What follows belongs to an exercise in optimizing a design on an open flow for small area, a short achievable clock period and few clock cycles; a production flow would make more cautious choices.
Function was checked by simulation only, so behaviour that the tests miss may differ from the original.
Some runs may be left out. An edit can pass the tests and still lose a function that they never use.

==> run_1/ff_map.png <==
(2 px per micron) Other sequential cells in the stronger grey, the rest of the logic in the fainter grey.
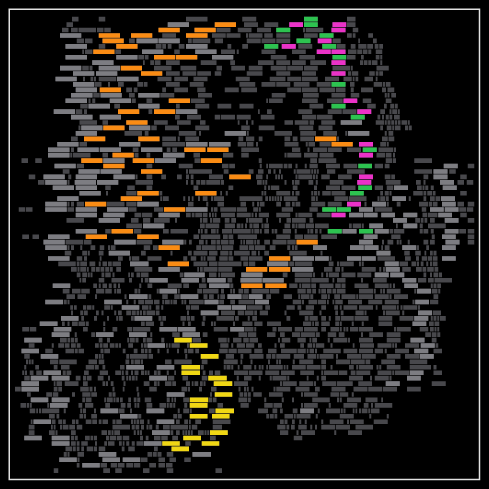
==> run_1/layers.png <==
(1.5 px per micron)
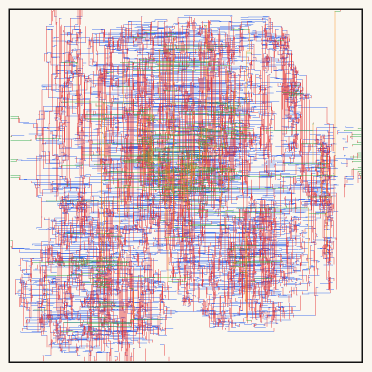
==> run_1/class_map.png <==
(1.5 px per micron)
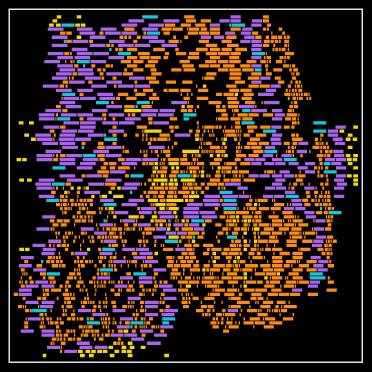
==> run_1/clock_wires.png <==
(1.5 px per micron)
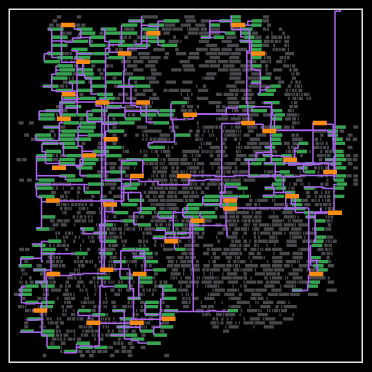
<file path="design.v">
`timescale 1ns/100ps
`default_nettype none
module Milestone_1 (
   input  logic            Clock_50,
   input  logic            Resetn,
   input  logic            Initialize,
   input  logic   [15:0]   SRAM_read_data,
   output logic   [17:0]   SRAM_address,
   output logic   [15:0]   SRAM_write_data,
   output logic            SRAM_we_n,
   output logic            sim_done
);
logic        busy;          
logic        pro;           
logic [3:0]  pcnt;          
logic [4:0]  ph;            
logic        wpend;         
logic [7:0]  pcol;          
logic [15:0] y_addr;
logic [17:0] w_addr;
logic [15:0] yreg;          
logic [7:0]  uw [0:5];      
logic [7:0]  vw [0:5];      
logic [15:0] upend;         
logic [7:0]  vhold;         
logic [10:0] f1;            
logic [9:0]  f2;            
logic [7:0]  f3;
wire c0 = ph[0];
wire c1 = ph[1];
wire c2 = ph[2];
wire c3 = ph[3];
wire c4 = ph[4];
wire podd = pcol[0];
wire tail = (pcol >= 8'd156);       
wire last_col = (pcol == 8'd159);
wire [7:0] xy = c2 ? yreg[15:8] : yreg[7:0];
wire [7:0] xx = c2 ? vw[2] : f2[7:0];
wire [18:0] xa0_d, xa1_d;    
wire xac_d;                  
m1_unit_x ux (.sr(c2 | c3), .sb(c4), .sfv(c0), .sfu(c1), .y(xy), .x(xx),
              .v0(vw[0]), .v1(vw[1]), .v2(vw[2]), .v3(vw[3]), .v4(vw[4]), .v5(vw[5]),
              .u0(uw[0]), .u1(uw[1]), .u2(uw[2]), .u3(uw[3]), .u4(uw[4]), .u5(uw[5]),
              .o0(xa0_d), .o1(xa1_d), .oc(xac_d));
wire [7:0] gy = c4 ? yreg[7:0] : yreg[15:8];
wire [9:0] gu = c4 ? {f2[9:8] & {2{pcol != 8'd0}}, f2[7:0]} : {2'b00, uw[2]};
wire [7:0] gv = c4 ? f3 : c3 ? 8'd128 : vw[2];
wire [10:0] ga0_d, ga1_d;
wire gac_d;
m1_unit_gb ug (.s(c3), .y(gy), .u(gu), .v(gv), .o0(ga0_d), .o1(ga1_d), .oc(gac_d));
logic [18:0] xa0, xa1;
logic [10:0] ga0, ga1;
logic        xac, gac;
wire [18:0] xs = xa0 + xa1 + {18'd0, xac};
wire [10:0] xo = xs[18:8];
wire [10:0] go = ga0 + ga1 + {10'd0, gac};
function automatic [7:0] sat(input [10:0] o);
   sat = ~o[10] ? 8'd0 : (|o[9:8]) ? 8'hff : o[7:0];
endfunction
wire [7:0] xsat = sat(xo);
wire [7:0] gsat = sat(go);
logic [1:0] usrc, vsrc;
logic ush, vsh, upend_ld;
always_comb begin
   if (pro) begin
      ush = 1'b0; vsh = 1'b0; upend_ld = 1'b0;
      usrc = 2'd3; vsrc = 2'd2;
      case (pcnt)
         4'd2: begin vsh = 1'b1; vsrc = 2'd0; end
         4'd3: begin vsh = 1'b1; ush = 1'b1; usrc = 2'd0; upend_ld = 1'b1; end
         4'd4: begin vsh = 1'b1; ush = 1'b1; end
         4'd5: begin vsh = 1'b1; vsrc = 2'd1; ush = 1'b1; end
         4'd6: begin ush = 1'b1; usrc = 2'd2; end
         4'd7: begin vsh = 1'b1; vsrc = 2'd0; end
         4'd8: begin vsh = 1'b1; vsrc = 2'd1; ush = 1'b1; usrc = 2'd0; upend_ld = 1'b1; end
         4'd9: begin ush = 1'b1; usrc = 2'd2; upend_ld = 1'b1; end
         default: ;
      endcase
   end else begin
      ush = c4;
      vsh = c4;
      upend_ld = c4 & podd;
      usrc = tail ? 2'd3 : podd ? 2'd2 : 2'd1;
      vsrc = tail ? 2'd2 : podd ? 2'd1 : 2'd0;
   end
end
wire [7:0] unew = (usrc == 2'd0) ? SRAM_read_data[15:8] : (usrc == 2'd1) ? upend[15:8] :
                  (usrc == 2'd2) ? upend[7:0] : uw[5];
wire [7:0] vnew = (vsrc == 2'd0) ? SRAM_read_data[15:8] : (vsrc == 2'd1) ? vhold : vw[5];
wire vhold_ld = vsh & (vsrc == 2'd0);
always_ff @(posedge Clock_50) begin
   if (ush) begin
      uw[0] <= uw[1]; uw[1] <= uw[2]; uw[2] <= uw[3]; uw[3] <= uw[4]; uw[4] <= uw[5]; uw[5] <= unew;
   end
   if (vsh) begin
      vw[0] <= vw[1]; vw[1] <= vw[2]; vw[2] <= vw[3]; vw[3] <= vw[4]; vw[4] <= vw[5]; vw[5] <= vnew;
   end
   if (upend_ld) upend <= SRAM_read_data;
   if (vhold_ld) vhold <= SRAM_read_data[7:0];
   if (c0) yreg <= SRAM_read_data;
   xa0 <= xa0_d; xa1 <= xa1_d; xac <= xac_d;
   ga0 <= ga0_d; ga1 <= ga1_d; gac <= gac_d;
   f1 <= xo;
   f2 <= f1[9:0];
   f3 <= f2[7:0];
   SRAM_write_data <= c3 ? {xsat, gsat} : {gsat, xsat};
end
logic       uv_v;
logic [1:0] uv_k;
always_comb begin
   uv_v = 1'b1; uv_k = 2'd2;
   if (pro) begin
      case (pcnt)
         4'd0:    begin uv_v = 1'b0; uv_k = 2'd0; end
         4'd4:    begin uv_v = 1'b1; uv_k = 2'd1; end
         4'd5:    begin uv_v = 1'b0; uv_k = 2'd1; end
         default: begin uv_v = 1'b0; uv_k = 2'd2; end
      endcase
   end else if (~busy | last_col) begin
      uv_k = 2'd0;                             
   end else begin
      uv_v = ~podd;
   end
end
wire [16:0] uv_addr = {2'b00, y_addr[15:1]} + (uv_v ? 17'd57600 : 17'd38400) + {15'd0, uv_k};
always_ff @(posedge Clock_50 or negedge Resetn) begin
   if (~Resetn) begin
      busy <= 1'b0;
      pro <= 1'b0;
      pcnt <= 4'd0;
      ph <= 5'd0;
      wpend <= 1'b0;
      pcol <= 8'd0;
      y_addr <= 16'd0;
      w_addr <= 18'd146944;
      SRAM_address <= 18'd0;
      SRAM_we_n <= 1'b1;
      sim_done <= 1'b0;
   end else begin
      SRAM_we_n <= 1'b1;
      if (~busy) begin
         if (Initialize & ~sim_done) begin
            busy <= 1'b1;
            pro <= 1'b1;
            pcnt <= 4'd0;
            SRAM_address <= {1'b0, uv_addr};
         end
      end else begin
         if (ph != 5'd0) ph <= {ph[3:0], ph[4]};
         if (c4) wpend <= 1'b1;
         if (c0) wpend <= 1'b0;
         if (c3 | c4 | (c0 & wpend)) begin
            SRAM_address <= w_addr;
            SRAM_we_n <= 1'b0;
            w_addr <= w_addr + 18'd1;
         end
         if (c1 & ~pro) begin
            SRAM_address <= {1'b0, uv_addr};
            if (last_col) begin
               pro <= 1'b1;
               pcnt <= 4'd0;
            end
         end
         if (c2 & ~pro) begin
            SRAM_address <= {2'b00, y_addr};
            if (pcol != 8'd159) y_addr <= y_addr + 16'd1;
         end
         if (c4 & ~last_col) pcol <= pcol + 8'd1;
         if (pro) begin
            pcnt <= pcnt + 4'd1;
            case (pcnt)
               4'd0, 4'd5, 4'd6: SRAM_address <= {1'b0, uv_addr};
               4'd4: begin
                  ph <= 5'd0;
                  SRAM_address <= {1'b0, uv_addr};
                  if (w_addr == 18'd0) begin
                     busy <= 1'b0;
                     pro <= 1'b0;
                     sim_done <= 1'b1;
                  end
               end
               4'd7: begin
                  SRAM_address <= {2'b00, y_addr};
                  y_addr <= y_addr + 16'd1;
               end
               4'd9: begin
                  pro <= 1'b0;
                  ph <= 5'd1;
                  pcol <= 8'd0;
               end
               default: ;
            endcase
         end
      end
   end
end
endmodule
module m1_unit_x(input sr, input sb, input sfv, input sfu, input [7:0] y, input [7:0] x, input [7:0] v0, v1, v2, v3, v4, v5, input [7:0] u0, u1, u2, u3, u4, u5, output [18:0] o0, output [18:0] o1, output oc);
  wire t0 = (((sb | sr) & y[4]) | ((sfv) & v0[5]) | ((sfu) & u0[5])) ^ (((sb | sr) & y[2]) | ((sfv) & v0[3]) | ((sfu) & u0[3]));
  wire t1 = (((sb | sr) & y[4]) | ((sfv) & v0[5]) | ((sfu) & u0[5])) & (((sb | sr) & y[2]) | ((sfv) & v0[3]) | ((sfu) & u0[3]));
  wire t2 = (((sb | sr) & y[5]) | ((sfv) & v0[6]) | ((sfu) & u0[6])) ^ (((sb | sr) & y[3]) | ((sfv) & v0[4]) | ((sfu) & u0[4])) ^ (((sb | sr) & y[1]) | ((sfv) & v0[2]) | ((sfu) & u0[2]));
  wire t3 = ((((sb | sr) & y[5]) | ((sfv) & v0[6]) | ((sfu) & u0[6])) & (((sb | sr) & y[3]) | ((sfv) & v0[4]) | ((sfu) & u0[4]))) | ((((sb | sr) & y[5]) | ((sfv) & v0[6]) | ((sfu) & u0[6])) & (((sb | sr) & y[1]) | ((sfv) & v0[2]) | ((sfu) & u0[2]))) | ((((sb | sr) & y[3]) | ((sfv) & v0[4]) | ((sfu) & u0[4])) & (((sb | sr) & y[1]) | ((sfv) & v0[2]) | ((sfu) & u0[2])));
  wire t4 = (((sb | sr) & x[7]) | ((sfv) & ~v1[4]) | ((sfu) & ~u1[4])) ^ (((sb) & x[4]) | ((sr) & ~x[3]) | ((sfv) & v1[2]) | ((sfu) & u1[2])) ^ (((sr) & x[1]) | ((sfv) & ~v1[0]) | ((sfu) & ~u1[0]));
  wire t5 = ((((sb | sr) & x[7]) | ((sfv) & ~v1[4]) | ((sfu) & ~u1[4])) & (((sb) & x[4]) | ((sr) & ~x[3]) | ((sfv) & v1[2]) | ((sfu) & u1[2]))) | ((((sb | sr) & x[7]) | ((sfv) & ~v1[4]) | ((sfu) & ~u1[4])) & (((sr) & x[1]) | ((sfv) & ~v1[0]) | ((sfu) & ~u1[0]))) | ((((sb) & x[4]) | ((sr) & ~x[3]) | ((sfv) & v1[2]) | ((sfu) & u1[2])) & (((sr) & x[1]) | ((sfv) & ~v1[0]) | ((sfu) & ~u1[0])));
  wire t6 = (((sb | sr) & y[6]) | ((sfv) & v0[7]) | ((sfu) & u0[7])) ^ (((sb | sr) & y[4]) | ((sfv) & v0[5]) | ((sfu) & u0[5])) ^ (((sb | sr) & y[2]) | ((sfv) & v0[3]) | ((sfu) & u0[3]));
  wire t7 = ((((sb | sr) & y[6]) | ((sfv) & v0[7]) | ((sfu) & u0[7])) & (((sb | sr) & y[4]) | ((sfv) & v0[5]) | ((sfu) & u0[5]))) | ((((sb | sr) & y[6]) | ((sfv) & v0[7]) | ((sfu) & u0[7])) & (((sb | sr) & y[2]) | ((sfv) & v0[3]) | ((sfu) & u0[3]))) | ((((sb | sr) & y[4]) | ((sfv) & v0[5]) | ((sfu) & u0[5])) & (((sb | sr) & y[2]) | ((sfv) & v0[3]) | ((sfu) & u0[3])));
  wire t8 = (((sb) & x[5]) | ((sr) & ~x[4]) | ((sfv) & ~v1[5]) | ((sfu) & ~u1[5])) ^ (((sr) & x[2]) | ((sfv) & v1[3]) | ((sfu) & u1[3])) ^ (((sr) & ~x[0]) | ((sfv) & ~v1[1]) | ((sfu) & ~u1[1]));
  wire t9 = ((((sb) & x[5]) | ((sr) & ~x[4]) | ((sfv) & ~v1[5]) | ((sfu) & ~u1[5])) & (((sr) & x[2]) | ((sfv) & v1[3]) | ((sfu) & u1[3]))) | ((((sb) & x[5]) | ((sr) & ~x[4]) | ((sfv) & ~v1[5]) | ((sfu) & ~u1[5])) & (((sr) & ~x[0]) | ((sfv) & ~v1[1]) | ((sfu) & ~u1[1]))) | ((((sr) & x[2]) | ((sfv) & v1[3]) | ((sfu) & u1[3])) & (((sr) & ~x[0]) | ((sfv) & ~v1[1]) | ((sfu) & ~u1[1])));
  wire t10 = (((sfv) & ~v2[7]) | ((sfu) & ~u2[7]) | (sr)) ^ (((sfv) & v2[2]) | ((sfu) & u2[2])) ^ (((sfv) & v2[0]) | ((sfu) & u2[0]));
  wire t11 = ((((sfv) & ~v2[7]) | ((sfu) & ~u2[7]) | (sr)) & (((sfv) & v2[2]) | ((sfu) & u2[2]))) | ((((sfv) & ~v2[7]) | ((sfu) & ~u2[7]) | (sr)) & (((sfv) & v2[0]) | ((sfu) & u2[0]))) | ((((sfv) & v2[2]) | ((sfu) & u2[2])) & (((sfv) & v2[0]) | ((sfu) & u2[0])));
  wire t12 = (((sfv) & ~v3[7]) | ((sfu) & ~u3[7])) ^ (((sfv) & v3[2]) | ((sfu) & u3[2]));
  wire t13 = (((sfv) & ~v3[7]) | ((sfu) & ~u3[7])) & (((sfv) & v3[2]) | ((sfu) & u3[2]));
  wire t14 = (1'b1) ^ (((sb | sr) & y[7]) | ((sfv) & v0[6]) | ((sfu) & u0[6])) ^ (((sb | sr) & y[5]) | ((sfv) & v0[4]) | ((sfu) & u0[4]));
  wire t15 = ((1'b1) & (((sb | sr) & y[7]) | ((sfv) & v0[6]) | ((sfu) & u0[6]))) | ((1'b1) & (((sb | sr) & y[5]) | ((sfv) & v0[4]) | ((sfu) & u0[4]))) | ((((sb | sr) & y[7]) | ((sfv) & v0[6]) | ((sfu) & u0[6])) & (((sb | sr) & y[5]) | ((sfv) & v0[4]) | ((sfu) & u0[4])));
  wire t16 = (((sb | sr) & y[3]) | ((sfv) & ~v1[6]) | ((sfu) & ~u1[6])) ^ (((sb | sr) & y[0]) | ((sfv) & v1[4]) | ((sfu) & u1[4])) ^ (((sb) & x[6]) | ((sr) & ~x[5]) | ((sfv) & ~v1[2]) | ((sfu) & ~u1[2]));
  wire t17 = ((((sb | sr) & y[3]) | ((sfv) & ~v1[6]) | ((sfu) & ~u1[6])) & (((sb | sr) & y[0]) | ((sfv) & v1[4]) | ((sfu) & u1[4]))) | ((((sb | sr) & y[3]) | ((sfv) & ~v1[6]) | ((sfu) & ~u1[6])) & (((sb) & x[6]) | ((sr) & ~x[5]) | ((sfv) & ~v1[2]) | ((sfu) & ~u1[2]))) | ((((sb | sr) & y[0]) | ((sfv) & v1[4]) | ((sfu) & u1[4])) & (((sb) & x[6]) | ((sr) & ~x[5]) | ((sfv) & ~v1[2]) | ((sfu) & ~u1[2])));
  wire t18 = (((sr) & x[3]) | ((sfv) & v2[3]) | ((sfu) & u2[3])) ^ (((sr) & ~x[1]) | ((sfv) & v2[1]) | ((sfu) & u2[1])) ^ (((sfv) & v3[3]) | ((sfu) & u3[3]));
  wire t19 = ((((sr) & x[3]) | ((sfv) & v2[3]) | ((sfu) & u2[3])) & (((sr) & ~x[1]) | ((sfv) & v2[1]) | ((sfu) & u2[1]))) | ((((sr) & x[3]) | ((sfv) & v2[3]) | ((sfu) & u2[3])) & (((sfv) & v3[3]) | ((sfu) & u3[3]))) | ((((sr) & ~x[1]) | ((sfv) & v2[1]) | ((sfu) & u2[1])) & (((sfv) & v3[3]) | ((sfu) & u3[3])));
  wire t20 = ((sb | sfu | sfv) | ((sr) & ~x[6])) ^ (((sb | sr) & y[6]) | ((sfv) & v0[7]) | ((sfu) & u0[7])) ^ (((sb | sr) & y[4]) | ((sfv) & v0[5]) | ((sfu) & u0[5]));
  wire t21 = (((sb | sfu | sfv) | ((sr) & ~x[6])) & (((sb | sr) & y[6]) | ((sfv) & v0[7]) | ((sfu) & u0[7]))) | (((sb | sfu | sfv) | ((sr) & ~x[6])) & (((sb | sr) & y[4]) | ((sfv) & v0[5]) | ((sfu) & u0[5]))) | ((((sb | sr) & y[6]) | ((sfv) & v0[7]) | ((sfu) & u0[7])) & (((sb | sr) & y[4]) | ((sfv) & v0[5]) | ((sfu) & u0[5])));
  wire t22 = (((sb | sr) & y[1]) | ((sfv) & ~v1[7]) | ((sfu) & ~u1[7])) ^ (((sb | sr) & x[0]) | ((sfv) & v1[5]) | ((sfu) & u1[5])) ^ (((sb) & x[7]) | ((sr) & x[4]) | ((sfv) & ~v1[3]) | ((sfu) & ~u1[3]));
  wire t23 = ((((sb | sr) & y[1]) | ((sfv) & ~v1[7]) | ((sfu) & ~u1[7])) & (((sb | sr) & x[0]) | ((sfv) & v1[5]) | ((sfu) & u1[5]))) | ((((sb | sr) & y[1]) | ((sfv) & ~v1[7]) | ((sfu) & ~u1[7])) & (((sb) & x[7]) | ((sr) & x[4]) | ((sfv) & ~v1[3]) | ((sfu) & ~u1[3]))) | ((((sb | sr) & x[0]) | ((sfv) & v1[5]) | ((sfu) & u1[5])) & (((sb) & x[7]) | ((sr) & x[4]) | ((sfv) & ~v1[3]) | ((sfu) & ~u1[3])));
  wire t24 = (((sr) & ~x[2]) | ((sfv) & v2[4]) | ((sfu) & u2[4])) ^ (((sfv) & v2[2]) | ((sfu) & u2[2]));
  wire t25 = (((sr) & ~x[2]) | ((sfv) & v2[4]) | ((sfu) & u2[4])) & (((sfv) & v2[2]) | ((sfu) & u2[2]));
  wire t26 = (((sb | sr) & y[7]) | (sfu | sfv)) ^ (((sb | sr) & y[5]) | ((sfv) & v0[6]) | ((sfu) & u0[6]));
  wire t27 = (((sb | sr) & y[7]) | (sfu | sfv)) & (((sb | sr) & y[5]) | ((sfv) & v0[6]) | ((sfu) & u0[6]));
  wire t28 = (((sb | sr) & y[3]) | ((sfv) & v0[4]) | ((sfu) & u0[4])) ^ (((sb | sr) & y[1]) | ((sfv) & v0[2]) | ((sfu) & u0[2])) ^ (((sb | sr) & x[5]) | ((sfv) & v0[0]) | ((sfu) & u0[0]));
  wire t29 = ((((sb | sr) & y[3]) | ((sfv) & v0[4]) | ((sfu) & u0[4])) & (((sb | sr) & y[1]) | ((sfv) & v0[2]) | ((sfu) & u0[2]))) | ((((sb | sr) & y[3]) | ((sfv) & v0[4]) | ((sfu) & u0[4])) & (((sb | sr) & x[5]) | ((sfv) & v0[0]) | ((sfu) & u0[0]))) | ((((sb | sr) & y[1]) | ((sfv) & v0[2]) | ((sfu) & u0[2])) & (((sb | sr) & x[5]) | ((sfv) & v0[0]) | ((sfu) & u0[0])));
  wire t30 = (((sb) & x[7]) | ((sr) & ~x[1]) | ((sfv) & ~v1[2]) | ((sfu) & ~u1[2])) ^ (((sb) & x[2]) | ((sfv) & v1[0]) | ((sfu) & u1[0]) | (sr));
  wire t31 = (((sb) & x[7]) | ((sr) & ~x[1]) | ((sfv) & ~v1[2]) | ((sfu) & ~u1[2])) & (((sb) & x[2]) | ((sfv) & v1[0]) | ((sfu) & u1[0]) | (sr));
  wire t32 = (t0) ^ (((sb | sr) & y[0]) | ((sfv) & v0[1]) | ((sfu) & u0[1])) ^ (((sb | sr) & x[6]) | ((sfv) & ~v1[3]) | ((sfu) & ~u1[3]));
  wire t33 = ((t0) & (((sb | sr) & y[0]) | ((sfv) & v0[1]) | ((sfu) & u0[1]))) | ((t0) & (((sb | sr) & x[6]) | ((sfv) & ~v1[3]) | ((sfu) & ~u1[3]))) | ((((sb | sr) & y[0]) | ((sfv) & v0[1]) | ((sfu) & u0[1])) & (((sb | sr) & x[6]) | ((sfv) & ~v1[3]) | ((sfu) & ~u1[3])));
  wire t34 = (((sb) & x[3]) | ((sr) & ~x[2]) | ((sfv) & v1[1]) | ((sfu) & u1[1])) ^ (((sr) & x[0]) | ((sfv) & ~v2[5]) | ((sfu) & ~u2[5])) ^ (((sfv) & v2[0]) | ((sfu) & u2[0]));
  wire t35 = ((((sb) & x[3]) | ((sr) & ~x[2]) | ((sfv) & v1[1]) | ((sfu) & u1[1])) & (((sr) & x[0]) | ((sfv) & ~v2[5]) | ((sfu) & ~u2[5]))) | ((((sb) & x[3]) | ((sr) & ~x[2]) | ((sfv) & v1[1]) | ((sfu) & u1[1])) & (((sfv) & v2[0]) | ((sfu) & u2[0]))) | ((((sr) & x[0]) | ((sfv) & ~v2[5]) | ((sfu) & ~u2[5])) & (((sfv) & v2[0]) | ((sfu) & u2[0])));
  wire t36 = (((sfv) & ~v3[5]) | ((sfu) & ~u3[5])) ^ (((sfv) & v3[0]) | ((sfu) & u3[0])) ^ (((sfv) & ~v4[3]) | ((sfu) & ~u4[3]));
  wire t37 = ((((sfv) & ~v3[5]) | ((sfu) & ~u3[5])) & (((sfv) & v3[0]) | ((sfu) & u3[0]))) | ((((sfv) & ~v3[5]) | ((sfu) & ~u3[5])) & (((sfv) & ~v4[3]) | ((sfu) & ~u4[3]))) | ((((sfv) & v3[0]) | ((sfu) & u3[0])) & (((sfv) & ~v4[3]) | ((sfu) & ~u4[3])));
  wire t38 = (t1) ^ (t2) ^ (t4);
  wire t39 = ((t1) & (t2)) | ((t1) & (t4)) | ((t2) & (t4));
  wire t40 = (((sfv) & ~v2[6]) | ((sfu) & ~u2[6])) ^ (((sfv) & v2[1]) | ((sfu) & u2[1])) ^ (((sfv) & ~v3[6]) | ((sfu) & ~u3[6]));
  wire t41 = ((((sfv) & ~v2[6]) | ((sfu) & ~u2[6])) & (((sfv) & v2[1]) | ((sfu) & u2[1]))) | ((((sfv) & ~v2[6]) | ((sfu) & ~u2[6])) & (((sfv) & ~v3[6]) | ((sfu) & ~u3[6]))) | ((((sfv) & v2[1]) | ((sfu) & u2[1])) & (((sfv) & ~v3[6]) | ((sfu) & ~u3[6])));
  wire t42 = (((sfv) & v3[1]) | ((sfu) & u3[1])) ^ (((sfv) & ~v4[4]) | ((sfu) & ~u4[4])) ^ (((sfv) & v4[2]) | ((sfu) & u4[2]));
  wire t43 = ((((sfv) & v3[1]) | ((sfu) & u3[1])) & (((sfv) & ~v4[4]) | ((sfu) & ~u4[4]))) | ((((sfv) & v3[1]) | ((sfu) & u3[1])) & (((sfv) & v4[2]) | ((sfu) & u4[2]))) | ((((sfv) & ~v4[4]) | ((sfu) & ~u4[4])) & (((sfv) & v4[2]) | ((sfu) & u4[2])));
  wire t44 = (((sfv) & ~v4[0]) | ((sfu) & ~u4[0])) ^ (((sfv) & v5[6]) | ((sfu) & u5[6]));
  wire t45 = (((sfv) & ~v4[0]) | ((sfu) & ~u4[0])) & (((sfv) & v5[6]) | ((sfu) & u5[6]));
  wire t46 = (t3) ^ (t5) ^ (t6);
  wire t47 = ((t3) & (t5)) | ((t3) & (t6)) | ((t5) & (t6));
  wire t48 = (t8) ^ (t10) ^ (t12);
  wire t49 = ((t8) & (t10)) | ((t8) & (t12)) | ((t10) & (t12));
  wire t50 = (((sfv) & v3[0]) | ((sfu) & u3[0])) ^ (((sfv) & ~v4[5]) | ((sfu) & ~u4[5])) ^ (((sfv) & v4[3]) | ((sfu) & u4[3]));
  wire t51 = ((((sfv) & v3[0]) | ((sfu) & u3[0])) & (((sfv) & ~v4[5]) | ((sfu) & ~u4[5]))) | ((((sfv) & v3[0]) | ((sfu) & u3[0])) & (((sfv) & v4[3]) | ((sfu) & u4[3]))) | ((((sfv) & ~v4[5]) | ((sfu) & ~u4[5])) & (((sfv) & v4[3]) | ((sfu) & u4[3])));
  wire t52 = (((sfv) & ~v4[1]) | ((sfu) & ~u4[1])) ^ (((sfv) & v5[7]) | ((sfu) & u5[7])) ^ (((sfv) & v5[5]) | ((sfu) & u5[5]));
  wire t53 = ((((sfv) & ~v4[1]) | ((sfu) & ~u4[1])) & (((sfv) & v5[7]) | ((sfu) & u5[7]))) | ((((sfv) & ~v4[1]) | ((sfu) & ~u4[1])) & (((sfv) & v5[5]) | ((sfu) & u5[5]))) | ((((sfv) & v5[7]) | ((sfu) & u5[7])) & (((sfv) & v5[5]) | ((sfu) & u5[5])));
  wire t54 = (t7) ^ (t9) ^ (t11);
  wire t55 = ((t7) & (t9)) | ((t7) & (t11)) | ((t9) & (t11));
  wire t56 = (t13) ^ (t14) ^ (t16);
  wire t57 = ((t13) & (t14)) | ((t13) & (t16)) | ((t14) & (t16));
  wire t58 = (t18) ^ (((sfv) & v3[1]) | ((sfu) & u3[1])) ^ (((sfv) & ~v4[6]) | ((sfu) & ~u4[6]));
  wire t59 = ((t18) & (((sfv) & v3[1]) | ((sfu) & u3[1]))) | ((t18) & (((sfv) & ~v4[6]) | ((sfu) & ~u4[6]))) | ((((sfv) & v3[1]) | ((sfu) & u3[1])) & (((sfv) & ~v4[6]) | ((sfu) & ~u4[6])));
  wire t60 = (((sfv) & v4[4]) | ((sfu) & u4[4])) ^ (((sfv) & ~v4[2]) | ((sfu) & ~u4[2])) ^ (((sfv) & v5[6]) | ((sfu) & u5[6]));
  wire t61 = ((((sfv) & v4[4]) | ((sfu) & u4[4])) & (((sfv) & ~v4[2]) | ((sfu) & ~u4[2]))) | ((((sfv) & v4[4]) | ((sfu) & u4[4])) & (((sfv) & v5[6]) | ((sfu) & u5[6]))) | ((((sfv) & ~v4[2]) | ((sfu) & ~u4[2])) & (((sfv) & v5[6]) | ((sfu) & u5[6])));
  wire t62 = (t15) ^ (t17) ^ (t19);
  wire t63 = ((t15) & (t17)) | ((t15) & (t19)) | ((t17) & (t19));
  wire t64 = (t20) ^ (t22) ^ (t24);
  wire t65 = ((t20) & (t22)) | ((t20) & (t24)) | ((t22) & (t24));
  wire t66 = (((sfv) & v3[4]) | ((sfu) & u3[4])) ^ (((sfv) & v3[2]) | ((sfu) & u3[2])) ^ (((sfv) & ~v4[7]) | ((sfu) & ~u4[7]));
  wire t67 = ((((sfv) & v3[4]) | ((sfu) & u3[4])) & (((sfv) & v3[2]) | ((sfu) & u3[2]))) | ((((sfv) & v3[4]) | ((sfu) & u3[4])) & (((sfv) & ~v4[7]) | ((sfu) & ~u4[7]))) | ((((sfv) & v3[2]) | ((sfu) & u3[2])) & (((sfv) & ~v4[7]) | ((sfu) & ~u4[7])));
  wire t68 = (((sfv) & v4[5]) | ((sfu) & u4[5])) ^ (((sfv) & ~v4[3]) | ((sfu) & ~u4[3])) ^ (((sfv) & v5[7]) | ((sfu) & u5[7]));
  wire t69 = ((((sfv) & v4[5]) | ((sfu) & u4[5])) & (((sfv) & ~v4[3]) | ((sfu) & ~u4[3]))) | ((((sfv) & v4[5]) | ((sfu) & u4[5])) & (((sfv) & v5[7]) | ((sfu) & u5[7]))) | ((((sfv) & ~v4[3]) | ((sfu) & ~u4[3])) & (((sfv) & v5[7]) | ((sfu) & u5[7])));
  wire t70 = (t21) ^ (t23) ^ (t25);
  wire t71 = ((t21) & (t23)) | ((t21) & (t25)) | ((t23) & (t25));
  wire t72 = (t26) ^ (((sb | sr) & y[2]) | ((sfv) & v1[6]) | ((sfu) & u1[6])) ^ (((sb | sr) & x[1]) | ((sfv) & ~v1[4]) | ((sfu) & ~u1[4]));
  wire t73 = ((t26) & (((sb | sr) & y[2]) | ((sfv) & v1[6]) | ((sfu) & u1[6]))) | ((t26) & (((sb | sr) & x[1]) | ((sfv) & ~v1[4]) | ((sfu) & ~u1[4]))) | ((((sb | sr) & y[2]) | ((sfv) & v1[6]) | ((sfu) & u1[6])) & (((sb | sr) & x[1]) | ((sfv) & ~v1[4]) | ((sfu) & ~u1[4])));
  wire t74 = (((sr) & ~x[7]) | ((sfv) & v2[5]) | ((sfu) & u2[5])) ^ (((sr) & x[5]) | ((sfv) & v2[3]) | ((sfu) & u2[3])) ^ (((sr) & ~x[3]) | ((sfv) & v3[5]) | ((sfu) & u3[5]));
  wire t75 = ((((sr) & ~x[7]) | ((sfv) & v2[5]) | ((sfu) & u2[5])) & (((sr) & x[5]) | ((sfv) & v2[3]) | ((sfu) & u2[3]))) | ((((sr) & ~x[7]) | ((sfv) & v2[5]) | ((sfu) & u2[5])) & (((sr) & ~x[3]) | ((sfv) & v3[5]) | ((sfu) & u3[5]))) | ((((sr) & x[5]) | ((sfv) & v2[3]) | ((sfu) & u2[3])) & (((sr) & ~x[3]) | ((sfv) & v3[5]) | ((sfu) & u3[5])));
  wire t76 = (((sfv) & v3[3]) | ((sfu) & u3[3])) ^ (((sfv) & v4[6]) | ((sfu) & u4[6])) ^ (((sfv) & ~v4[4]) | ((sfu) & ~u4[4]));
  wire t77 = ((((sfv) & v3[3]) | ((sfu) & u3[3])) & (((sfv) & v4[6]) | ((sfu) & u4[6]))) | ((((sfv) & v3[3]) | ((sfu) & u3[3])) & (((sfv) & ~v4[4]) | ((sfu) & ~u4[4]))) | ((((sfv) & v4[6]) | ((sfu) & u4[6])) & (((sfv) & ~v4[4]) | ((sfu) & ~u4[4])));
  wire t78 = (t27) ^ (((sb | sr) & y[6]) | ((sfv) & v0[7]) | ((sfu) & u0[7])) ^ (((sb | sr) & y[3]) | ((sfv) & v1[7]) | ((sfu) & u1[7]));
  wire t79 = ((t27) & (((sb | sr) & y[6]) | ((sfv) & v0[7]) | ((sfu) & u0[7]))) | ((t27) & (((sb | sr) & y[3]) | ((sfv) & v1[7]) | ((sfu) & u1[7]))) | ((((sb | sr) & y[6]) | ((sfv) & v0[7]) | ((sfu) & u0[7])) & (((sb | sr) & y[3]) | ((sfv) & v1[7]) | ((sfu) & u1[7])));
  wire t80 = (((sb | sr) & x[2]) | ((sfv) & ~v1[5]) | ((sfu) & ~u1[5])) ^ ((sb | sr) | ((sfv) & v2[6]) | ((sfu) & u2[6])) ^ (((sr) & x[6]) | ((sfv) & v2[4]) | ((sfu) & u2[4]));
  wire t81 = ((((sb | sr) & x[2]) | ((sfv) & ~v1[5]) | ((sfu) & ~u1[5])) & ((sb | sr) | ((sfv) & v2[6]) | ((sfu) & u2[6]))) | ((((sb | sr) & x[2]) | ((sfv) & ~v1[5]) | ((sfu) & ~u1[5])) & (((sr) & x[6]) | ((sfv) & v2[4]) | ((sfu) & u2[4]))) | (((sb | sr) | ((sfv) & v2[6]) | ((sfu) & u2[6])) & (((sr) & x[6]) | ((sfv) & v2[4]) | ((sfu) & u2[4])));
  wire t82 = (((sr) & ~x[4]) | ((sfv) & v3[6]) | ((sfu) & u3[6])) ^ (((sfv) & v3[4]) | ((sfu) & u3[4])) ^ (((sfv) & v4[7]) | ((sfu) & u4[7]));
  wire t83 = ((((sr) & ~x[4]) | ((sfv) & v3[6]) | ((sfu) & u3[6])) & (((sfv) & v3[4]) | ((sfu) & u3[4]))) | ((((sr) & ~x[4]) | ((sfv) & v3[6]) | ((sfu) & u3[6])) & (((sfv) & v4[7]) | ((sfu) & u4[7]))) | ((((sfv) & v3[4]) | ((sfu) & u3[4])) & (((sfv) & v4[7]) | ((sfu) & u4[7])));
  wire t84 = ((sfu | sfv | sr)) ^ (((sb | sr) & y[7]) | ((sfv) & ~v1[6]) | ((sfu) & ~u1[6]));
  wire t85 = ((sfu | sfv | sr)) & (((sb | sr) & y[7]) | ((sfv) & ~v1[6]) | ((sfu) & ~u1[6]));
  wire t86 = (((sb | sr) & y[1]) | ((sfv) & v0[2]) | ((sfu) & u0[2])) ^ (((sb | sr) & x[3]) | ((sfv) & v0[0]) | ((sfu) & u0[0])) ^ (((sr) & x[6]) | ((sb) & x[5]) | ((sfv) & ~v1[0]) | ((sfu) & ~u1[0]));
  wire t87 = ((((sb | sr) & y[1]) | ((sfv) & v0[2]) | ((sfu) & u0[2])) & (((sb | sr) & x[3]) | ((sfv) & v0[0]) | ((sfu) & u0[0]))) | ((((sb | sr) & y[1]) | ((sfv) & v0[2]) | ((sfu) & u0[2])) & (((sr) & x[6]) | ((sb) & x[5]) | ((sfv) & ~v1[0]) | ((sfu) & ~u1[0]))) | ((((sb | sr) & x[3]) | ((sfv) & v0[0]) | ((sfu) & u0[0])) & (((sr) & x[6]) | ((sb) & x[5]) | ((sfv) & ~v1[0]) | ((sfu) & ~u1[0])));
  wire t88 = (1'b1) ^ (((sb | sr) & y[2]) | ((sfv) & v0[3]) | ((sfu) & u0[3])) ^ (((sb | sr) & y[0]) | ((sfv) & v0[1]) | ((sfu) & u0[1]));
  wire t89 = ((1'b1) & (((sb | sr) & y[2]) | ((sfv) & v0[3]) | ((sfu) & u0[3]))) | ((1'b1) & (((sb | sr) & y[0]) | ((sfv) & v0[1]) | ((sfu) & u0[1]))) | ((((sb | sr) & y[2]) | ((sfv) & v0[3]) | ((sfu) & u0[3])) & (((sb | sr) & y[0]) | ((sfv) & v0[1]) | ((sfu) & u0[1])));
  wire t90 = (((sb | sr) & x[4]) | ((sfv) & ~v1[1]) | ((sfu) & ~u1[1])) ^ (((sr) & x[7]) | ((sb) & x[6]) | ((sfv) & ~v2[3]) | ((sfu) & ~u2[3])) ^ (((sb) & x[1]) | ((sr) & ~x[0]) | ((sfv) & ~v3[3]) | ((sfu) & ~u3[3]));
  wire t91 = ((((sb | sr) & x[4]) | ((sfv) & ~v1[1]) | ((sfu) & ~u1[1])) & (((sr) & x[7]) | ((sb) & x[6]) | ((sfv) & ~v2[3]) | ((sfu) & ~u2[3]))) | ((((sb | sr) & x[4]) | ((sfv) & ~v1[1]) | ((sfu) & ~u1[1])) & (((sb) & x[1]) | ((sr) & ~x[0]) | ((sfv) & ~v3[3]) | ((sfu) & ~u3[3]))) | ((((sr) & x[7]) | ((sb) & x[6]) | ((sfv) & ~v2[3]) | ((sfu) & ~u2[3])) & (((sb) & x[1]) | ((sr) & ~x[0]) | ((sfv) & ~v3[3]) | ((sfu) & ~u3[3])));
  wire t92 = (t28) ^ (t30) ^ (((sfv) & ~v2[4]) | ((sfu) & ~u2[4]));
  wire t93 = ((t28) & (t30)) | ((t28) & (((sfv) & ~v2[4]) | ((sfu) & ~u2[4]))) | ((t30) & (((sfv) & ~v2[4]) | ((sfu) & ~u2[4])));
  wire t94 = (((sfv) & ~v3[4]) | ((sfu) & ~u3[4])) ^ (((sfv) & ~v4[2]) | ((sfu) & ~u4[2])) ^ (((sfv) & v4[0]) | ((sfu) & u4[0]));
  wire t95 = ((((sfv) & ~v3[4]) | ((sfu) & ~u3[4])) & (((sfv) & ~v4[2]) | ((sfu) & ~u4[2]))) | ((((sfv) & ~v3[4]) | ((sfu) & ~u3[4])) & (((sfv) & v4[0]) | ((sfu) & u4[0]))) | ((((sfv) & ~v4[2]) | ((sfu) & ~u4[2])) & (((sfv) & v4[0]) | ((sfu) & u4[0])));
  wire t96 = (((sfv) & v5[4]) | ((sfu) & u5[4])) ^ (((sfv) & v5[2]) | ((sfu) & u5[2]));
  wire t97 = (((sfv) & v5[4]) | ((sfu) & u5[4])) & (((sfv) & v5[2]) | ((sfu) & u5[2]));
  wire t98 = (t29) ^ (t31) ^ (t32);
  wire t99 = ((t29) & (t31)) | ((t29) & (t32)) | ((t31) & (t32));
  wire t100 = (t34) ^ (t36) ^ (((sfv) & v4[1]) | ((sfu) & u4[1]));
  wire t101 = ((t34) & (t36)) | ((t34) & (((sfv) & v4[1]) | ((sfu) & u4[1]))) | ((t36) & (((sfv) & v4[1]) | ((sfu) & u4[1])));
  wire t102 = (((sfv) & v5[5]) | ((sfu) & u5[5])) ^ (((sfv) & v5[3]) | ((sfu) & u5[3])) ^ (((sfv) & v5[1]) | ((sfu) & u5[1]));
  wire t103 = ((((sfv) & v5[5]) | ((sfu) & u5[5])) & (((sfv) & v5[3]) | ((sfu) & u5[3]))) | ((((sfv) & v5[5]) | ((sfu) & u5[5])) & (((sfv) & v5[1]) | ((sfu) & u5[1]))) | ((((sfv) & v5[3]) | ((sfu) & u5[3])) & (((sfv) & v5[1]) | ((sfu) & u5[1])));
  wire t104 = (t33) ^ (t35) ^ (t37);
  wire t105 = ((t33) & (t35)) | ((t33) & (t37)) | ((t35) & (t37));
  wire t106 = (t38) ^ (t40) ^ (t42);
  wire t107 = ((t38) & (t40)) | ((t38) & (t42)) | ((t40) & (t42));
  wire t108 = (t44) ^ (((sfv) & v5[4]) | ((sfu) & u5[4])) ^ (((sfv) & v5[2]) | ((sfu) & u5[2]));
  wire t109 = ((t44) & (((sfv) & v5[4]) | ((sfu) & u5[4]))) | ((t44) & (((sfv) & v5[2]) | ((sfu) & u5[2]))) | ((((sfv) & v5[4]) | ((sfu) & u5[4])) & (((sfv) & v5[2]) | ((sfu) & u5[2])));
  wire t110 = (t39) ^ (t41) ^ (t43);
  wire t111 = ((t39) & (t41)) | ((t39) & (t43)) | ((t41) & (t43));
  wire t112 = (t45) ^ (t46) ^ (t48);
  wire t113 = ((t45) & (t46)) | ((t45) & (t48)) | ((t46) & (t48));
  wire t114 = (t50) ^ (t52) ^ (((sfv) & v5[3]) | ((sfu) & u5[3]));
  wire t115 = ((t50) & (t52)) | ((t50) & (((sfv) & v5[3]) | ((sfu) & u5[3]))) | ((t52) & (((sfv) & v5[3]) | ((sfu) & u5[3])));
  wire t116 = (t47) ^ (t49) ^ (t51);
  wire t117 = ((t47) & (t49)) | ((t47) & (t51)) | ((t49) & (t51));
  wire t118 = (t53) ^ (t54) ^ (t56);
  wire t119 = ((t53) & (t54)) | ((t53) & (t56)) | ((t54) & (t56));
  wire t120 = (t58) ^ (t60) ^ (((sfv) & v5[4]) | ((sfu) & u5[4]));
  wire t121 = ((t58) & (t60)) | ((t58) & (((sfv) & v5[4]) | ((sfu) & u5[4]))) | ((t60) & (((sfv) & v5[4]) | ((sfu) & u5[4])));
  wire t122 = (t55) ^ (t57) ^ (t59);
  wire t123 = ((t55) & (t57)) | ((t55) & (t59)) | ((t57) & (t59));
  wire t124 = (t61) ^ (t62) ^ (t64);
  wire t125 = ((t61) & (t62)) | ((t61) & (t64)) | ((t62) & (t64));
  wire t126 = (t66) ^ (t68) ^ (((sfv) & v5[5]) | ((sfu) & u5[5]));
  wire t127 = ((t66) & (t68)) | ((t66) & (((sfv) & v5[5]) | ((sfu) & u5[5]))) | ((t68) & (((sfv) & v5[5]) | ((sfu) & u5[5])));
  wire t128 = (t63) ^ (t65) ^ (t67);
  wire t129 = ((t63) & (t65)) | ((t63) & (t67)) | ((t65) & (t67));
  wire t130 = (t69) ^ (t70) ^ (t72);
  wire t131 = ((t69) & (t70)) | ((t69) & (t72)) | ((t70) & (t72));
  wire t132 = (t74) ^ (t76) ^ (((sfv) & v5[6]) | ((sfu) & u5[6]));
  wire t133 = ((t74) & (t76)) | ((t74) & (((sfv) & v5[6]) | ((sfu) & u5[6]))) | ((t76) & (((sfv) & v5[6]) | ((sfu) & u5[6])));
  wire t134 = (t71) ^ (t73) ^ (t75);
  wire t135 = ((t71) & (t73)) | ((t71) & (t75)) | ((t73) & (t75));
  wire t136 = (t77) ^ (t78) ^ (t80);
  wire t137 = ((t77) & (t78)) | ((t77) & (t80)) | ((t78) & (t80));
  wire t138 = (t82) ^ (((sfv) & ~v4[5]) | ((sfu) & ~u4[5])) ^ (((sfv) & v5[7]) | ((sfu) & u5[7]));
  wire t139 = ((t82) & (((sfv) & ~v4[5]) | ((sfu) & ~u4[5]))) | ((t82) & (((sfv) & v5[7]) | ((sfu) & u5[7]))) | ((((sfv) & ~v4[5]) | ((sfu) & ~u4[5])) & (((sfv) & v5[7]) | ((sfu) & u5[7])));
  wire t140 = (t79) ^ (t81) ^ (t83);
  wire t141 = ((t79) & (t81)) | ((t79) & (t83)) | ((t81) & (t83));
  wire t142 = (t84) ^ (((sb | sr) & y[4]) | ((sfv) & v2[7]) | ((sfu) & u2[7])) ^ (((sb | sr) & x[3]) | ((sfv) & v2[5]) | ((sfu) & u2[5]));
  wire t143 = ((t84) & (((sb | sr) & y[4]) | ((sfv) & v2[7]) | ((sfu) & u2[7]))) | ((t84) & (((sb | sr) & x[3]) | ((sfv) & v2[5]) | ((sfu) & u2[5]))) | ((((sb | sr) & y[4]) | ((sfv) & v2[7]) | ((sfu) & u2[7])) & (((sb | sr) & x[3]) | ((sfv) & v2[5]) | ((sfu) & u2[5])));
  wire t144 = (((sr) & x[7]) | ((sfv) & v3[7]) | ((sfu) & u3[7])) ^ (((sr) & ~x[5]) | ((sfv) & v3[5]) | ((sfu) & u3[5])) ^ (((sfv) & ~v4[6]) | ((sfu) & ~u4[6]));
  wire t145 = ((((sr) & x[7]) | ((sfv) & v3[7]) | ((sfu) & u3[7])) & (((sr) & ~x[5]) | ((sfv) & v3[5]) | ((sfu) & u3[5]))) | ((((sr) & x[7]) | ((sfv) & v3[7]) | ((sfu) & u3[7])) & (((sfv) & ~v4[6]) | ((sfu) & ~u4[6]))) | ((((sr) & ~x[5]) | ((sfv) & v3[5]) | ((sfu) & u3[5])) & (((sfv) & ~v4[6]) | ((sfu) & ~u4[6])));
  wire t146 = (t85) ^ ((sb | sfu | sfv) | ((sr) & ~x[6])) ^ (((sb | sr) & y[5]) | ((sfv) & ~v1[7]) | ((sfu) & ~u1[7]));
  wire t147 = ((t85) & ((sb | sfu | sfv) | ((sr) & ~x[6]))) | ((t85) & (((sb | sr) & y[5]) | ((sfv) & ~v1[7]) | ((sfu) & ~u1[7]))) | (((sb | sfu | sfv) | ((sr) & ~x[6])) & (((sb | sr) & y[5]) | ((sfv) & ~v1[7]) | ((sfu) & ~u1[7])));
  wire t148 = (((sb | sr) & x[4]) | ((sfv) & v2[6]) | ((sfu) & u2[6])) ^ (((sfv) & v3[6]) | ((sfu) & u3[6]));
  wire t149 = (((sb | sr) & x[4]) | ((sfv) & v2[6]) | ((sfu) & u2[6])) & (((sfv) & v3[6]) | ((sfu) & u3[6]));
  wire t150 = (((sb | sr) & ~y[4])) ^ (((sb | sr) & ~x[6]));
  wire t151 = (((sb | sr) & ~y[4])) & (((sb | sr) & ~x[6]));
  wire t152 = (((sb | sr) & ~y[5])) ^ (((sb | sr) & ~x[7])) ^ (((sb | sr) & x[0]));
  wire t153 = ((((sb | sr) & ~y[5])) & (((sb | sr) & ~x[7]))) | ((((sb | sr) & ~y[5])) & (((sb | sr) & x[0]))) | ((((sb | sr) & ~x[7])) & (((sb | sr) & x[0])));
  wire t154 = ((sb | sr)) ^ (((sb) & ~x[5]) | ((sr) & x[5]));
  wire t155 = ((sb | sr)) & (((sb) & ~x[5]) | ((sr) & x[5]));
  wire t156 = (((sb | sr) & ~y[6]) | ((sfv) & v0[0]) | ((sfu) & u0[0])) ^ (((sb | sr) & x[1]) | ((sfv) & ~v2[0]) | ((sfu) & ~u2[0])) ^ ((sb | sr) | ((sfv) & ~v3[0]) | ((sfu) & ~u3[0]));
  wire t157 = ((((sb | sr) & ~y[6]) | ((sfv) & v0[0]) | ((sfu) & u0[0])) & (((sb | sr) & x[1]) | ((sfv) & ~v2[0]) | ((sfu) & ~u2[0]))) | ((((sb | sr) & ~y[6]) | ((sfv) & v0[0]) | ((sfu) & u0[0])) & ((sb | sr) | ((sfv) & ~v3[0]) | ((sfu) & ~u3[0]))) | ((((sb | sr) & x[1]) | ((sfv) & ~v2[0]) | ((sfu) & ~u2[0])) & ((sb | sr) | ((sfv) & ~v3[0]) | ((sfu) & ~u3[0])));
  wire t158 = (((sb) & ~x[6]) | ((sr) & x[6]) | ((sfv) & v5[0]) | ((sfu) & u5[0])) ^ (((sr) & x[4]) | ((sb) & x[3]));
  wire t159 = (((sb) & ~x[6]) | ((sr) & x[6]) | ((sfv) & v5[0]) | ((sfu) & u5[0])) & (((sr) & x[4]) | ((sb) & x[3]));
  wire t160 = (((sb | sr) & ~y[7]) | (sfu | sfv)) ^ (((sb | sr) & y[0]) | ((sfv) & v0[1]) | ((sfu) & u0[1])) ^ (((sb | sr) & x[2]) | ((sfv) & ~v2[1]) | ((sfu) & ~u2[1]));
  wire t161 = ((((sb | sr) & ~y[7]) | (sfu | sfv)) & (((sb | sr) & y[0]) | ((sfv) & v0[1]) | ((sfu) & u0[1]))) | ((((sb | sr) & ~y[7]) | (sfu | sfv)) & (((sb | sr) & x[2]) | ((sfv) & ~v2[1]) | ((sfu) & ~u2[1]))) | ((((sb | sr) & y[0]) | ((sfv) & v0[1]) | ((sfu) & u0[1])) & (((sb | sr) & x[2]) | ((sfv) & ~v2[1]) | ((sfu) & ~u2[1])));
  wire t162 = (((sb) & ~x[7]) | ((sr) & x[7]) | ((sfv) & ~v3[1]) | ((sfu) & ~u3[1])) ^ (((sr) & x[5]) | ((sb) & x[4]) | ((sfv) & v5[1]) | ((sfu) & u5[1]));
  wire t163 = (((sb) & ~x[7]) | ((sr) & x[7]) | ((sfv) & ~v3[1]) | ((sfu) & ~u3[1])) & (((sr) & x[5]) | ((sb) & x[4]) | ((sfv) & v5[1]) | ((sfu) & u5[1]));
  wire t164 = (t86) ^ (((sb) & x[0]) | ((sfv) & ~v2[2]) | ((sfu) & ~u2[2])) ^ (((sfv) & ~v3[2]) | ((sfu) & ~u3[2]));
  wire t165 = ((t86) & (((sb) & x[0]) | ((sfv) & ~v2[2]) | ((sfu) & ~u2[2]))) | ((t86) & (((sfv) & ~v3[2]) | ((sfu) & ~u3[2]))) | ((((sb) & x[0]) | ((sfv) & ~v2[2]) | ((sfu) & ~u2[2])) & (((sfv) & ~v3[2]) | ((sfu) & ~u3[2])));
  wire t166 = (((sfv) & ~v4[0]) | ((sfu) & ~u4[0])) ^ (((sfv) & v5[2]) | ((sfu) & u5[2])) ^ (((sfv) & v5[0]) | ((sfu) & u5[0]));
  wire t167 = ((((sfv) & ~v4[0]) | ((sfu) & ~u4[0])) & (((sfv) & v5[2]) | ((sfu) & u5[2]))) | ((((sfv) & ~v4[0]) | ((sfu) & ~u4[0])) & (((sfv) & v5[0]) | ((sfu) & u5[0]))) | ((((sfv) & v5[2]) | ((sfu) & u5[2])) & (((sfv) & v5[0]) | ((sfu) & u5[0])));
  wire t168 = (t87) ^ (t88) ^ (t90);
  wire t169 = ((t87) & (t88)) | ((t87) & (t90)) | ((t88) & (t90));
  wire t170 = (((sfv) & ~v4[1]) | ((sfu) & ~u4[1])) ^ (((sfv) & v5[3]) | ((sfu) & u5[3])) ^ (((sfv) & v5[1]) | ((sfu) & u5[1]));
  wire t171 = ((((sfv) & ~v4[1]) | ((sfu) & ~u4[1])) & (((sfv) & v5[3]) | ((sfu) & u5[3]))) | ((((sfv) & ~v4[1]) | ((sfu) & ~u4[1])) & (((sfv) & v5[1]) | ((sfu) & u5[1]))) | ((((sfv) & v5[3]) | ((sfu) & u5[3])) & (((sfv) & v5[1]) | ((sfu) & u5[1])));
  wire t172 = (t89) ^ (t91) ^ (t92);
  wire t173 = ((t89) & (t91)) | ((t89) & (t92)) | ((t91) & (t92));
  wire t174 = (t94) ^ (t96) ^ (((sfv) & v5[0]) | ((sfu) & u5[0]));
  wire t175 = ((t94) & (t96)) | ((t94) & (((sfv) & v5[0]) | ((sfu) & u5[0]))) | ((t96) & (((sfv) & v5[0]) | ((sfu) & u5[0])));
  wire t176 = (t93) ^ (t95) ^ (t97);
  wire t177 = ((t93) & (t95)) | ((t93) & (t97)) | ((t95) & (t97));
  wire t178 = (t98) ^ (t100) ^ (t102);
  wire t179 = ((t98) & (t100)) | ((t98) & (t102)) | ((t100) & (t102));
  wire t180 = (t99) ^ (t101) ^ (t103);
  wire t181 = ((t99) & (t101)) | ((t99) & (t103)) | ((t101) & (t103));
  wire t182 = (t104) ^ (t106) ^ (t108);
  wire t183 = ((t104) & (t106)) | ((t104) & (t108)) | ((t106) & (t108));
  wire t184 = (t105) ^ (t107) ^ (t109);
  wire t185 = ((t105) & (t107)) | ((t105) & (t109)) | ((t107) & (t109));
  wire t186 = (t110) ^ (t112) ^ (t114);
  wire t187 = ((t110) & (t112)) | ((t110) & (t114)) | ((t112) & (t114));
  wire t188 = (t111) ^ (t113) ^ (t115);
  wire t189 = ((t111) & (t113)) | ((t111) & (t115)) | ((t113) & (t115));
  wire t190 = (t116) ^ (t118) ^ (t120);
  wire t191 = ((t116) & (t118)) | ((t116) & (t120)) | ((t118) & (t120));
  wire t192 = (t117) ^ (t119) ^ (t121);
  wire t193 = ((t117) & (t119)) | ((t117) & (t121)) | ((t119) & (t121));
  wire t194 = (t122) ^ (t124) ^ (t126);
  wire t195 = ((t122) & (t124)) | ((t122) & (t126)) | ((t124) & (t126));
  wire t196 = (t123) ^ (t125) ^ (t127);
  wire t197 = ((t123) & (t125)) | ((t123) & (t127)) | ((t125) & (t127));
  wire t198 = (t128) ^ (t130) ^ (t132);
  wire t199 = ((t128) & (t130)) | ((t128) & (t132)) | ((t130) & (t132));
  wire t200 = (t129) ^ (t131) ^ (t133);
  wire t201 = ((t129) & (t131)) | ((t129) & (t133)) | ((t131) & (t133));
  wire t202 = (t134) ^ (t136) ^ (t138);
  wire t203 = ((t134) & (t136)) | ((t134) & (t138)) | ((t136) & (t138));
  wire t204 = (t135) ^ (t137) ^ (t139);
  wire t205 = ((t135) & (t137)) | ((t135) & (t139)) | ((t137) & (t139));
  wire t206 = (t140) ^ (t142) ^ (t144);
  wire t207 = ((t140) & (t142)) | ((t140) & (t144)) | ((t142) & (t144));
  wire t208 = (t141) ^ (t143) ^ (t145);
  wire t209 = ((t141) & (t143)) | ((t141) & (t145)) | ((t143) & (t145));
  wire t210 = (t146) ^ (t148) ^ (((sfv) & ~v4[7]) | ((sfu) & ~u4[7]));
  wire t211 = ((t146) & (t148)) | ((t146) & (((sfv) & ~v4[7]) | ((sfu) & ~u4[7]))) | ((t148) & (((sfv) & ~v4[7]) | ((sfu) & ~u4[7])));
  wire t212 = (t147) ^ (t149) ^ ((sb | sfu | sfv) | ((sr) & ~x[7]));
  wire t213 = ((t147) & (t149)) | ((t147) & ((sb | sfu | sfv) | ((sr) & ~x[7]))) | ((t149) & ((sb | sfu | sfv) | ((sr) & ~x[7])));
  wire t214 = (((sb | sr) & y[6]) | ((sfv) & v2[7]) | ((sfu) & u2[7])) ^ (((sb | sr) & x[5]) | ((sfv) & v3[7]) | ((sfu) & u3[7]));
  wire t215 = (((sb | sr) & y[6]) | ((sfv) & v2[7]) | ((sfu) & u2[7])) & (((sb | sr) & x[5]) | ((sfv) & v3[7]) | ((sfu) & u3[7]));
  wire t216 = (((sb | sr) & y[7])) ^ (((sb | sr) & x[6]));
  wire t217 = (((sb | sr) & y[7])) & (((sb | sr) & x[6]));
  wire t218 = (((sb | sr) & ~y[0])) ^ (((sb | sr) & ~x[2]));
  wire t219 = (((sb | sr) & ~y[0])) & (((sb | sr) & ~x[2]));
  wire t220 = (((sb | sr) & ~y[1])) ^ (((sb | sr) & ~x[3])) ^ (((sb) & ~x[1]) | ((sr) & x[1]));
  wire t221 = ((((sb | sr) & ~y[1])) & (((sb | sr) & ~x[3]))) | ((((sb | sr) & ~y[1])) & (((sb) & ~x[1]) | ((sr) & x[1]))) | ((((sb | sr) & ~x[3])) & (((sb) & ~x[1]) | ((sr) & x[1])));
  wire t222 = (((sb | sr) & ~y[2])) ^ (((sb | sr) & ~x[4])) ^ (((sb) & ~x[2]) | ((sr) & x[2]));
  wire t223 = ((((sb | sr) & ~y[2])) & (((sb | sr) & ~x[4]))) | ((((sb | sr) & ~y[2])) & (((sb) & ~x[2]) | ((sr) & x[2]))) | ((((sb | sr) & ~x[4])) & (((sb) & ~x[2]) | ((sr) & x[2])));
  wire t224 = (((sb | sr) & ~y[3])) ^ (((sb | sr) & ~x[5])) ^ (((sb) & ~x[3]) | ((sr) & x[3]));
  wire t225 = ((((sb | sr) & ~y[3])) & (((sb | sr) & ~x[5]))) | ((((sb | sr) & ~y[3])) & (((sb) & ~x[3]) | ((sr) & x[3]))) | ((((sb | sr) & ~x[5])) & (((sb) & ~x[3]) | ((sr) & x[3])));
  wire t226 = (t150) ^ ((sb | sr)) ^ (((sb) & ~x[4]) | ((sr) & x[4]));
  wire t227 = ((t150) & ((sb | sr))) | ((t150) & (((sb) & ~x[4]) | ((sr) & x[4]))) | (((sb | sr)) & (((sb) & ~x[4]) | ((sr) & x[4])));
  wire t228 = (t151) ^ (t152) ^ (t154);
  wire t229 = ((t151) & (t152)) | ((t151) & (t154)) | ((t152) & (t154));
  wire t230 = (t153) ^ (t155) ^ (t156);
  wire t231 = ((t153) & (t155)) | ((t153) & (t156)) | ((t155) & (t156));
  wire t232 = (t157) ^ (t159) ^ (t160);
  wire t233 = ((t157) & (t159)) | ((t157) & (t160)) | ((t159) & (t160));
  wire t234 = (t161) ^ (t163) ^ (t164);
  wire t235 = ((t161) & (t163)) | ((t161) & (t164)) | ((t163) & (t164));
  wire t236 = (t165) ^ (t167) ^ (t168);
  wire t237 = ((t165) & (t167)) | ((t165) & (t168)) | ((t167) & (t168));
  wire t238 = (t169) ^ (t171) ^ (t172);
  wire t239 = ((t169) & (t171)) | ((t169) & (t172)) | ((t171) & (t172));
  wire t240 = (t173) ^ (t175) ^ (t176);
  wire t241 = ((t173) & (t175)) | ((t173) & (t176)) | ((t175) & (t176));
  wire t242 = (t177) ^ (t179) ^ (t180);
  wire t243 = ((t177) & (t179)) | ((t177) & (t180)) | ((t179) & (t180));
  wire t244 = (t181) ^ (t183) ^ (t184);
  wire t245 = ((t181) & (t183)) | ((t181) & (t184)) | ((t183) & (t184));
  wire t246 = (t185) ^ (t187) ^ (t188);
  wire t247 = ((t185) & (t187)) | ((t185) & (t188)) | ((t187) & (t188));
  wire t248 = (t189) ^ (t191) ^ (t192);
  wire t249 = ((t189) & (t191)) | ((t189) & (t192)) | ((t191) & (t192));
  wire t250 = (t193) ^ (t195) ^ (t196);
  wire t251 = ((t193) & (t195)) | ((t193) & (t196)) | ((t195) & (t196));
  wire t252 = (t197) ^ (t199) ^ (t200);
  wire t253 = ((t197) & (t199)) | ((t197) & (t200)) | ((t199) & (t200));
  wire t254 = (t201) ^ (t203) ^ (t204);
  wire t255 = ((t201) & (t203)) | ((t201) & (t204)) | ((t203) & (t204));
  wire t256 = (t205) ^ (t207) ^ (t208);
  wire t257 = ((t205) & (t207)) | ((t205) & (t208)) | ((t207) & (t208));
  wire t258 = (t209) ^ (t211) ^ (t212);
  wire t259 = ((t209) & (t211)) | ((t209) & (t212)) | ((t211) & (t212));
  wire t260 = (t213) ^ (t215) ^ (t216);
  wire t261 = ((t213) & (t215)) | ((t213) & (t216)) | ((t215) & (t216));
  wire t262 = (t218) ^ (((sb) & ~x[0]) | ((sr) & x[0]));
  wire t263 = (t218) & (((sb) & ~x[0]) | ((sr) & x[0]));
  wire t264 = (t219) ^ (t220) ^ ((sb));
  wire t265 = ((t219) & (t220)) | ((t219) & ((sb))) | ((t220) & ((sb)));
  wire t266 = (t221) ^ (t222) ^ (((sr) & x[0]));
  wire t267 = ((t221) & (t222)) | ((t221) & (((sr) & x[0]))) | ((t222) & (((sr) & x[0])));
  wire t268 = (t223) ^ (t224) ^ (((sr) & x[1]) | ((sb) & x[0]));
  wire t269 = ((t223) & (t224)) | ((t223) & (((sr) & x[1]) | ((sb) & x[0]))) | ((t224) & (((sr) & x[1]) | ((sb) & x[0])));
  wire t270 = (t225) ^ (t226) ^ (((sr) & x[2]) | ((sb) & x[1]));
  wire t271 = ((t225) & (t226)) | ((t225) & (((sr) & x[2]) | ((sb) & x[1]))) | ((t226) & (((sr) & x[2]) | ((sb) & x[1])));
  wire t272 = (t227) ^ (t228) ^ (((sr) & x[3]) | ((sb) & x[2]));
  wire t273 = ((t227) & (t228)) | ((t227) & (((sr) & x[3]) | ((sb) & x[2]))) | ((t228) & (((sr) & x[3]) | ((sb) & x[2])));
  wire t274 = (t229) ^ (t230) ^ (t158);
  wire t275 = ((t229) & (t230)) | ((t229) & (t158)) | ((t230) & (t158));
  wire t276 = (t231) ^ (t232) ^ (t162);
  wire t277 = ((t231) & (t232)) | ((t231) & (t162)) | ((t232) & (t162));
  wire t278 = (t233) ^ (t234) ^ (t166);
  wire t279 = ((t233) & (t234)) | ((t233) & (t166)) | ((t234) & (t166));
  wire t280 = (t235) ^ (t236) ^ (t170);
  wire t281 = ((t235) & (t236)) | ((t235) & (t170)) | ((t236) & (t170));
  wire t282 = (t237) ^ (t238) ^ (t174);
  wire t283 = ((t237) & (t238)) | ((t237) & (t174)) | ((t238) & (t174));
  wire t284 = (t239) ^ (t240) ^ (t178);
  wire t285 = ((t239) & (t240)) | ((t239) & (t178)) | ((t240) & (t178));
  wire t286 = (t241) ^ (t242) ^ (t182);
  wire t287 = ((t241) & (t242)) | ((t241) & (t182)) | ((t242) & (t182));
  wire t288 = (t243) ^ (t244) ^ (t186);
  wire t289 = ((t243) & (t244)) | ((t243) & (t186)) | ((t244) & (t186));
  wire t290 = (t245) ^ (t246) ^ (t190);
  wire t291 = ((t245) & (t246)) | ((t245) & (t190)) | ((t246) & (t190));
  wire t292 = (t247) ^ (t248) ^ (t194);
  wire t293 = ((t247) & (t248)) | ((t247) & (t194)) | ((t248) & (t194));
  wire t294 = (t249) ^ (t250) ^ (t198);
  wire t295 = ((t249) & (t250)) | ((t249) & (t198)) | ((t250) & (t198));
  wire t296 = (t251) ^ (t252) ^ (t202);
  wire t297 = ((t251) & (t252)) | ((t251) & (t202)) | ((t252) & (t202));
  wire t298 = (t253) ^ (t254) ^ (t206);
  wire t299 = ((t253) & (t254)) | ((t253) & (t206)) | ((t254) & (t206));
  wire t300 = (t255) ^ (t256) ^ (t210);
  wire t301 = ((t255) & (t256)) | ((t255) & (t210)) | ((t256) & (t210));
  wire t302 = (t257) ^ (t258) ^ (t214);
  wire t303 = ((t257) & (t258)) | ((t257) & (t214)) | ((t258) & (t214));
  wire t304 = (t259) ^ (t260) ^ ((sb | sr));
  wire t305 = ((t259) & (t260)) | ((t259) & ((sb | sr))) | ((t260) & ((sb | sr)));
  wire t306 = (t261) ^ (t217) ^ (((sb | sr) & x[7]) | (sfu | sfv));
  wire t307 = ((t261) & (t217)) | ((t261) & (((sb | sr) & x[7]) | (sfu | sfv))) | ((t217) & (((sb | sr) & x[7]) | (sfu | sfv)));
  wire [26:0] r0 = {((sfu | sfv)), (t307), (t305), (t303), (t301), (t299), (t297), (t295), (t293), (t291), (t289), (t287), (t285), (t283), (t281), (t279), (t277), (t275), (t273), (t271), (t269), (t267), (t265), (t263), (t262), (((sb | sr) & ~x[1])), (((sb | sr) & ~x[0]))};
  wire [26:0] r1 = {1'b0, (1'b1), (t306), (t304), (t302), (t300), (t298), (t296), (t294), (t292), (t290), (t288), (t286), (t284), (t282), (t280), (t278), (t276), (t274), (t272), (t270), (t268), (t266), (t264), ((sr)), 1'b0, ((sb | sr))};
  wire [8:0] lo = r0[7:0] + r1[7:0];
  assign o0 = r0[26:8];
  assign o1 = r1[26:8];
  assign oc = lo[8];
endmodule
module m1_unit_gb(input s, input [7:0] y, input [9:0] u, input [7:0] v, output [10:0] o0, output [10:0] o1, output oc);
  wire t0 = v[4] ^ v[0];
  wire t1 = v[4] | v[0];
  wire t2 = v[5] ^ v[1];
  wire t3 = v[5] | v[1];
  wire t4 = v[6] ^ v[2];
  wire t5 = v[6] | v[2];
  wire t6 = y[3] ^ v[5];
  wire t7 = y[3] | v[5];
  wire t8 = (y[4]) ^ (v[6]) ^ (v[1]);
  wire t9 = ((y[4]) & (v[6])) | ((y[4]) & (v[1])) | ((v[6]) & (v[1]));
  wire t10 = (y[5]) ^ (v[7]) ^ (v[2]);
  wire t11 = ((y[5]) & (v[7])) | ((y[5]) & (v[2])) | ((v[7]) & (v[2]));
  wire t12 = y[6] ^ v[3];
  wire t13 = y[6] | v[3];
  wire t14 = y[7] ^ v[4];
  wire t15 = y[7] | v[4];
  wire t16 = (y[1]) ^ (((~s) & u[7]) | ((s) & u[5]));
  wire t17 = (y[1]) & (((~s) & u[7]) | ((s) & u[5]));
  wire t18 = (y[2]) ^ (y[0]) ^ (1'b1);
  wire t19 = ((y[2]) & (y[0])) | ((y[2]) & (1'b1)) | ((y[0]) & (1'b1));
  wire t20 = (y[3]) ^ (y[1]) ^ (((~s) & ~u[9]) | ((s) & u[7]));
  wire t21 = ((y[3]) & (y[1])) | ((y[3]) & (((~s) & ~u[9]) | ((s) & u[7]))) | ((y[1]) & (((~s) & ~u[9]) | ((s) & u[7])));
  wire t22 = v[7] ^ v[0];
  wire t23 = v[7] | v[0];
  wire t24 = (y[4]) ^ (y[2]) ^ (y[0]);
  wire t25 = ((y[4]) & (y[2])) | ((y[4]) & (y[0])) | ((y[2]) & (y[0]));
  wire t26 = (((~s) & ~u[8]) | ((s) & u[6])) ^ (((~s) & ~u[3]) | ((s) & u[3]));
  wire t27 = (((~s) & ~u[8]) | ((s) & u[6])) & (((~s) & ~u[3]) | ((s) & u[3]));
  wire t28 = (y[5]) ^ (y[3]) ^ (y[1]);
  wire t29 = ((y[5]) & (y[3])) | ((y[5]) & (y[1])) | ((y[3]) & (y[1]));
  wire t30 = (v[0]) ^ (((~s) & u[9]) | ((s) & u[7])) ^ (((~s) & ~u[4]) | ((s) & u[4]));
  wire t31 = ((v[0]) & (((~s) & u[9]) | ((s) & u[7]))) | ((v[0]) & (((~s) & ~u[4]) | ((s) & u[4]))) | ((((~s) & u[9]) | ((s) & u[7])) & (((~s) & ~u[4]) | ((s) & u[4])));
  wire t32 = (y[6]) ^ (y[4]) ^ (y[2]);
  wire t33 = ((y[6]) & (y[4])) | ((y[6]) & (y[2])) | ((y[4]) & (y[2]));
  wire t34 = (v[1]) ^ (((~s) & ~u[5]) | ((s) & u[5])) ^ (((~s) & u[2]));
  wire t35 = ((v[1]) & (((~s) & ~u[5]) | ((s) & u[5]))) | ((v[1]) & (((~s) & u[2]))) | ((((~s) & ~u[5]) | ((s) & u[5])) & (((~s) & u[2])));
  wire t36 = (((~s) & ~u[0])) ^ ((~s));
  wire t37 = (((~s) & ~u[0])) & ((~s));
  wire t38 = (t0) ^ (y[7]) ^ (y[5]);
  wire t39 = ((t0) & (y[7])) | ((t0) & (y[5])) | ((y[7]) & (y[5]));
  wire t40 = (y[3]) ^ (y[0]) ^ (v[2]);
  wire t41 = ((y[3]) & (y[0])) | ((y[3]) & (v[2])) | ((y[0]) & (v[2]));
  wire t42 = (((~s) & ~u[6]) | ((s) & u[6])) ^ (((~s) & u[3])) ^ (((~s) & ~u[1]));
  wire t43 = ((((~s) & ~u[6]) | ((s) & u[6])) & (((~s) & u[3]))) | ((((~s) & ~u[6]) | ((s) & u[6])) & (((~s) & ~u[1]))) | ((((~s) & u[3])) & (((~s) & ~u[1])));
  wire t44 = (t2) ^ (y[6]) ^ (y[4]);
  wire t45 = ((t2) & (y[6])) | ((t2) & (y[4])) | ((y[6]) & (y[4]));
  wire t46 = (y[1]) ^ (v[3]) ^ (((~s) & ~u[7]) | ((s) & u[7]));
  wire t47 = ((y[1]) & (v[3])) | ((y[1]) & (((~s) & ~u[7]) | ((s) & u[7]))) | ((v[3]) & (((~s) & ~u[7]) | ((s) & u[7])));
  wire t48 = ~(t1) ^ (((~s) & u[4]) | ((s) & u[0])) ^ (((~s) & ~u[2]));
  wire t49 = (~(t1) & (((~s) & u[4]) | ((s) & u[0]))) | (~(t1) & (((~s) & ~u[2]))) | ((((~s) & u[4]) | ((s) & u[0])) & (((~s) & ~u[2])));
  wire t50 = (t4) ^ (y[7]) ^ (y[5]);
  wire t51 = ((t4) & (y[7])) | ((t4) & (y[5])) | ((y[7]) & (y[5]));
  wire t52 = (y[2]) ^ (v[4]) ^ (((~s) & ~u[8]) | ((s) & u[1]));
  wire t53 = ((y[2]) & (v[4])) | ((y[2]) & (((~s) & ~u[8]) | ((s) & u[1]))) | ((v[4]) & (((~s) & ~u[8]) | ((s) & u[1])));
  wire t54 = ~(t3) ^ (((~s) & u[5]) | (s)) ^ (((~s) & ~u[3]));
  wire t55 = (~(t3) & (((~s) & u[5]) | (s))) | (~(t3) & (((~s) & ~u[3]))) | ((((~s) & u[5]) | (s)) & (((~s) & ~u[3])));
  wire t56 = (t5) ^ (v[7]) ^ (v[3]);
  wire t57 = ((t5) & (v[7])) | ((t5) & (v[3])) | ((v[7]) & (v[3]));
  wire t58 = (y[6]) ^ (y[3]) ^ (v[5]);
  wire t59 = ((y[6]) & (y[3])) | ((y[6]) & (v[5])) | ((y[3]) & (v[5]));
  wire t60 = (((~s) & u[9]) | ((s) & u[2])) ^ (((~s) & u[6])) ^ (((~s) & ~u[4]));
  wire t61 = ((((~s) & u[9]) | ((s) & u[2])) & (((~s) & u[6]))) | ((((~s) & u[9]) | ((s) & u[2])) & (((~s) & ~u[4]))) | ((((~s) & u[6])) & (((~s) & ~u[4])));
  wire t62 = (y[7]) ^ (y[4]) ^ (v[6]);
  wire t63 = ((y[7]) & (y[4])) | ((y[7]) & (v[6])) | ((y[4]) & (v[6]));
  wire t64 = (((~s) & u[7]) | ((s) & u[3])) ^ (((~s) & ~u[5])) ^ ((~s));
  wire t65 = ((((~s) & u[7]) | ((s) & u[3])) & (((~s) & ~u[5]))) | ((((~s) & u[7]) | ((s) & u[3])) & ((~s))) | ((((~s) & ~u[5])) & ((~s)));
  wire t66 = (y[5]) ^ (v[7]) ^ (((~s) & u[8]) | ((s) & u[4]));
  wire t67 = ((y[5]) & (v[7])) | ((y[5]) & (((~s) & u[8]) | ((s) & u[4]))) | ((v[7]) & (((~s) & u[8]) | ((s) & u[4])));
  wire t68 = y[1] ^ v[3];
  wire t69 = y[1] | v[3];
  wire t70 = y[2] ^ v[4];
  wire t71 = y[2] | v[4];
  wire t72 = (t6) ^ (((~s) & u[2]) | ((s) & ~u[5])) ^ (((~s) & ~u[0]) | ((s) & ~u[3]));
  wire t73 = ((t6) & (((~s) & u[2]) | ((s) & ~u[5]))) | ((t6) & (((~s) & ~u[0]) | ((s) & ~u[3]))) | ((((~s) & u[2]) | ((s) & ~u[5])) & (((~s) & ~u[0]) | ((s) & ~u[3])));
  wire t74 = (((s) & u[0])) ^ ((s));
  wire t75 = (((s) & u[0])) & ((s));
  wire t76 = (((~s) & u[3]) | ((s) & ~u[6])) ^ (((~s) & ~u[1]) | ((s) & ~u[4])) ^ (((s) & u[1]));
  wire t77 = ((((~s) & u[3]) | ((s) & ~u[6])) & (((~s) & ~u[1]) | ((s) & ~u[4]))) | ((((~s) & u[3]) | ((s) & ~u[6])) & (((s) & u[1]))) | ((((~s) & ~u[1]) | ((s) & ~u[4])) & (((s) & u[1])));
  wire t78 = (t7) ^ (t8) ^ ~((s));
  wire t79 = ((t7) & (t8)) | ((t7) & ~((s))) | ((t8) & ~((s)));
  wire t80 = (((~s) & u[4]) | ((s) & ~u[7])) ^ (((~s) & ~u[2]) | ((s) & ~u[5])) ^ (((s) & u[2]));
  wire t81 = ((((~s) & u[4]) | ((s) & ~u[7])) & (((~s) & ~u[2]) | ((s) & ~u[5]))) | ((((~s) & u[4]) | ((s) & ~u[7])) & (((s) & u[2]))) | ((((~s) & ~u[2]) | ((s) & ~u[5])) & (((s) & u[2])));
  wire t82 = (t9) ^ (t10) ^ ~(((s) & u[0]));
  wire t83 = ((t9) & (t10)) | ((t9) & ~(((s) & u[0]))) | ((t10) & ~(((s) & u[0])));
  wire t84 = (t12) ^ (((~s) & u[5]) | ((s) & ~u[6])) ^ (((~s) & ~u[3]) | ((s) & u[3]));
  wire t85 = ((t12) & (((~s) & u[5]) | ((s) & ~u[6]))) | ((t12) & (((~s) & ~u[3]) | ((s) & u[3]))) | ((((~s) & u[5]) | ((s) & ~u[6])) & (((~s) & ~u[3]) | ((s) & u[3])));
  wire t86 = ~(t11) ^ (((s) & u[1])) ^ ((s));
  wire t87 = (~(t11) & (((s) & u[1]))) | (~(t11) & ((s))) | ((((s) & u[1])) & ((s)));
  wire t88 = (t14) ^ (y[0]) ^ (((~s) & u[6]) | ((s) & ~u[7]));
  wire t89 = ((t14) & (y[0])) | ((t14) & (((~s) & u[6]) | ((s) & ~u[7]))) | ((y[0]) & (((~s) & u[6]) | ((s) & ~u[7])));
  wire t90 = ~(t13) ^ (((~s) & ~u[4]) | ((s) & u[4])) ^ (((s) & u[2]));
  wire t91 = (~(t13) & (((~s) & ~u[4]) | ((s) & u[4]))) | (~(t13) & (((s) & u[2]))) | ((((~s) & ~u[4]) | ((s) & u[4])) & (((s) & u[2])));
  wire t92 = (t16) ^ (((~s) & ~u[5]) | ((s) & u[3])) ^ (((~s) & ~u[0]) | ((s) & u[0]));
  wire t93 = ((t16) & (((~s) & ~u[5]) | ((s) & u[3]))) | ((t16) & (((~s) & ~u[0]) | ((s) & u[0]))) | ((((~s) & ~u[5]) | ((s) & u[3])) & (((~s) & ~u[0]) | ((s) & u[0])));
  wire t94 = (t15) ^ (v[5]) ^ ~((~s));
  wire t95 = ((t15) & (v[5])) | ((t15) & ~((~s))) | ((v[5]) & ~((~s)));
  wire t96 = (t17) ^ (t18) ^ (((~s) & u[8]) | ((s) & u[6]));
  wire t97 = ((t17) & (t18)) | ((t17) & (((~s) & u[8]) | ((s) & u[6]))) | ((t18) & (((~s) & u[8]) | ((s) & u[6])));
  wire t98 = ~(v[6]) ^ (((~s) & ~u[6]) | ((s) & u[4])) ^ (((~s) & ~u[1]) | ((s) & u[1]));
  wire t99 = (~(v[6]) & (((~s) & ~u[6]) | ((s) & u[4]))) | (~(v[6]) & (((~s) & ~u[1]) | ((s) & u[1]))) | ((((~s) & ~u[6]) | ((s) & u[4])) & (((~s) & ~u[1]) | ((s) & u[1])));
  wire t100 = (t19) ^ (t20) ^ (t22);
  wire t101 = ((t19) & (t20)) | ((t19) & (t22)) | ((t20) & (t22));
  wire t102 = (((~s) & ~u[7]) | ((s) & u[5])) ^ (((~s) & ~u[2]) | ((s) & u[2])) ^ ((~s));
  wire t103 = ((((~s) & ~u[7]) | ((s) & u[5])) & (((~s) & ~u[2]) | ((s) & u[2]))) | ((((~s) & ~u[7]) | ((s) & u[5])) & ((~s))) | ((((~s) & ~u[2]) | ((s) & u[2])) & ((~s)));
  wire t104 = (t21) ^ (t24) ^ (t26);
  wire t105 = ((t21) & (t24)) | ((t21) & (t26)) | ((t24) & (t26));
  wire t106 = (t23) ^ (v[1]) ^ ~(((~s) & u[0]));
  wire t107 = ((t23) & (v[1])) | ((t23) & ~(((~s) & u[0]))) | ((v[1]) & ~(((~s) & u[0])));
  wire t108 = (t25) ^ (t27) ^ (t28);
  wire t109 = ((t25) & (t27)) | ((t25) & (t28)) | ((t27) & (t28));
  wire t110 = ~(v[2]) ^ (t30) ^ (((~s) & u[1]));
  wire t111 = (~(v[2]) & (t30)) | (~(v[2]) & (((~s) & u[1]))) | ((t30) & (((~s) & u[1])));
  wire t112 = (t29) ^ (t31) ^ (t32);
  wire t113 = ((t29) & (t31)) | ((t29) & (t32)) | ((t31) & (t32));
  wire t114 = ~(v[3]) ^ (t34) ^ (t36);
  wire t115 = (~(v[3]) & (t34)) | (~(v[3]) & (t36)) | ((t34) & (t36));
  wire t116 = (t33) ^ (t35) ^ (t37);
  wire t117 = ((t33) & (t35)) | ((t33) & (t37)) | ((t35) & (t37));
  wire t118 = (t38) ^ (t40) ^ (t42);
  wire t119 = ((t38) & (t40)) | ((t38) & (t42)) | ((t40) & (t42));
  wire t120 = (t39) ^ (t41) ^ (t43);
  wire t121 = ((t39) & (t41)) | ((t39) & (t43)) | ((t41) & (t43));
  wire t122 = (t44) ^ (t46) ^ (t48);
  wire t123 = ((t44) & (t46)) | ((t44) & (t48)) | ((t46) & (t48));
  wire t124 = (t45) ^ (t47) ^ (t49);
  wire t125 = ((t45) & (t47)) | ((t45) & (t49)) | ((t47) & (t49));
  wire t126 = (t50) ^ (t52) ^ (t54);
  wire t127 = ((t50) & (t52)) | ((t50) & (t54)) | ((t52) & (t54));
  wire t128 = (t51) ^ (t53) ^ (t55);
  wire t129 = ((t51) & (t53)) | ((t51) & (t55)) | ((t53) & (t55));
  wire t130 = ~(t56) ^ (t58) ^ (t60);
  wire t131 = (~(t56) & (t58)) | (~(t56) & (t60)) | ((t58) & (t60));
  wire t132 = (t59) ^ (t61) ^ (t62);
  wire t133 = ((t59) & (t61)) | ((t59) & (t62)) | ((t61) & (t62));
  wire t134 = (t57) ^ (v[4]) ^ ~(t64);
  wire t135 = ((t57) & (v[4])) | ((t57) & ~(t64)) | ((v[4]) & ~(t64));
  wire t136 = (t63) ^ (t65) ^ (t66);
  wire t137 = ((t63) & (t65)) | ((t63) & (t66)) | ((t65) & (t66));
  wire t138 = ~(v[5]) ^ (((~s) & ~u[6])) ^ ((~s));
  wire t139 = (~(v[5]) & (((~s) & ~u[6]))) | (~(v[5]) & ((~s))) | ((((~s) & ~u[6])) & ((~s)));
  wire t140 = (t67) ^ (y[6]) ^ (((~s) & ~u[9]) | ((s) & u[5]));
  wire t141 = ((t67) & (y[6])) | ((t67) & (((~s) & ~u[9]) | ((s) & u[5]))) | ((y[6]) & (((~s) & ~u[9]) | ((s) & u[5])));
  wire t142 = ~(v[6]) ^ (((~s) & ~u[7]) | (s));
  wire t143 = ~(v[6]) & (((~s) & ~u[7]) | (s));
  wire t144 = (y[7]) ^ (((~s) & ~u[8]) | ((s) & u[6]));
  wire t145 = (y[7]) & (((~s) & ~u[8]) | ((s) & u[6]));
  wire t146 = y[0] ^ v[2];
  wire t147 = y[0] | v[2];
  wire t148 = (t68) ^ (((~s) & u[0]) | ((s) & ~u[3])) ^ (((s) & ~u[1]));
  wire t149 = ((t68) & (((~s) & u[0]) | ((s) & ~u[3]))) | ((t68) & (((s) & ~u[1]))) | ((((~s) & u[0]) | ((s) & ~u[3])) & (((s) & ~u[1])));
  wire t150 = (t70) ^ (((~s) & u[1]) | ((s) & ~u[4])) ^ (((s) & ~u[2]));
  wire t151 = ((t70) & (((~s) & u[1]) | ((s) & ~u[4]))) | ((t70) & (((s) & ~u[2]))) | ((((~s) & u[1]) | ((s) & ~u[4])) & (((s) & ~u[2])));
  wire t152 = (t71) ^ (v[0]) ^ ~(t72);
  wire t153 = ((t71) & (v[0])) | ((t71) & ~(t72)) | ((v[0]) & ~(t72));
  wire t154 = (t73) ^ (t75) ^ (t76);
  wire t155 = ((t73) & (t75)) | ((t73) & (t76)) | ((t75) & (t76));
  wire t156 = (t79) ^ (t82) ^ ~(t77);
  wire t157 = ((t79) & (t82)) | ((t79) & ~(t77)) | ((t82) & ~(t77));
  wire t158 = (t81) ^ (t84) ^ (t86);
  wire t159 = ((t81) & (t84)) | ((t81) & (t86)) | ((t84) & (t86));
  wire t160 = (t85) ^ (t87) ^ (t88);
  wire t161 = ((t85) & (t87)) | ((t85) & (t88)) | ((t87) & (t88));
  wire t162 = (t89) ^ (t91) ^ (t92);
  wire t163 = ((t89) & (t91)) | ((t89) & (t92)) | ((t91) & (t92));
  wire t164 = (t93) ^ (t96) ^ (t98);
  wire t165 = ((t93) & (t96)) | ((t93) & (t98)) | ((t96) & (t98));
  wire t166 = (t97) ^ (t99) ^ (t100);
  wire t167 = ((t97) & (t99)) | ((t97) & (t100)) | ((t99) & (t100));
  wire t168 = (t101) ^ (t103) ^ (t104);
  wire t169 = ((t101) & (t103)) | ((t101) & (t104)) | ((t103) & (t104));
  wire t170 = (t105) ^ (t108) ^ (t110);
  wire t171 = ((t105) & (t108)) | ((t105) & (t110)) | ((t108) & (t110));
  wire t172 = (t109) ^ (t111) ^ (t112);
  wire t173 = ((t109) & (t111)) | ((t109) & (t112)) | ((t111) & (t112));
  wire t174 = (t113) ^ (t115) ^ (t116);
  wire t175 = ((t113) & (t115)) | ((t113) & (t116)) | ((t115) & (t116));
  wire t176 = (t117) ^ (t119) ^ (t120);
  wire t177 = ((t117) & (t119)) | ((t117) & (t120)) | ((t119) & (t120));
  wire t178 = (t121) ^ (t123) ^ (t124);
  wire t179 = ((t121) & (t123)) | ((t121) & (t124)) | ((t123) & (t124));
  wire t180 = (t125) ^ (t127) ^ (t128);
  wire t181 = ((t125) & (t127)) | ((t125) & (t128)) | ((t127) & (t128));
  wire t182 = (t129) ^ (t131) ^ (t132);
  wire t183 = ((t129) & (t131)) | ((t129) & (t132)) | ((t131) & (t132));
  wire t184 = (t133) ^ (t136) ^ (t138);
  wire t185 = ((t133) & (t136)) | ((t133) & (t138)) | ((t136) & (t138));
  wire t186 = (t137) ^ (t139) ^ (t140);
  wire t187 = ((t137) & (t139)) | ((t137) & (t140)) | ((t139) & (t140));
  wire t188 = (t141) ^ (t143) ^ (t144);
  wire t189 = ((t141) & (t143)) | ((t141) & (t144)) | ((t143) & (t144));
  wire t190 = (((s) & ~u[1])) ^ ((s));
  wire t191 = (((s) & ~u[1])) & ((s));
  wire t192 = (t146) ^ (((s) & ~u[2]) | (~s)) ^ (((s) & ~u[0]));
  wire t193 = ((t146) & (((s) & ~u[2]) | (~s))) | ((t146) & (((s) & ~u[0]))) | ((((s) & ~u[2]) | (~s)) & (((s) & ~u[0])));
  wire t194 = ~(t147) ^ (t148) ^ ((s));
  wire t195 = (~(t147) & (t148)) | (~(t147) & ((s))) | ((t148) & ((s)));
  wire t196 = ~(t69) ^ (t149) ^ (t150);
  wire t197 = (~(t69) & (t149)) | (~(t69) & (t150)) | ((t149) & (t150));
  wire t198 = ~(t152) ^ (t151) ^ (t74);
  wire t199 = (~(t152) & (t151)) | (~(t152) & (t74)) | ((t151) & (t74));
  wire t200 = (t153) ^ (t78) ^ ~(t154);
  wire t201 = ((t153) & (t78)) | ((t153) & ~(t154)) | ((t78) & ~(t154));
  wire t202 = ~(t156) ^ (t155) ^ (t80);
  wire t203 = (~(t156) & (t155)) | (~(t156) & (t80)) | ((t155) & (t80));
  wire t204 = (t157) ^ (t83) ^ ~(t158);
  wire t205 = ((t157) & (t83)) | ((t157) & ~(t158)) | ((t83) & ~(t158));
  wire t206 = (t159) ^ (t160) ^ (t90);
  wire t207 = ((t159) & (t160)) | ((t159) & (t90)) | ((t160) & (t90));
  wire t208 = ~(t94) ^ (t161) ^ (t162);
  wire t209 = (~(t94) & (t161)) | (~(t94) & (t162)) | ((t161) & (t162));
  wire t210 = ~(t95) ^ (t163) ^ (t164);
  wire t211 = (~(t95) & (t163)) | (~(t95) & (t164)) | ((t163) & (t164));
  wire t212 = (t165) ^ (t166) ^ (t102);
  wire t213 = ((t165) & (t166)) | ((t165) & (t102)) | ((t166) & (t102));
  wire t214 = ~(t106) ^ (t167) ^ (t168);
  wire t215 = (~(t106) & (t167)) | (~(t106) & (t168)) | ((t167) & (t168));
  wire t216 = ~(t107) ^ (t169) ^ (t170);
  wire t217 = (~(t107) & (t169)) | (~(t107) & (t170)) | ((t169) & (t170));
  wire t218 = (t171) ^ (t172) ^ (t114);
  wire t219 = ((t171) & (t172)) | ((t171) & (t114)) | ((t172) & (t114));
  wire t220 = (t173) ^ (t174) ^ (t118);
  wire t221 = ((t173) & (t174)) | ((t173) & (t118)) | ((t174) & (t118));
  wire t222 = (t175) ^ (t176) ^ (t122);
  wire t223 = ((t175) & (t176)) | ((t175) & (t122)) | ((t176) & (t122));
  wire t224 = (t177) ^ (t178) ^ (t126);
  wire t225 = ((t177) & (t178)) | ((t177) & (t126)) | ((t178) & (t126));
  wire t226 = (t179) ^ (t180) ^ (t130);
  wire t227 = ((t179) & (t180)) | ((t179) & (t130)) | ((t180) & (t130));
  wire t228 = ~(t134) ^ (t181) ^ (t182);
  wire t229 = (~(t134) & (t181)) | (~(t134) & (t182)) | ((t181) & (t182));
  wire t230 = ~(t135) ^ (t183) ^ (t184);
  wire t231 = (~(t135) & (t183)) | (~(t135) & (t184)) | ((t183) & (t184));
  wire t232 = (t185) ^ (t186) ^ (t142);
  wire t233 = ((t185) & (t186)) | ((t185) & (t142)) | ((t186) & (t142));
  wire t234 = ~(v[7]) ^ (t187) ^ (t188);
  wire t235 = (~(v[7]) & (t187)) | (~(v[7]) & (t188)) | ((t187) & (t188));
  wire t236 = (t189) ^ (t145) ^ (((~s) & u[9]) | ((s) & u[7]));
  wire t237 = ((t189) & (t145)) | ((t189) & (((~s) & u[9]) | ((s) & u[7]))) | ((t145) & (((~s) & u[9]) | ((s) & u[7])));
  wire [26:0] r0 = {1'b0, (t237), (t235), (t233), (t231), (t229), (t227), (t225), (t223), (t221), (t219), (t217), (t215), (t213), (t211), (t209), (t207), ~(t205), (t203), ~(t201), (t199), (t197), (t195), (t193), (t191), (t190), (((s) & ~u[0]) | (~s))};
  wire [26:0] r1 = {1'b0, (1'b1), (t236), (t234), (t232), (t230), (t228), (t226), (t224), (t222), (t220), (t218), (t216), (t214), (t212), (t210), (t208), (t206), ~(t204), (t202), ~(t200), (t198), (t196), (t194), (t192), ~(v[1]), ~(v[0])};
  wire [16:0] lo = r0[15:0] + r1[15:0];
  assign o0 = r0[26:16];
  assign o1 = r1[26:16];
  assign oc = lo[16];
endmodule
</file>
<file path="flow/run.sh">
#!/bin/bash
# Standard ORFS layout through standard.sh, with two changes to how
# the layout is made:
#  - synthesis is the standard script with Yosys's quick ABC pass in
#    `synth` skipped (-noabc), so the full adders extract_fa finds keep the
#    polarity they are written with; registers are unchanged;
#  - OpenROAD's timing repair aims for a larger setup margin, so that repair
#    works the design's paths below the 14 ns constraint.
# The SDC is unchanged. make's output goes to flow_make.log.
set -euo pipefail
MARGIN=$(cat flow/setup_margin.txt)
sed 's/yosys synth -nofsm -noshare /yosys synth -nofsm -noshare -noabc /' synth_recipe.tcl > flow_synth.tcl
grep -q -- '-noabc' flow_synth.tcl
bash standard.sh SYNTH_SCRIPT="$PWD/flow_synth.tcl" SETUP_SLACK_MARGIN=$MARGIN finish > flow_make.log 2>&1
</file>
<file path="flow/setup_margin.txt">
9.5
</file>
<file path="standard.sh">
#!/bin/bash
# synth_recipe.tcl (not shown) runs the flow's synth.tcl, then flattens the netlist and writes it again
# the make line also repeats each setting of config.mk as NAME=value (left out here)
make -C /OpenROAD-flow-scripts/flow DESIGN_CONFIG=/design/flow/config.mk WORK_HOME=/design/flow/orfs CLKGATE_MAP_FILE= SYNTH_SCRIPT=/design/flow/synth_recipe.tcl "${@:-finish}"
</file>
<file path="config.mk">
export PLATFORM = sky130hd
export DESIGN_NAME = Milestone_1
export DESIGN_NICKNAME = Milestone_1
export VERILOG_FILES = /design/flow/design.v
export SDC_FILE = /design/flow/constraint.sdc
export NUM_CORES = 4
export LEC_CHECK = 0
export CAP_MARGIN = 20
export CORE_MARGIN = 2
export CORE_UTILIZATION = 40
export SLEW_MARGIN = 20
</file>
<file path="constraint.sdc">
create_clock -name core_clock -period 14.0 [get_ports {Clock_50}]
set_input_delay 2.8000 -clock core_clock [delete_from_list [all_inputs] [get_ports {Clock_50}]]
set_output_delay 2.8000 -clock core_clock [all_outputs]
set_load 0.01 [all_outputs]
</file>
==> reports/metrics.cfg, run 1 <==
[place]
placed_area_sq_mm = 0.0226
io_buffer_count = 54
gp_congestion = 0.965
hpwl_microns = 46900

[timing]
period_needed_ns = 4.55
fmax_ghz = 0.220
worstMarginPinSlew_ns = 0.996
hold_violations = 0
fin_crit_sh_pct = 32.5
max_slew_margin_pct = 32.8
fin_skew_ns = 0.0263
setup-tns-final_ns = 0
slew_viol_final = 0
grt_setup_unrepaired = yes
setup_viol = 0

[clock_tree]
clock_latency_ns = 0.56
cts_tree = yes
hold_buffers = 0
cts_sinks = 311
htreeDepth = 2
post-cts-setup-buffer-count = 31
numCtsBuffers = 37
cts_resized = 60
clk_pin_slew_ns = 0.06
clock-root-buffer = clkbuf_16
cts_buffer_depth = 3

[synth]
ys_types = 76
synth_ff_type = edfxtp_1
syn-num-nets = 2257
synth_compound_area_share_pct = 11.9
synthMuxAreaShare_pct = 3.59
synth_warnings = 5
synthXorXnorAreaFrac_pct = 2.64
synth_top_area_share_pct = 22.5
yosysSeqAreaShare_pct = 37.5
synth_simple_gate_area_share_pct = 9.33
synthCells = 1864
synthAdderAreaFrac_pct = 30.5
yosysTopAreaCell = fa_1
synth.area.top_cells = fa_1, edfxtp_1, dfxtp_1
yosysMostFrequentCell = fa_1
synth-async-reset-ratio_pct = 23.8
syn_avg_cell_area_sq_um = 11.4
synth-edff-count = 136
synth.top_cells.by_count = fa_1, inv_1, nand2_1
synth_top_family_by_area = adder cells
syn-cell-area_sq_mm = 0.0212
synth-seq-cells = 311

[floorplan]
initial_core_util_pct = 40.4
ioPinCount = 55
core_sq_mm = 0.0526
die_x_microns = 234
die_h_microns = 234
dieArea_sq_mm = 0.0549
rows = 84

[hold_path]
worstHoldPathType = reg2reg

[route]
wl_met2_microns = 29000
wl_met1_microns = 27800
route.detailed.drc = 0
dr_wl_met3_microns = 4040
top_layer = met4
avgRoutedWirePerCell_microns = 23.4
drtIter0Drc = 1439
drt-pass1-iter-count = 8
vias_per_cell = 5.59
ant_nets = 0

[worst_setup_path]
crit_buf_inv = 3
path_max_fanout = 5
cp_cell_sequence = buf_12 > buf_12 > mux2_4 > a222oi_1 > inv_1 > fa_2 > fa_1 > fa_2 > fa_2 > fa_1 > fa_1
cp.required_ns = 14.42
crit_path_end_kind = flop
start_kind = flop
cpMaxStageDelayCell = fa_2
cp_slowest_stage_delay_ns = 0.61
arrival_ns = 4.97
path_delay_family = adder cells
path_class = reg2reg

[finish]
design_area_sq_mm = 0.0250
nFillCells = 4677
diodes = 0
drive_above_1_share_pct = 15.0
final_nets = 2365
syn_to_final_growth_pct = 17.8

[run]
timing.max_cap.violations = 0

[grt]
grt_pass1_vias = 15200
grt_start_max_net_pins = 75
met2_usage_pct = 37.0
grt_first_pass_wirelength_microns = 94400
use_met1_pct = 32.3
use_met3_pct = 3.92
grt_busiest_layer = met2
overflow = 0
antenna_found_initial = 0

[run_status]
status = finished clean

Testbench counts for the RTL of run 1, summed over its fixed seeds: cycles 774,748.
## Picture notes: ff_map.png
Key: w_addr = yellow [placed flops 18, where bottom centre]; vw = orange [placed flops 48]; xa1 = magenta [placed flops 17]; xa0 = green [placed flops 19]
Another 209 sequential cells are not coloured.
Seq/total area: 31.9%
Sequential cell area: 0.00798 sq mm
Final Util: 47.6%

## Picture notes: layers.png
Key: M1 = blue [wire length 27.8 mm]; M2 = red [wire length 29.0 mm]; M3 = green [wire length 4040 microns]; M4 = orange [wire length 1950 microns]
Total GRT Usage: 23.1%
WL final: 62800 microns
via count: 15000

## Picture notes: class_map.png
Key: registers = purple [cells 311, share of their area 33%]; clock drivers and dummy loads = cyan [cells 66, share of their area 5.2%]; remaining logic cells = orange [cells 1482, share of their area 56%]; remaining buffers and delay cells = yellow [cells 140, share of their area 6.0%]

## Picture notes: clock_wires.png
Key: flip-flops = green [count 311]; clock-net drivers = orange [count 37]; clock wires = purple [length 4370 microns]
There are 38 routed clock nets.

run 1: layout by cell type (no fill, tap or decap), drive strengths merged, types with 15 or more instances in the layout:
cell,instances
xnor2,42
o211ai,27
o22ai,30
clkinv,16
nand2,162
mux2,27
nand3,32
edfxtp,136
nor2,103
inv,166
nand4,15
xor2,22
buf,83
dfrtp,67
a22o,27
a22oi,21
mux2i,45
or2,22
dfxtp,101
nor3,24
o21ai,95
fa,239
clkbuf,50
a21oi,55
clkdlybuf4s50,53
ha,135
run 1: metrics by stage:
stage / cells / worst slack (ns) / hold WS, ns
after global routing: 2687 / 9.35 / 0.344
after global placement: 2552 / 8.50 / 0.317
after detailed placement: 2552 / 8.35 / 0.314
after CTS: 2657 / 9.41 / 0.330
final: 2687 / 9.45 / 0.328
after floorplan: 1864 / 9.49 / 0.310
run 1: kinds of logic after synthesis:
family,after synthesis
AOI/OAI and AO/OA,370
xor gates and xnor gates,64
adders and majority gates,374
buffers and inverters,246
DFF,311
muxes,72
and+or+nand+nor,427
run 1: path summary, 6_finish.rpt:
check                      startpoint              end  slack (ns)  depth (start not counted)
setup / recovery                ph[2]           xa1[8]        9.45                         11
hold / removal                  f1[3]            f2[3]        0.33                          0
setup reg to reg                ph[2]           xa1[8]        9.45                         11
hold reg to reg                 f1[3]            f2[3]        0.33                          0
max in group asynchronous      Resetn            ph[3]       10.86                          1
min in group asynchronous      Resetn  SRAM_address[6]        2.37                          1
run 1: area by class of cell:
cell class                 instances  area (sq um)  area share (%)
timing repair inverter             1          5.00          0.0200
clock buffer                      50          1110            4.44
sequential                       311          7980            31.9
tap                              688           861            3.44
timing repair buffer             140          1450            5.78
multi-input combinational       1307         12800            51.1
clock inverter                    16           156           0.625
inverter                         174           688            2.75
run 1: flip-flops by register name (all words and copies together) (netlist names), 9 cells and up:
register	cells
yreg	16
SRAM_address	18
xa1	17
xa0	19
ga0	10
f1	10
w_addr	18
SRAM_write_data	16
uw	48
vw	48
f2	10
y_addr	16
ga1	9
upend	16
==> inputs of run 2 (changes only) <==
==> flow/run.sh (replaced) <==
#!/bin/bash
# Standard ORFS layout (standard.sh, standard synthesis script) with a
# larger setup margin for OpenROAD's timing repair, so that repair works the
# design's own paths below the 14 ns constraint. The SDC is unchanged.
set -euo pipefail
MARGIN=$(cat flow/setup_margin.txt)
bash standard.sh SETUP_SLACK_MARGIN=$MARGIN finish > flow_make.log 2>&1
==> flow/setup_margin.txt (replaced) <==
9
==> run_2/layers.png <==
(1.5 px per micron)
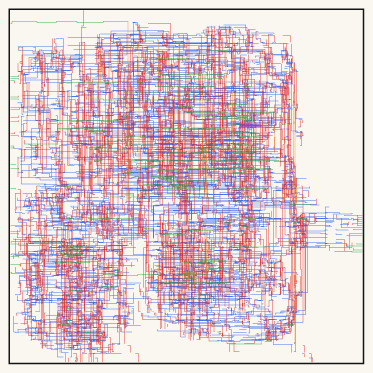
Key: M3 = green [wire length 3750 microns]; M1 = blue [wire length 27.8 mm]; M5 = purple [wire length 12.9 microns]; M4 = orange [wire length 1490 microns]; M2 = red [wire length 27.0 mm]

==> run_2/clock_wires.png <==
(1.5 px per micron)
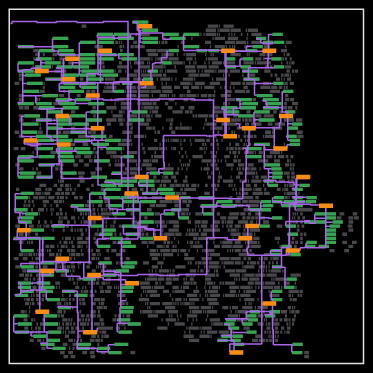
Key: clock-net drivers = orange [count 37]; clock wires = purple [length 4440 microns]; flip-flops = green [count 311]
There are 38 routed clock nets. Position of the flops: spread over the die.
worst skew pair latency: 0.58 ns

==> reports/metrics.cfg, run 2 <==
[run_status]
status = finished clean

[synth]
syn_avg_cell_area_sq_um = 10.9  ; -4.2%
synth-async-reset-ratio_pct = 23.8  ; unchanged
synth_ff_type = edfxtp_1
synth.area.top_cells = fa_1, edfxtp_1, dfxtp_1
synth-seq-cells = 311  ; unchanged
ys_types = 75  ; -1.3%
syn-cell-area_sq_mm = 0.0214  ; +0.67%
yosysSeqAreaShare_pct = 37.3  ; -0.25 points
synth_top_area_share_pct = 21.4  ; -1.2 points
syn-num-nets = 2343  ; +3.8%
synth_warnings = 5  ; unchanged
synth-edff-count = 136  ; unchanged
synthCells = 1959  ; +5.1%
yosysMostFrequentCell = inv_1
synth.top_cells.by_count = inv_1, fa_1, ha_1
yosysTopAreaCell = fa_1

[timing]
setup-tns-final_ns = 0  ; unchanged
period_needed_ns = 4.86  ; +0.311 ns
max_slew_margin_pct = 25.3  ; -7.4 points
worstMarginPinSlew_ns = 1.09  ; +0.0926 ns
grt_setup_unrepaired = yes
fin_crit_sh_pct = 34.7  ; +2.2 points
fin_skew_ns = 0.0354  ; +0.00916 ns
setup_viol = 0  ; unchanged
slew_viol_final = 0  ; unchanged
hold_violations = 0  ; unchanged
fmax_ghz = 0.206  ; -6.4%

[worst_setup_path]
cpMaxStageDelayCell = fa_1
rr_endpoint = xa1[7]
crit_path_end_kind = flop
path_max_fanout = 19  ; +14
arrival_ns = 5.28  ; +0.31 ns
cp_slowest_stage_delay_ns = 0.51  ; -0.10 ns
r2r_start = ph[2]
path_class = reg2reg
path_common_cell = fa_1
r2r_cells = 15  ; +4
cp_cell_sequence = nor2_4 > inv_6 > nor2_4 > buf_8 > clkinvlp_4 > and2_1 > a221o_1 > ha_1 > xnor2_2 > fa_1 > fa_1 > fa_1 > fa_1 > inv_1 > fa_1
cp.required_ns = 14.42  ; about the same
start_kind = flop
rrSetupSlack_ns = 9.14  ; -0.31 ns

[route]
vias_per_cell = 5.38  ; -3.7%
route.detailed.drc = 0  ; unchanged
drtIter0Drc = 1249  ; -13%
drt-pass1-iter-count = 7  ; -1
avgRoutedWirePerCell_microns = 21.9  ; -6.3%
ant_nets = 0  ; unchanged
vias = 14800  ; -1.7%
totalWireLength_microns = 60100  ; -4.4%

[finish]
layout_common_cells = inv_1, fa_1, ha_1, edfxtp_1, nand2_1
top_regs = uw (48), vw (48), xa0 (19)
syn_to_final_growth_pct = 13.4
post-route-util_pct = 46.0  ; -1.6 points
diodes = 0  ; unchanged
final_common_cell = inv_1
fin_cells = 2743  ; +2.1%
final_nets = 2411  ; +1.9%
drive_above_1_share_pct = 8.27  ; -6.7 points
design_area_sq_mm = 0.0242  ; -3.1%

[hold_path]
hold_path_depth = 0  ; unchanged
min_from = f1[0]
worstHoldPathType = reg2reg
hold-path-endpoint = f2[0]

[clock_tree]
numCtsBuffers = 37  ; unchanged
hold_buffers = 0  ; unchanged
clk_pin_slew_ns = 0.06  ; about the same
cts_tree = yes
cts_buffer_depth = 3  ; unchanged
cts_sinks = 311  ; unchanged
clock-root-buffer = clkbuf_16
htreeDepth = 2  ; unchanged

[place]
hpwl_microns = 47100  ; +0.37%
placed_area_sq_mm = 0.0227  ; +0.74%
gp_congestion = 0.947  ; -1.9%
dpl.cell_count = 2663  ; +4.3%
io_buffer_count = 54  ; unchanged

[floorplan]
dieArea_sq_mm = 0.0553  ; +0.65%
die_h_microns = 235  ; +0.33%
initial_core_util_pct = 40.6  ; +0.19 points
rows = 84  ; unchanged
die_x_microns = 235  ; +0.33%
ioPinCount = 55  ; unchanged
core_sq_mm = 0.0527  ; +0.20%

[grt]
antenna_found_initial = 1  ; +1
grt_start_max_net_pins = 75  ; unchanged
grt.total_usage_pct = 21.8  ; -1.3 points
overflow = 0  ; unchanged
grt_first_pass_wirelength_microns = 92400  ; -2.1%
grt_pass1_vias = 15100  ; -0.91%

[run]
timing.max_cap.violations = 0  ; unchanged

-- run 2: worst max-delay path: cells and delay by family (launching register included) --
family / cells / cell delay, ns
AOI/OAI and AO/OA: 1 / 0.33
buffers and inverters: 4 / 0.46
adders and majority gates: 6 / 2.74
xor gates and xnor gates: 1 / 0.16
and+or+nand+nor: 3 / 0.55
DFF: 1 / 0.45
-- run 2: cell type report --
class                           count  area [sq um]
Inverter                          339          1290
Clock inverter                     22           240
Timing Repair inverter              1          5.00
Sequential cell                   311          7980
Clock buffer                       45           977
Fill cell                        4854         28400
Multi-Input combinational cell   1245         12000
Timing Repair Buffer               92           897
Tap cell                          688           861
-- run 2: worst max path at each step --
stage	slack [ns]	depth (start not counted)	to	startpoint
finish	9.14	15	xa1[7]	ph[2]
global route	8.95	24	gac	ph[3]
CTS	9.01	16	xa1[11]	ph[3]
detailed placement	8.37	15	xa1[7]	ph[2]
global placement	8.49	16	xa1[11]	ph[2]
floorplan	9.08	20	gac	ph[4]
-- run 2: cell families (layout without fill, tap and decap cells) --
group           after synthesis  in the layout  synth area share [%]
buf+inv                     403            499                  7.20
compound gates              381            381                  11.9
fa+ha+maj                   366            366                  29.4
simple gates                350            350                  7.57
flops                       311            311                  37.3
xor+xnor                     75             75                  3.07
mux                          73             73                  3.56
-- run 2: metrics by stage --
stage                     hold WS (ns)  setup WS [ns]
after floorplan                  0.310           9.08
after global placement           0.311           8.49
after detailed placement         0.312           8.37
after CTS                        0.326           9.01
after global routing             0.326           8.95
final                            0.325           9.14
-- run 2: per-layer routing --
metal  up-vias  GRT usage (%)  wire length (microns)
li1       6714              -                      -
met4         2           5.85                   1490
met3        86           3.60                   3750
met5         -              0                     12
met2       528           33.9                  27000
met1      7439           31.6                  27800
-- run 2: repair_timing --
action                                  in CTS  in global routing
cloned                                       1                  2
pin swaps                                    1                  2
resized for setup                           15                 32
endpoints found under the setup margin      21                 14
buffers inserted                             7                  3
==> run_2/class_map.png <==
(1.5 px per micron)
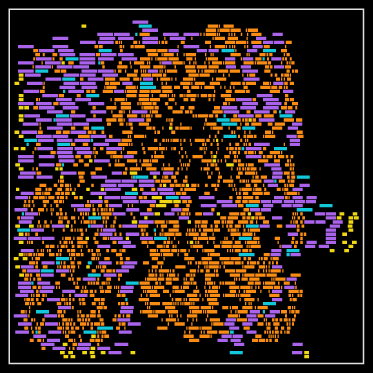

==> inputs of run 3 (changes only) <==
==> flow/setup_margin.txt (replaced) <==
9.5
==> run_3/class_map.png <==
(1.5 px per micron)
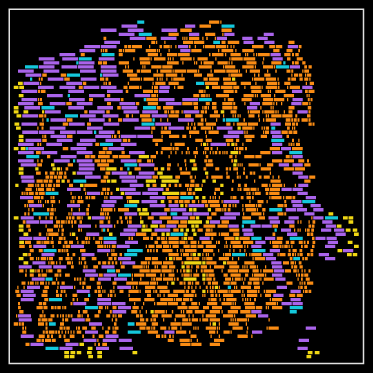
Key: remaining logic cells = orange [cells 1587, share of their area 56%]; registers = purple [cells 311, share of their area 33%]; clock drivers and dummy loads = cyan [cells 71, share of their area 5.3%]; remaining buffers and delay cells = yellow [cells 142, share of their area 5.9%]
Finished Cell Area: 0.0253 sq mm
# rows: 84
Seq/total area: 31.5%

==> run_3/layers.png <==
(1.5 px per micron)
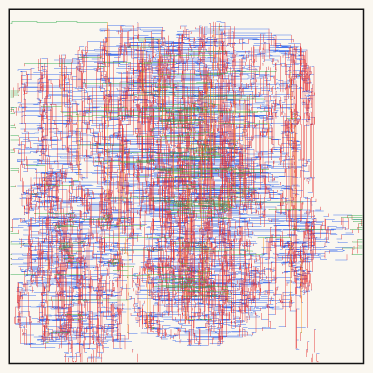
Key: M1 = blue [wire length 27.7 mm]; M2 = red [wire length 28.2 mm]; M4 = orange [wire length 1720 microns]; M3 = green [wire length 3850 microns]

==> reports/metrics.cfg, run 3 <==
[finish]
drive_above_1_share_pct = 15.4  ; +7.1 points
diodes = 0  ; unchanged
final_nets = 2465  ; +2.2%
nFillCells = 4835  ; -0.39%
top_regs = uw (48), vw (48), xa0 (19)
layout_common_cells = inv_1, fa_1, edfxtp_1, ha_1, nand2_1
fin_cells = 2799  ; +2.0%
post-route-util_pct = 48.0  ; +2.0 points
syn_to_final_growth_pct = 18.3
final_common_cell = inv_1

[synth]
synth-edff-count = 136  ; unchanged
synth.area.top_cells = fa_1, edfxtp_1, dfxtp_1
synth-seq-cells = 311  ; unchanged
syn-num-nets = 2343  ; unchanged
yosysSeqAreaShare_pct = 37.3  ; unchanged
synth_warnings = 5  ; unchanged
synth-async-reset-ratio_pct = 23.8  ; unchanged
yosysTopAreaCell = fa_1
ys_types = 75  ; unchanged
syn_avg_cell_area_sq_um = 10.9  ; unchanged
synthCells = 1959  ; unchanged
syn-cell-area_sq_mm = 0.0214  ; unchanged
synth_ff_type = edfxtp_1
synth_top_area_share_pct = 21.4  ; unchanged
synth.top_cells.by_count = inv_1, fa_1, ha_1
yosysMostFrequentCell = inv_1

[route]
drt-pass1-iter-count = 5  ; -2
drtIter0Drc = 1218  ; -2.5%
route.detailed.drc = 0  ; unchanged
vias_per_cell = 5.36  ; -0.47%
vias = 15000  ; +1.6%
avgRoutedWirePerCell_microns = 22.0  ; +0.29%
totalWireLength_microns = 61500  ; +2.3%
ant_nets = 0  ; unchanged

[clock_tree]
htreeDepth = 2  ; unchanged
clk_pin_slew_ns = 0.06  ; about the same
cts_buffer_depth = 3  ; unchanged
cts_tree = yes
cts_sinks = 311  ; unchanged
clock_latency_ns = 0.58  ; about the same
hold_buffers = 0  ; unchanged
numCtsBuffers = 39  ; +5.4%
clock-root-buffer = clkbuf_16

[grt]
grt.total_usage_pct = 22.3  ; +0.49 points
grt_first_pass_wirelength_microns = 94300  ; +2.1%
antenna_found_initial = 0  ; -1
grt_start_max_net_pins = 75  ; unchanged
grt_pass1_vias = 15500  ; +2.5%
overflow = 0  ; unchanged

[worst_setup_path]
path_class = reg2reg
path_max_fanout = 7  ; -12
r2r_start = ph[2]
rrSetupSlack_ns = 9.38  ; +0.24 ns
cp.required_ns = 14.52  ; +0.10 ns
cpMaxStageDelayCell = fa_1
crit_path_end_kind = flop
rr_endpoint = xa1[9]
start_kind = flop
arrival_ns = 5.14  ; -0.14 ns
cp_slowest_stage_delay_ns = 0.59  ; +0.08 ns
r2r_cells = 17  ; +2
cp_cell_sequence = buf_12 > nor2_4 > inv_8 > nor2_4 > buf_4 > buf_6 > nor2_1 > nor2_1 > fa_1 > inv_2 > fa_1 > fa_2 > inv_2 > fa_2 > fa_1 > inv_2 > fa_2

[timing]
worstMarginPinSlew_ns = 0.979  ; -0.110 ns
max_slew_margin_pct = 34.7  ; +9.4 points
slew_viol_final = 0  ; unchanged
setup_ws_ns = 9.38  ; +0.243 ns
fin_crit_sh_pct = 33.0  ; -1.7 points
timing.hold.ws_ns = 0.325  ; +0.000337 ns
fmax_ghz = 0.217  ; +5.3%
grt_setup_unrepaired = yes
setup-tns-final_ns = 0  ; unchanged
fin_skew_ns = 0.0301  ; -0.00531 ns
period_needed_ns = 4.62  ; -0.243 ns
setup_viol = 0  ; unchanged
hold_violations = 0  ; unchanged

[floorplan]
core_sq_mm = 0.0527  ; unchanged
ioPinCount = 55  ; unchanged
die_x_microns = 235  ; unchanged
initial_core_util_pct = 40.6  ; unchanged
die_h_microns = 235  ; unchanged
dieArea_sq_mm = 0.0553  ; unchanged

[hold_path]
min_from = f1[3]
hold_path_depth = 0  ; unchanged
worstHoldPathType = reg2reg
hold-path-endpoint = f2[3]

[place]
placed_area_sq_mm = 0.0227  ; about the same
hpwl_microns = 46700  ; -0.84%
dpl.cell_count = 2662  ; -0.038%
post-place-ws_ns = 7.54  ; -0.823 ns
io_buffer_count = 54  ; unchanged
gp_congestion = 0.922  ; -2.6%

[run_status]
status = finished clean

[run]
timing.max_cap.violations = 0  ; unchanged

[run 3: cell counts after synthesis]
No cell type changed its count.
[run 3: per-layer routing]
layer | vias up | part of all wire (%) | global-route usage, %
li1 | 6821 | - | -
met1 | 7577 | 45 | 31.4
met2 | 495 | 46 | 35.2
met3 | 107 | 6.3 | 3.93
met4 | 0 | 2.8 | 6.54
met5 | - | 0 | 0
[run 3: area by class of cell]
type / instances / area (sq um) / area share [%]
repair buffers: 142 / 1450 / 5.72
multi-input cells: 1246 / 12400 / 49.1
clock buffers: 59 / 1130 / 4.47
clock inverters: 12 / 154 / 0.608
repair inverters: 2 / 11.3 / 0.0445
flip-flops and latches: 311 / 7980 / 31.5
inverters: 339 / 1310 / 5.16
well taps: 688 / 861 / 3.40
[run 3: worst max-delay path: cells and delay by family, from the launching register on]
| kind | cells | cell delay [ns] |
|---|---|---|
| adder cells (fa/ha/maj) | 6 | 3.01 |
| buffers and inverters | 7 | 0.58 |
| flip-flops | 1 | 0.38 |
| AND/OR/NAND/NOR | 4 | 0.59 |
[run 3: logic make-up (layout without fill, tap and decap cells)]
logic type,after synthesis,count (layout),synth area share [%]
multiplexers,73,73,3.56
adder cells (fa/ha/maj),366,366,29.4
XOR/XNOR,75,75,3.07
buffers and inverters,403,554,7.20
AND/OR/NAND/NOR,350,351,7.57
AO/OA/AOI/OAI,381,381,11.9
flip-flops,311,311,37.3
[run 3: worst max path at each step]
stage	from	end	slack, ns	cells after the start
floorplan	ph[4]	gac	9.46	20
global route	ph[3]	xa1[10]	9.23	18
detailed placement	ph[3]	xa1[11]	7.54	16
CTS	ph[2]	xa1[7]	9.36	15
global placement	ph[3]	xa1[11]	7.68	16
finish	ph[2]	xa1[9]	9.38	17
[run 3: repair_timing]
action / 4_1_cts / 5_1_grt
endpoints found under the setup margin: 46 / 18
resized for setup: 101 / 70
gates cloned: 7 / 2
setup buffers: 28 / 29
pin swaps: 44 / 44
==> run_3/ff_map.png <==
(2 px per micron) Other sequential cells in the stronger grey, the rest of the logic in the fainter grey.
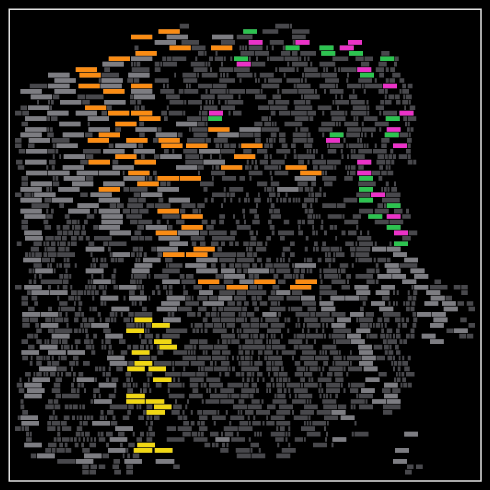

## Run 4: large edit since run 3, in outline
design.v: 759 -> 770 lines; modules unchanged: 1
  Milestone_1: edited, 195 -> 206 lines
  m1_unit_x: edited, 316 -> 316 lines
==> module Milestone_1 as of run 4 <==
module Milestone_1 (
   input  logic            Clock_50,
   input  logic            Resetn,
   input  logic            Initialize,
   input  logic   [15:0]   SRAM_read_data,
   output logic   [17:0]   SRAM_address,
   output logic   [15:0]   SRAM_write_data,
   output logic            SRAM_we_n,
   output logic            sim_done
);
logic        busy;          
logic        pro;           
logic [3:0]  pcnt;          
logic [4:0]  ph;            
logic [4:0]  ph_n;
logic        sr;            
logic        srb;           
logic        wpend;         
logic [7:0]  pcol;          
logic [15:0] y_addr;
logic [17:0] w_addr;
logic [15:0] yreg;          
logic [7:0]  uw [0:5];      
logic [7:0]  vw [0:5];      
logic [15:0] upend;         
logic [7:0]  vhold;         
logic [10:0] f1;            
logic [9:0]  f2;            
logic [7:0]  f3;
wire c0 = ph[0];
wire c1 = ph[1];
wire c2 = ph[2];
wire c3 = ph[3];
wire c4 = ph[4];
wire podd = pcol[0];
wire tail = (pcol >= 8'd156);       
wire last_col = (pcol == 8'd159);
wire [7:0] xy = c2 ? yreg[15:8] : yreg[7:0];
wire [7:0] xx = c2 ? vw[2] : f2[7:0];
wire [18:0] xa0_d, xa1_d;    
wire xac_d;                  
m1_unit_x ux (.sr(sr), .sb(c4), .srb(srb), .sfv(c0), .sfu(c1), .y(xy), .x(xx),
              .v0(vw[0]), .v1(vw[1]), .v2(vw[2]), .v3(vw[3]), .v4(vw[4]), .v5(vw[5]),
              .u0(uw[0]), .u1(uw[1]), .u2(uw[2]), .u3(uw[3]), .u4(uw[4]), .u5(uw[5]),
              .o0(xa0_d), .o1(xa1_d), .oc(xac_d));
wire [7:0] gy = c4 ? yreg[7:0] : yreg[15:8];
wire [9:0] gu = c4 ? {f2[9:8] & {2{pcol != 8'd0}}, f2[7:0]} : {2'b00, uw[2]};
wire [7:0] gv = c4 ? f3 : c3 ? 8'd128 : vw[2];
wire [10:0] ga0_d, ga1_d;
wire gac_d;
m1_unit_gb ug (.s(c3), .y(gy), .u(gu), .v(gv), .o0(ga0_d), .o1(ga1_d), .oc(gac_d));
logic [18:0] xa0, xa1;
logic [10:0] ga0, ga1;
logic        xac, gac;
wire [18:0] xs = xa0 + xa1 + {18'd0, xac};
wire [10:0] xo = xs[18:8];
wire [10:0] go = ga0 + ga1 + {10'd0, gac};
function automatic [7:0] sat(input [10:0] o);
   sat = ~o[10] ? 8'd0 : (|o[9:8]) ? 8'hff : o[7:0];
endfunction
wire [7:0] xsat = sat(xo);
wire [7:0] gsat = sat(go);
logic [1:0] usrc, vsrc;
logic ush, vsh, upend_ld;
always_comb begin
   if (pro) begin
      ush = 1'b0; vsh = 1'b0; upend_ld = 1'b0;
      usrc = 2'd3; vsrc = 2'd2;
      case (pcnt)
         4'd2: begin vsh = 1'b1; vsrc = 2'd0; end
         4'd3: begin vsh = 1'b1; ush = 1'b1; usrc = 2'd0; upend_ld = 1'b1; end
         4'd4: begin vsh = 1'b1; ush = 1'b1; end
         4'd5: begin vsh = 1'b1; vsrc = 2'd1; ush = 1'b1; end
         4'd6: begin ush = 1'b1; usrc = 2'd2; end
         4'd7: begin vsh = 1'b1; vsrc = 2'd0; end
         4'd8: begin vsh = 1'b1; vsrc = 2'd1; ush = 1'b1; usrc = 2'd0; upend_ld = 1'b1; end
         4'd9: begin ush = 1'b1; usrc = 2'd2; upend_ld = 1'b1; end
         default: ;
      endcase
   end else begin
      ush = c4;
      vsh = c4;
      upend_ld = c4 & podd;
      usrc = tail ? 2'd3 : podd ? 2'd2 : 2'd1;
      vsrc = tail ? 2'd2 : podd ? 2'd1 : 2'd0;
   end
end
wire [7:0] unew = (usrc == 2'd0) ? SRAM_read_data[15:8] : (usrc == 2'd1) ? upend[15:8] :
                  (usrc == 2'd2) ? upend[7:0] : uw[5];
wire [7:0] vnew = (vsrc == 2'd0) ? SRAM_read_data[15:8] : (vsrc == 2'd1) ? vhold : vw[5];
wire vhold_ld = vsh & (vsrc == 2'd0);
always_ff @(posedge Clock_50) begin
   if (ush) begin
      uw[0] <= uw[1]; uw[1] <= uw[2]; uw[2] <= uw[3]; uw[3] <= uw[4]; uw[4] <= uw[5]; uw[5] <= unew;
   end
   if (vsh) begin
      vw[0] <= vw[1]; vw[1] <= vw[2]; vw[2] <= vw[3]; vw[3] <= vw[4]; vw[4] <= vw[5]; vw[5] <= vnew;
   end
   if (upend_ld) upend <= SRAM_read_data;
   if (vhold_ld) vhold <= SRAM_read_data[7:0];
   if (c0) yreg <= SRAM_read_data;
   xa0 <= xa0_d; xa1 <= xa1_d; xac <= xac_d;
   ga0 <= ga0_d; ga1 <= ga1_d; gac <= gac_d;
   f1 <= xo;
   f2 <= f1[9:0];
   f3 <= f2[7:0];
   SRAM_write_data <= c3 ? {xsat, gsat} : {gsat, xsat};
end
always_comb begin
   ph_n = {ph[3:0], ph[4]};
   if (pro & (pcnt == 4'd4)) ph_n = 5'd0;
   if (pro & (pcnt == 4'd9)) ph_n = 5'd1;
   if (~busy) ph_n = 5'd0;
end
logic       uv_v;
logic [1:0] uv_k;
always_comb begin
   uv_v = 1'b1; uv_k = 2'd2;
   if (pro) begin
      case (pcnt)
         4'd0:    begin uv_v = 1'b0; uv_k = 2'd0; end
         4'd4:    begin uv_v = 1'b1; uv_k = 2'd1; end
         4'd5:    begin uv_v = 1'b0; uv_k = 2'd1; end
         default: begin uv_v = 1'b0; uv_k = 2'd2; end
      endcase
   end else if (~busy | last_col) begin
      uv_k = 2'd0;                             
   end else begin
      uv_v = ~podd;
   end
end
wire [16:0] uv_addr = {2'b00, y_addr[15:1]} + (uv_v ? 17'd57600 : 17'd38400) + {15'd0, uv_k};
always_ff @(posedge Clock_50 or negedge Resetn) begin
   if (~Resetn) begin
      busy <= 1'b0;
      pro <= 1'b0;
      pcnt <= 4'd0;
      ph <= 5'd0;
      sr <= 1'b0;
      srb <= 1'b0;
      wpend <= 1'b0;
      pcol <= 8'd0;
      y_addr <= 16'd0;
      w_addr <= 18'd146944;
      SRAM_address <= 18'd0;
      SRAM_we_n <= 1'b1;
      sim_done <= 1'b0;
   end else begin
      SRAM_we_n <= 1'b1;
      if (~busy) begin
         if (Initialize & ~sim_done) begin
            busy <= 1'b1;
            pro <= 1'b1;
            pcnt <= 4'd0;
            SRAM_address <= {1'b0, uv_addr};
         end
      end else begin
         ph <= ph_n;
         sr <= ph_n[2] | ph_n[3];
         srb <= ph_n[2] | ph_n[3] | ph_n[4];
         if (c4) wpend <= 1'b1;
         if (c0) wpend <= 1'b0;
         if (c3 | c4 | (c0 & wpend)) begin
            SRAM_address <= w_addr;
            SRAM_we_n <= 1'b0;
            w_addr <= w_addr + 18'd1;
         end
         if (c1 & ~pro) begin
            SRAM_address <= {1'b0, uv_addr};
            if (last_col) begin
               pro <= 1'b1;
               pcnt <= 4'd0;
            end
         end
         if (c2 & ~pro) begin
            SRAM_address <= {2'b00, y_addr};
            if (pcol != 8'd159) y_addr <= y_addr + 16'd1;
         end
         if (c4 & ~last_col) pcol <= pcol + 8'd1;
         if (pro) begin
            pcnt <= pcnt + 4'd1;
            case (pcnt)
               4'd0, 4'd5, 4'd6: SRAM_address <= {1'b0, uv_addr};
               4'd4: begin
                  SRAM_address <= {1'b0, uv_addr};
                  if (w_addr == 18'd0) begin
                     busy <= 1'b0;
                     pro <= 1'b0;
                     sim_done <= 1'b1;
                  end
               end
               4'd7: begin
                  SRAM_address <= {2'b00, y_addr};
                  y_addr <= y_addr + 16'd1;
               end
               4'd9: begin
                  pro <= 1'b0;
                  pcol <= 8'd0;
               end
               default: ;
            endcase
         end
      end
   end
end
endmodule
==> flow/setup_margin.txt (replaced) <==
9
==> run_4/ff_map.png <==
(2 px per micron) Other sequential cells in the stronger grey, the rest of the logic in the fainter grey.
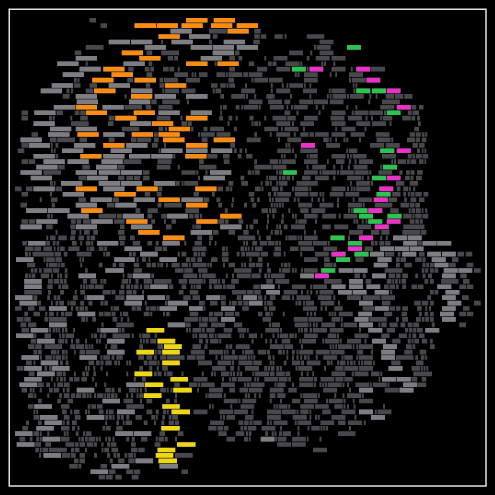
Key: w_addr = yellow [placed flops 18]; xa0 = green [placed flops 19]; xa1 = magenta [placed flops 17]; vw = orange [placed flops 48]
Another 211 sequential cells are not coloured.
Seq/total area: 32.6%
Sequential cell area: 0.00803 sq mm

==> reports/metrics.cfg, run 4 <==
[finish]
final_common_cell = inv_1
layout_common_cells = inv_1, fa_1, nand2_1, edfxtp_1, ha_1
fin_cells = 2816  ; +0.61%
syn_to_final_growth_pct = 12.6
top_regs = uw (48), vw (48), xa0 (19)
drive_above_1_share_pct = 7.50  ; -7.9 points
final_nets = 2474  ; +0.37%
diodes = 0  ; unchanged

[worst_setup_path]
path_max_fanout = 18  ; +11
rrSetupSlack_ns = 9.09  ; -0.29 ns
arrival_ns = 5.34  ; +0.20 ns
crit_path_end_kind = flop
path_class = reg2reg
cp.required_ns = 14.43  ; -0.09 ns
start_kind = flop
r2r_cells = 12  ; -5
rr_endpoint = xa1[9]
r2r_start = sr

[clock_tree]
htreeDepth = 2  ; unchanged
cts_resized = 15  ; -85%
post-cts-setup-buffer-count = 1  ; -96%
numCtsBuffers = 38  ; -2.6%
clk_pin_slew_ns = 0.06  ; about the same
clock-root-buffer = clkbuf_16
cts_tree = yes
cts_sinks = 313  ; +0.64%
cts_buffer_depth = 3  ; unchanged
clock_latency_ns = 0.58  ; about the same
hold_buffers = 0  ; unchanged

[grt]
grt.total_usage_pct = 21.9  ; -0.34 points
grt_start_max_net_pins = 77  ; +2.7%
grt_first_pass_wirelength_microns = 94500  ; +0.19%
overflow = 0  ; unchanged
grt_pass1_vias = 15700  ; +1.1%
antenna_found_initial = 0  ; unchanged

[run_status]
status = finished clean

[timing]
fin_skew_ns = 0.0250  ; -0.00508 ns
setup-tns-final_ns = 0  ; unchanged
grt_setup_unrepaired = yes
setup_viol = 0  ; unchanged
period_needed_ns = 4.91  ; +0.292 ns
max_slew_margin_pct = 33.3  ; -1.4 points
worstMarginPinSlew_ns = 1.00  ; +0.0207 ns
fmax_ghz = 0.204  ; -5.9%
fin_crit_sh_pct = 35.1  ; +2.1 points
hold_violations = 0  ; unchanged
slew_viol_final = 0  ; unchanged

[floorplan]
die_h_microns = 238  ; +1.1%
ioPinCount = 55  ; unchanged
dieArea_sq_mm = 0.0565  ; +2.1%
initial_core_util_pct = 40.5  ; -0.092 points
core_sq_mm = 0.0539  ; +2.4%
rows = 85  ; +1.2%
die_x_microns = 238  ; +1.1%

[hold_path]
hold_path_depth = 0  ; unchanged
worstHoldPathType = reg2reg
hold-path-endpoint = f2[0]
min_from = f1[0]

[synth]
synthCells = 2038  ; +4.0%
yosysMostFrequentCell = inv_1
syn-cell-area_sq_mm = 0.0218  ; +2.2%
yosysSeqAreaShare_pct = 36.7  ; -0.56 points
synth.area.top_cells = fa_1, edfxtp_1, dfxtp_1
yosysTopAreaCell = fa_1
synth_top_area_share_pct = 21.3  ; -0.087 points
syn_avg_cell_area_sq_um = 10.7  ; -1.8%
synth-edff-count = 136  ; unchanged
ys_types = 85  ; +13%
synth-seq-cells = 313  ; +0.64%
synth-async-reset-ratio_pct = 24.3  ; +0.49 points
synth.top_cells.by_count = inv_1, fa_1, nand2_1
synth_warnings = 5  ; unchanged
synth_ff_type = edfxtp_1
syn-num-nets = 2420  ; +3.3%

[route]
totalWireLength_microns = 61300  ; -0.32%
vias_per_cell = 5.43  ; +1.2%
route.detailed.drc = 0  ; unchanged
drt-pass1-iter-count = 6  ; +1
avgRoutedWirePerCell_microns = 21.8  ; -0.92%
drtIter0Drc = 1369  ; +12%
vias = 15300  ; +1.8%
ant_nets = 0  ; unchanged

[place]
hpwl_microns = 48000  ; +2.7%
dpl.cell_count = 2743  ; +3.0%
gp_congestion = 1.01  ; +9.2%
io_buffer_count = 54  ; unchanged

[run]
timing.max_cap.violations = 0  ; unchanged

Testbench counts for the RTL of run 4, summed over its fixed seeds: cycles 774,748.
==> run_4/clock_wires.png <==
(1.5 px per micron)
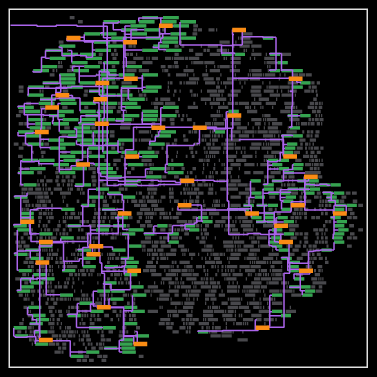
Key: flip-flops = green [count 313]; clock wires = purple [length 4650 microns]; clock-net drivers = orange [count 38]
Position of the flops: spread over the die. There are 39 routed clock nets.

run 4: cell count changes after synthesis, moves of 8 or more:
cell,delta
nand2_1,+42
clkbuf_1,+19
inv_1,+17
nor2_1,-16
nand3_1,+12
buf_2,-9
nor2b_1,-9
xnor2_1,-9
o211ai_1,+8
run 4: layer usage:
layer	GRT usage, %	up-vias	wire (microns)
met4	7.83	0	1880
met5	0	-	0
met1	31.4	7674	28000
li1	-	6973	-
met2	33.9	530	27600
met3	3.38	100	3830
run 4: final cells by class:
class | instances | area, sq um
inverters | 352 | 1330
clock buffers | 50 | 1050
flip-flops and latches | 313 | 8030
fillers | 4935 | 29300
clock inverters | 18 | 194
well taps | 696 | 871
repair buffers | 89 | 852
multi-input cells | 1298 | 12300
run 4: worst max path at each step:
stage / start / to / slack [ns] / cells past startpoint
global placement: ph[0] / xa1[9] / 8.71 / 14
finish: sr / xa1[9] / 9.09 / 12
floorplan: ph[4] / gac / 9.02 / 17
global route: ph[1] / xa1[9] / 8.95 / 14
detailed placement: ph[0] / xa1[9] / 8.56 / 14
CTS: ph[1] / xa1[9] / 9.01 / 14
run 4: cells by family after synthesis:
family / share of synthesized area (%)
buffers and inverters: 7.52
AND/OR/NAND/NOR: 8.46
AO/OA/AOI/OAI: 12.3
adder cells (fa/ha/maj): 28.8
flip-flops: 36.7
XOR/XNOR: 2.89
multiplexers: 3.27
run 4: worst max-delay path, cell delays in order (launching register included):
cell	delay [ns]
dfrtp_1	0.86
inv_1	0.42
nor2_1	0.28
nor2b_1	0.16
fa_1	0.52
fa_1	0.51
inv_1	0.05
fa_1	0.49
inv_1	0.05
fa_1	0.38
fa_1	0.52
inv_1	0.06
fa_1	0.45
run 4: stage by stage:
stage          util, %  hold slack, ns  worst slack [ns]  instance area [sq um]
3_3_place_gp      43.0           0.312              8.71                  23200
2_1_floorplan        -           0.310              9.02                  21800
4_1_cts           45.4           0.327              9.01                  24500
3_5_place_dp      43.0           0.312              8.56                  23200
5_1_grt           45.6           0.341              8.95                  24600
6_report          45.6           0.326              9.09                  24600

==> port drivers added, routing unchanged <==
The results above use ideal ports. As a check the final layouts listed here were re-extracted and re-timed, cells and wires unchanged. Step 1 sets driving cells, clkbuf_16 on the clock port and buf_2 on the other inputs (assumed; they add their load-dependent delay and slew). Step 2 times the ports against the registers' clock, not the clock port: input delays grow and output delays shrink by t, the midpoint of the rising clock arrivals with the driver on. Three values: ideal, step 1, step 2; two values: the first two.
run	t, ns	slack for setup (ns)	hold slack, ns	worst data-port slew with drivers (ns)
run 1	0.611	9.452 / 9.452 / 9.319	0.328 / 0.328 / 0.328	0.04
run 2	0.620	9.141 / 9.141 / 9.140	0.325 / 0.325 / 0.325	0.03
run 3	0.626	9.384 / 9.384 / 9.274	0.325 / 0.325 / 0.325	0.03
run 4	0.621	9.093 / 9.093 / 9.093	0.326 / 0.326 / 0.326	0.03
After both steps setup and hold are still met in every run listed. For run 1, which loses most, drivers alone change the setup slack by 0.000 ns; drivers and shift together by -0.133 ns.
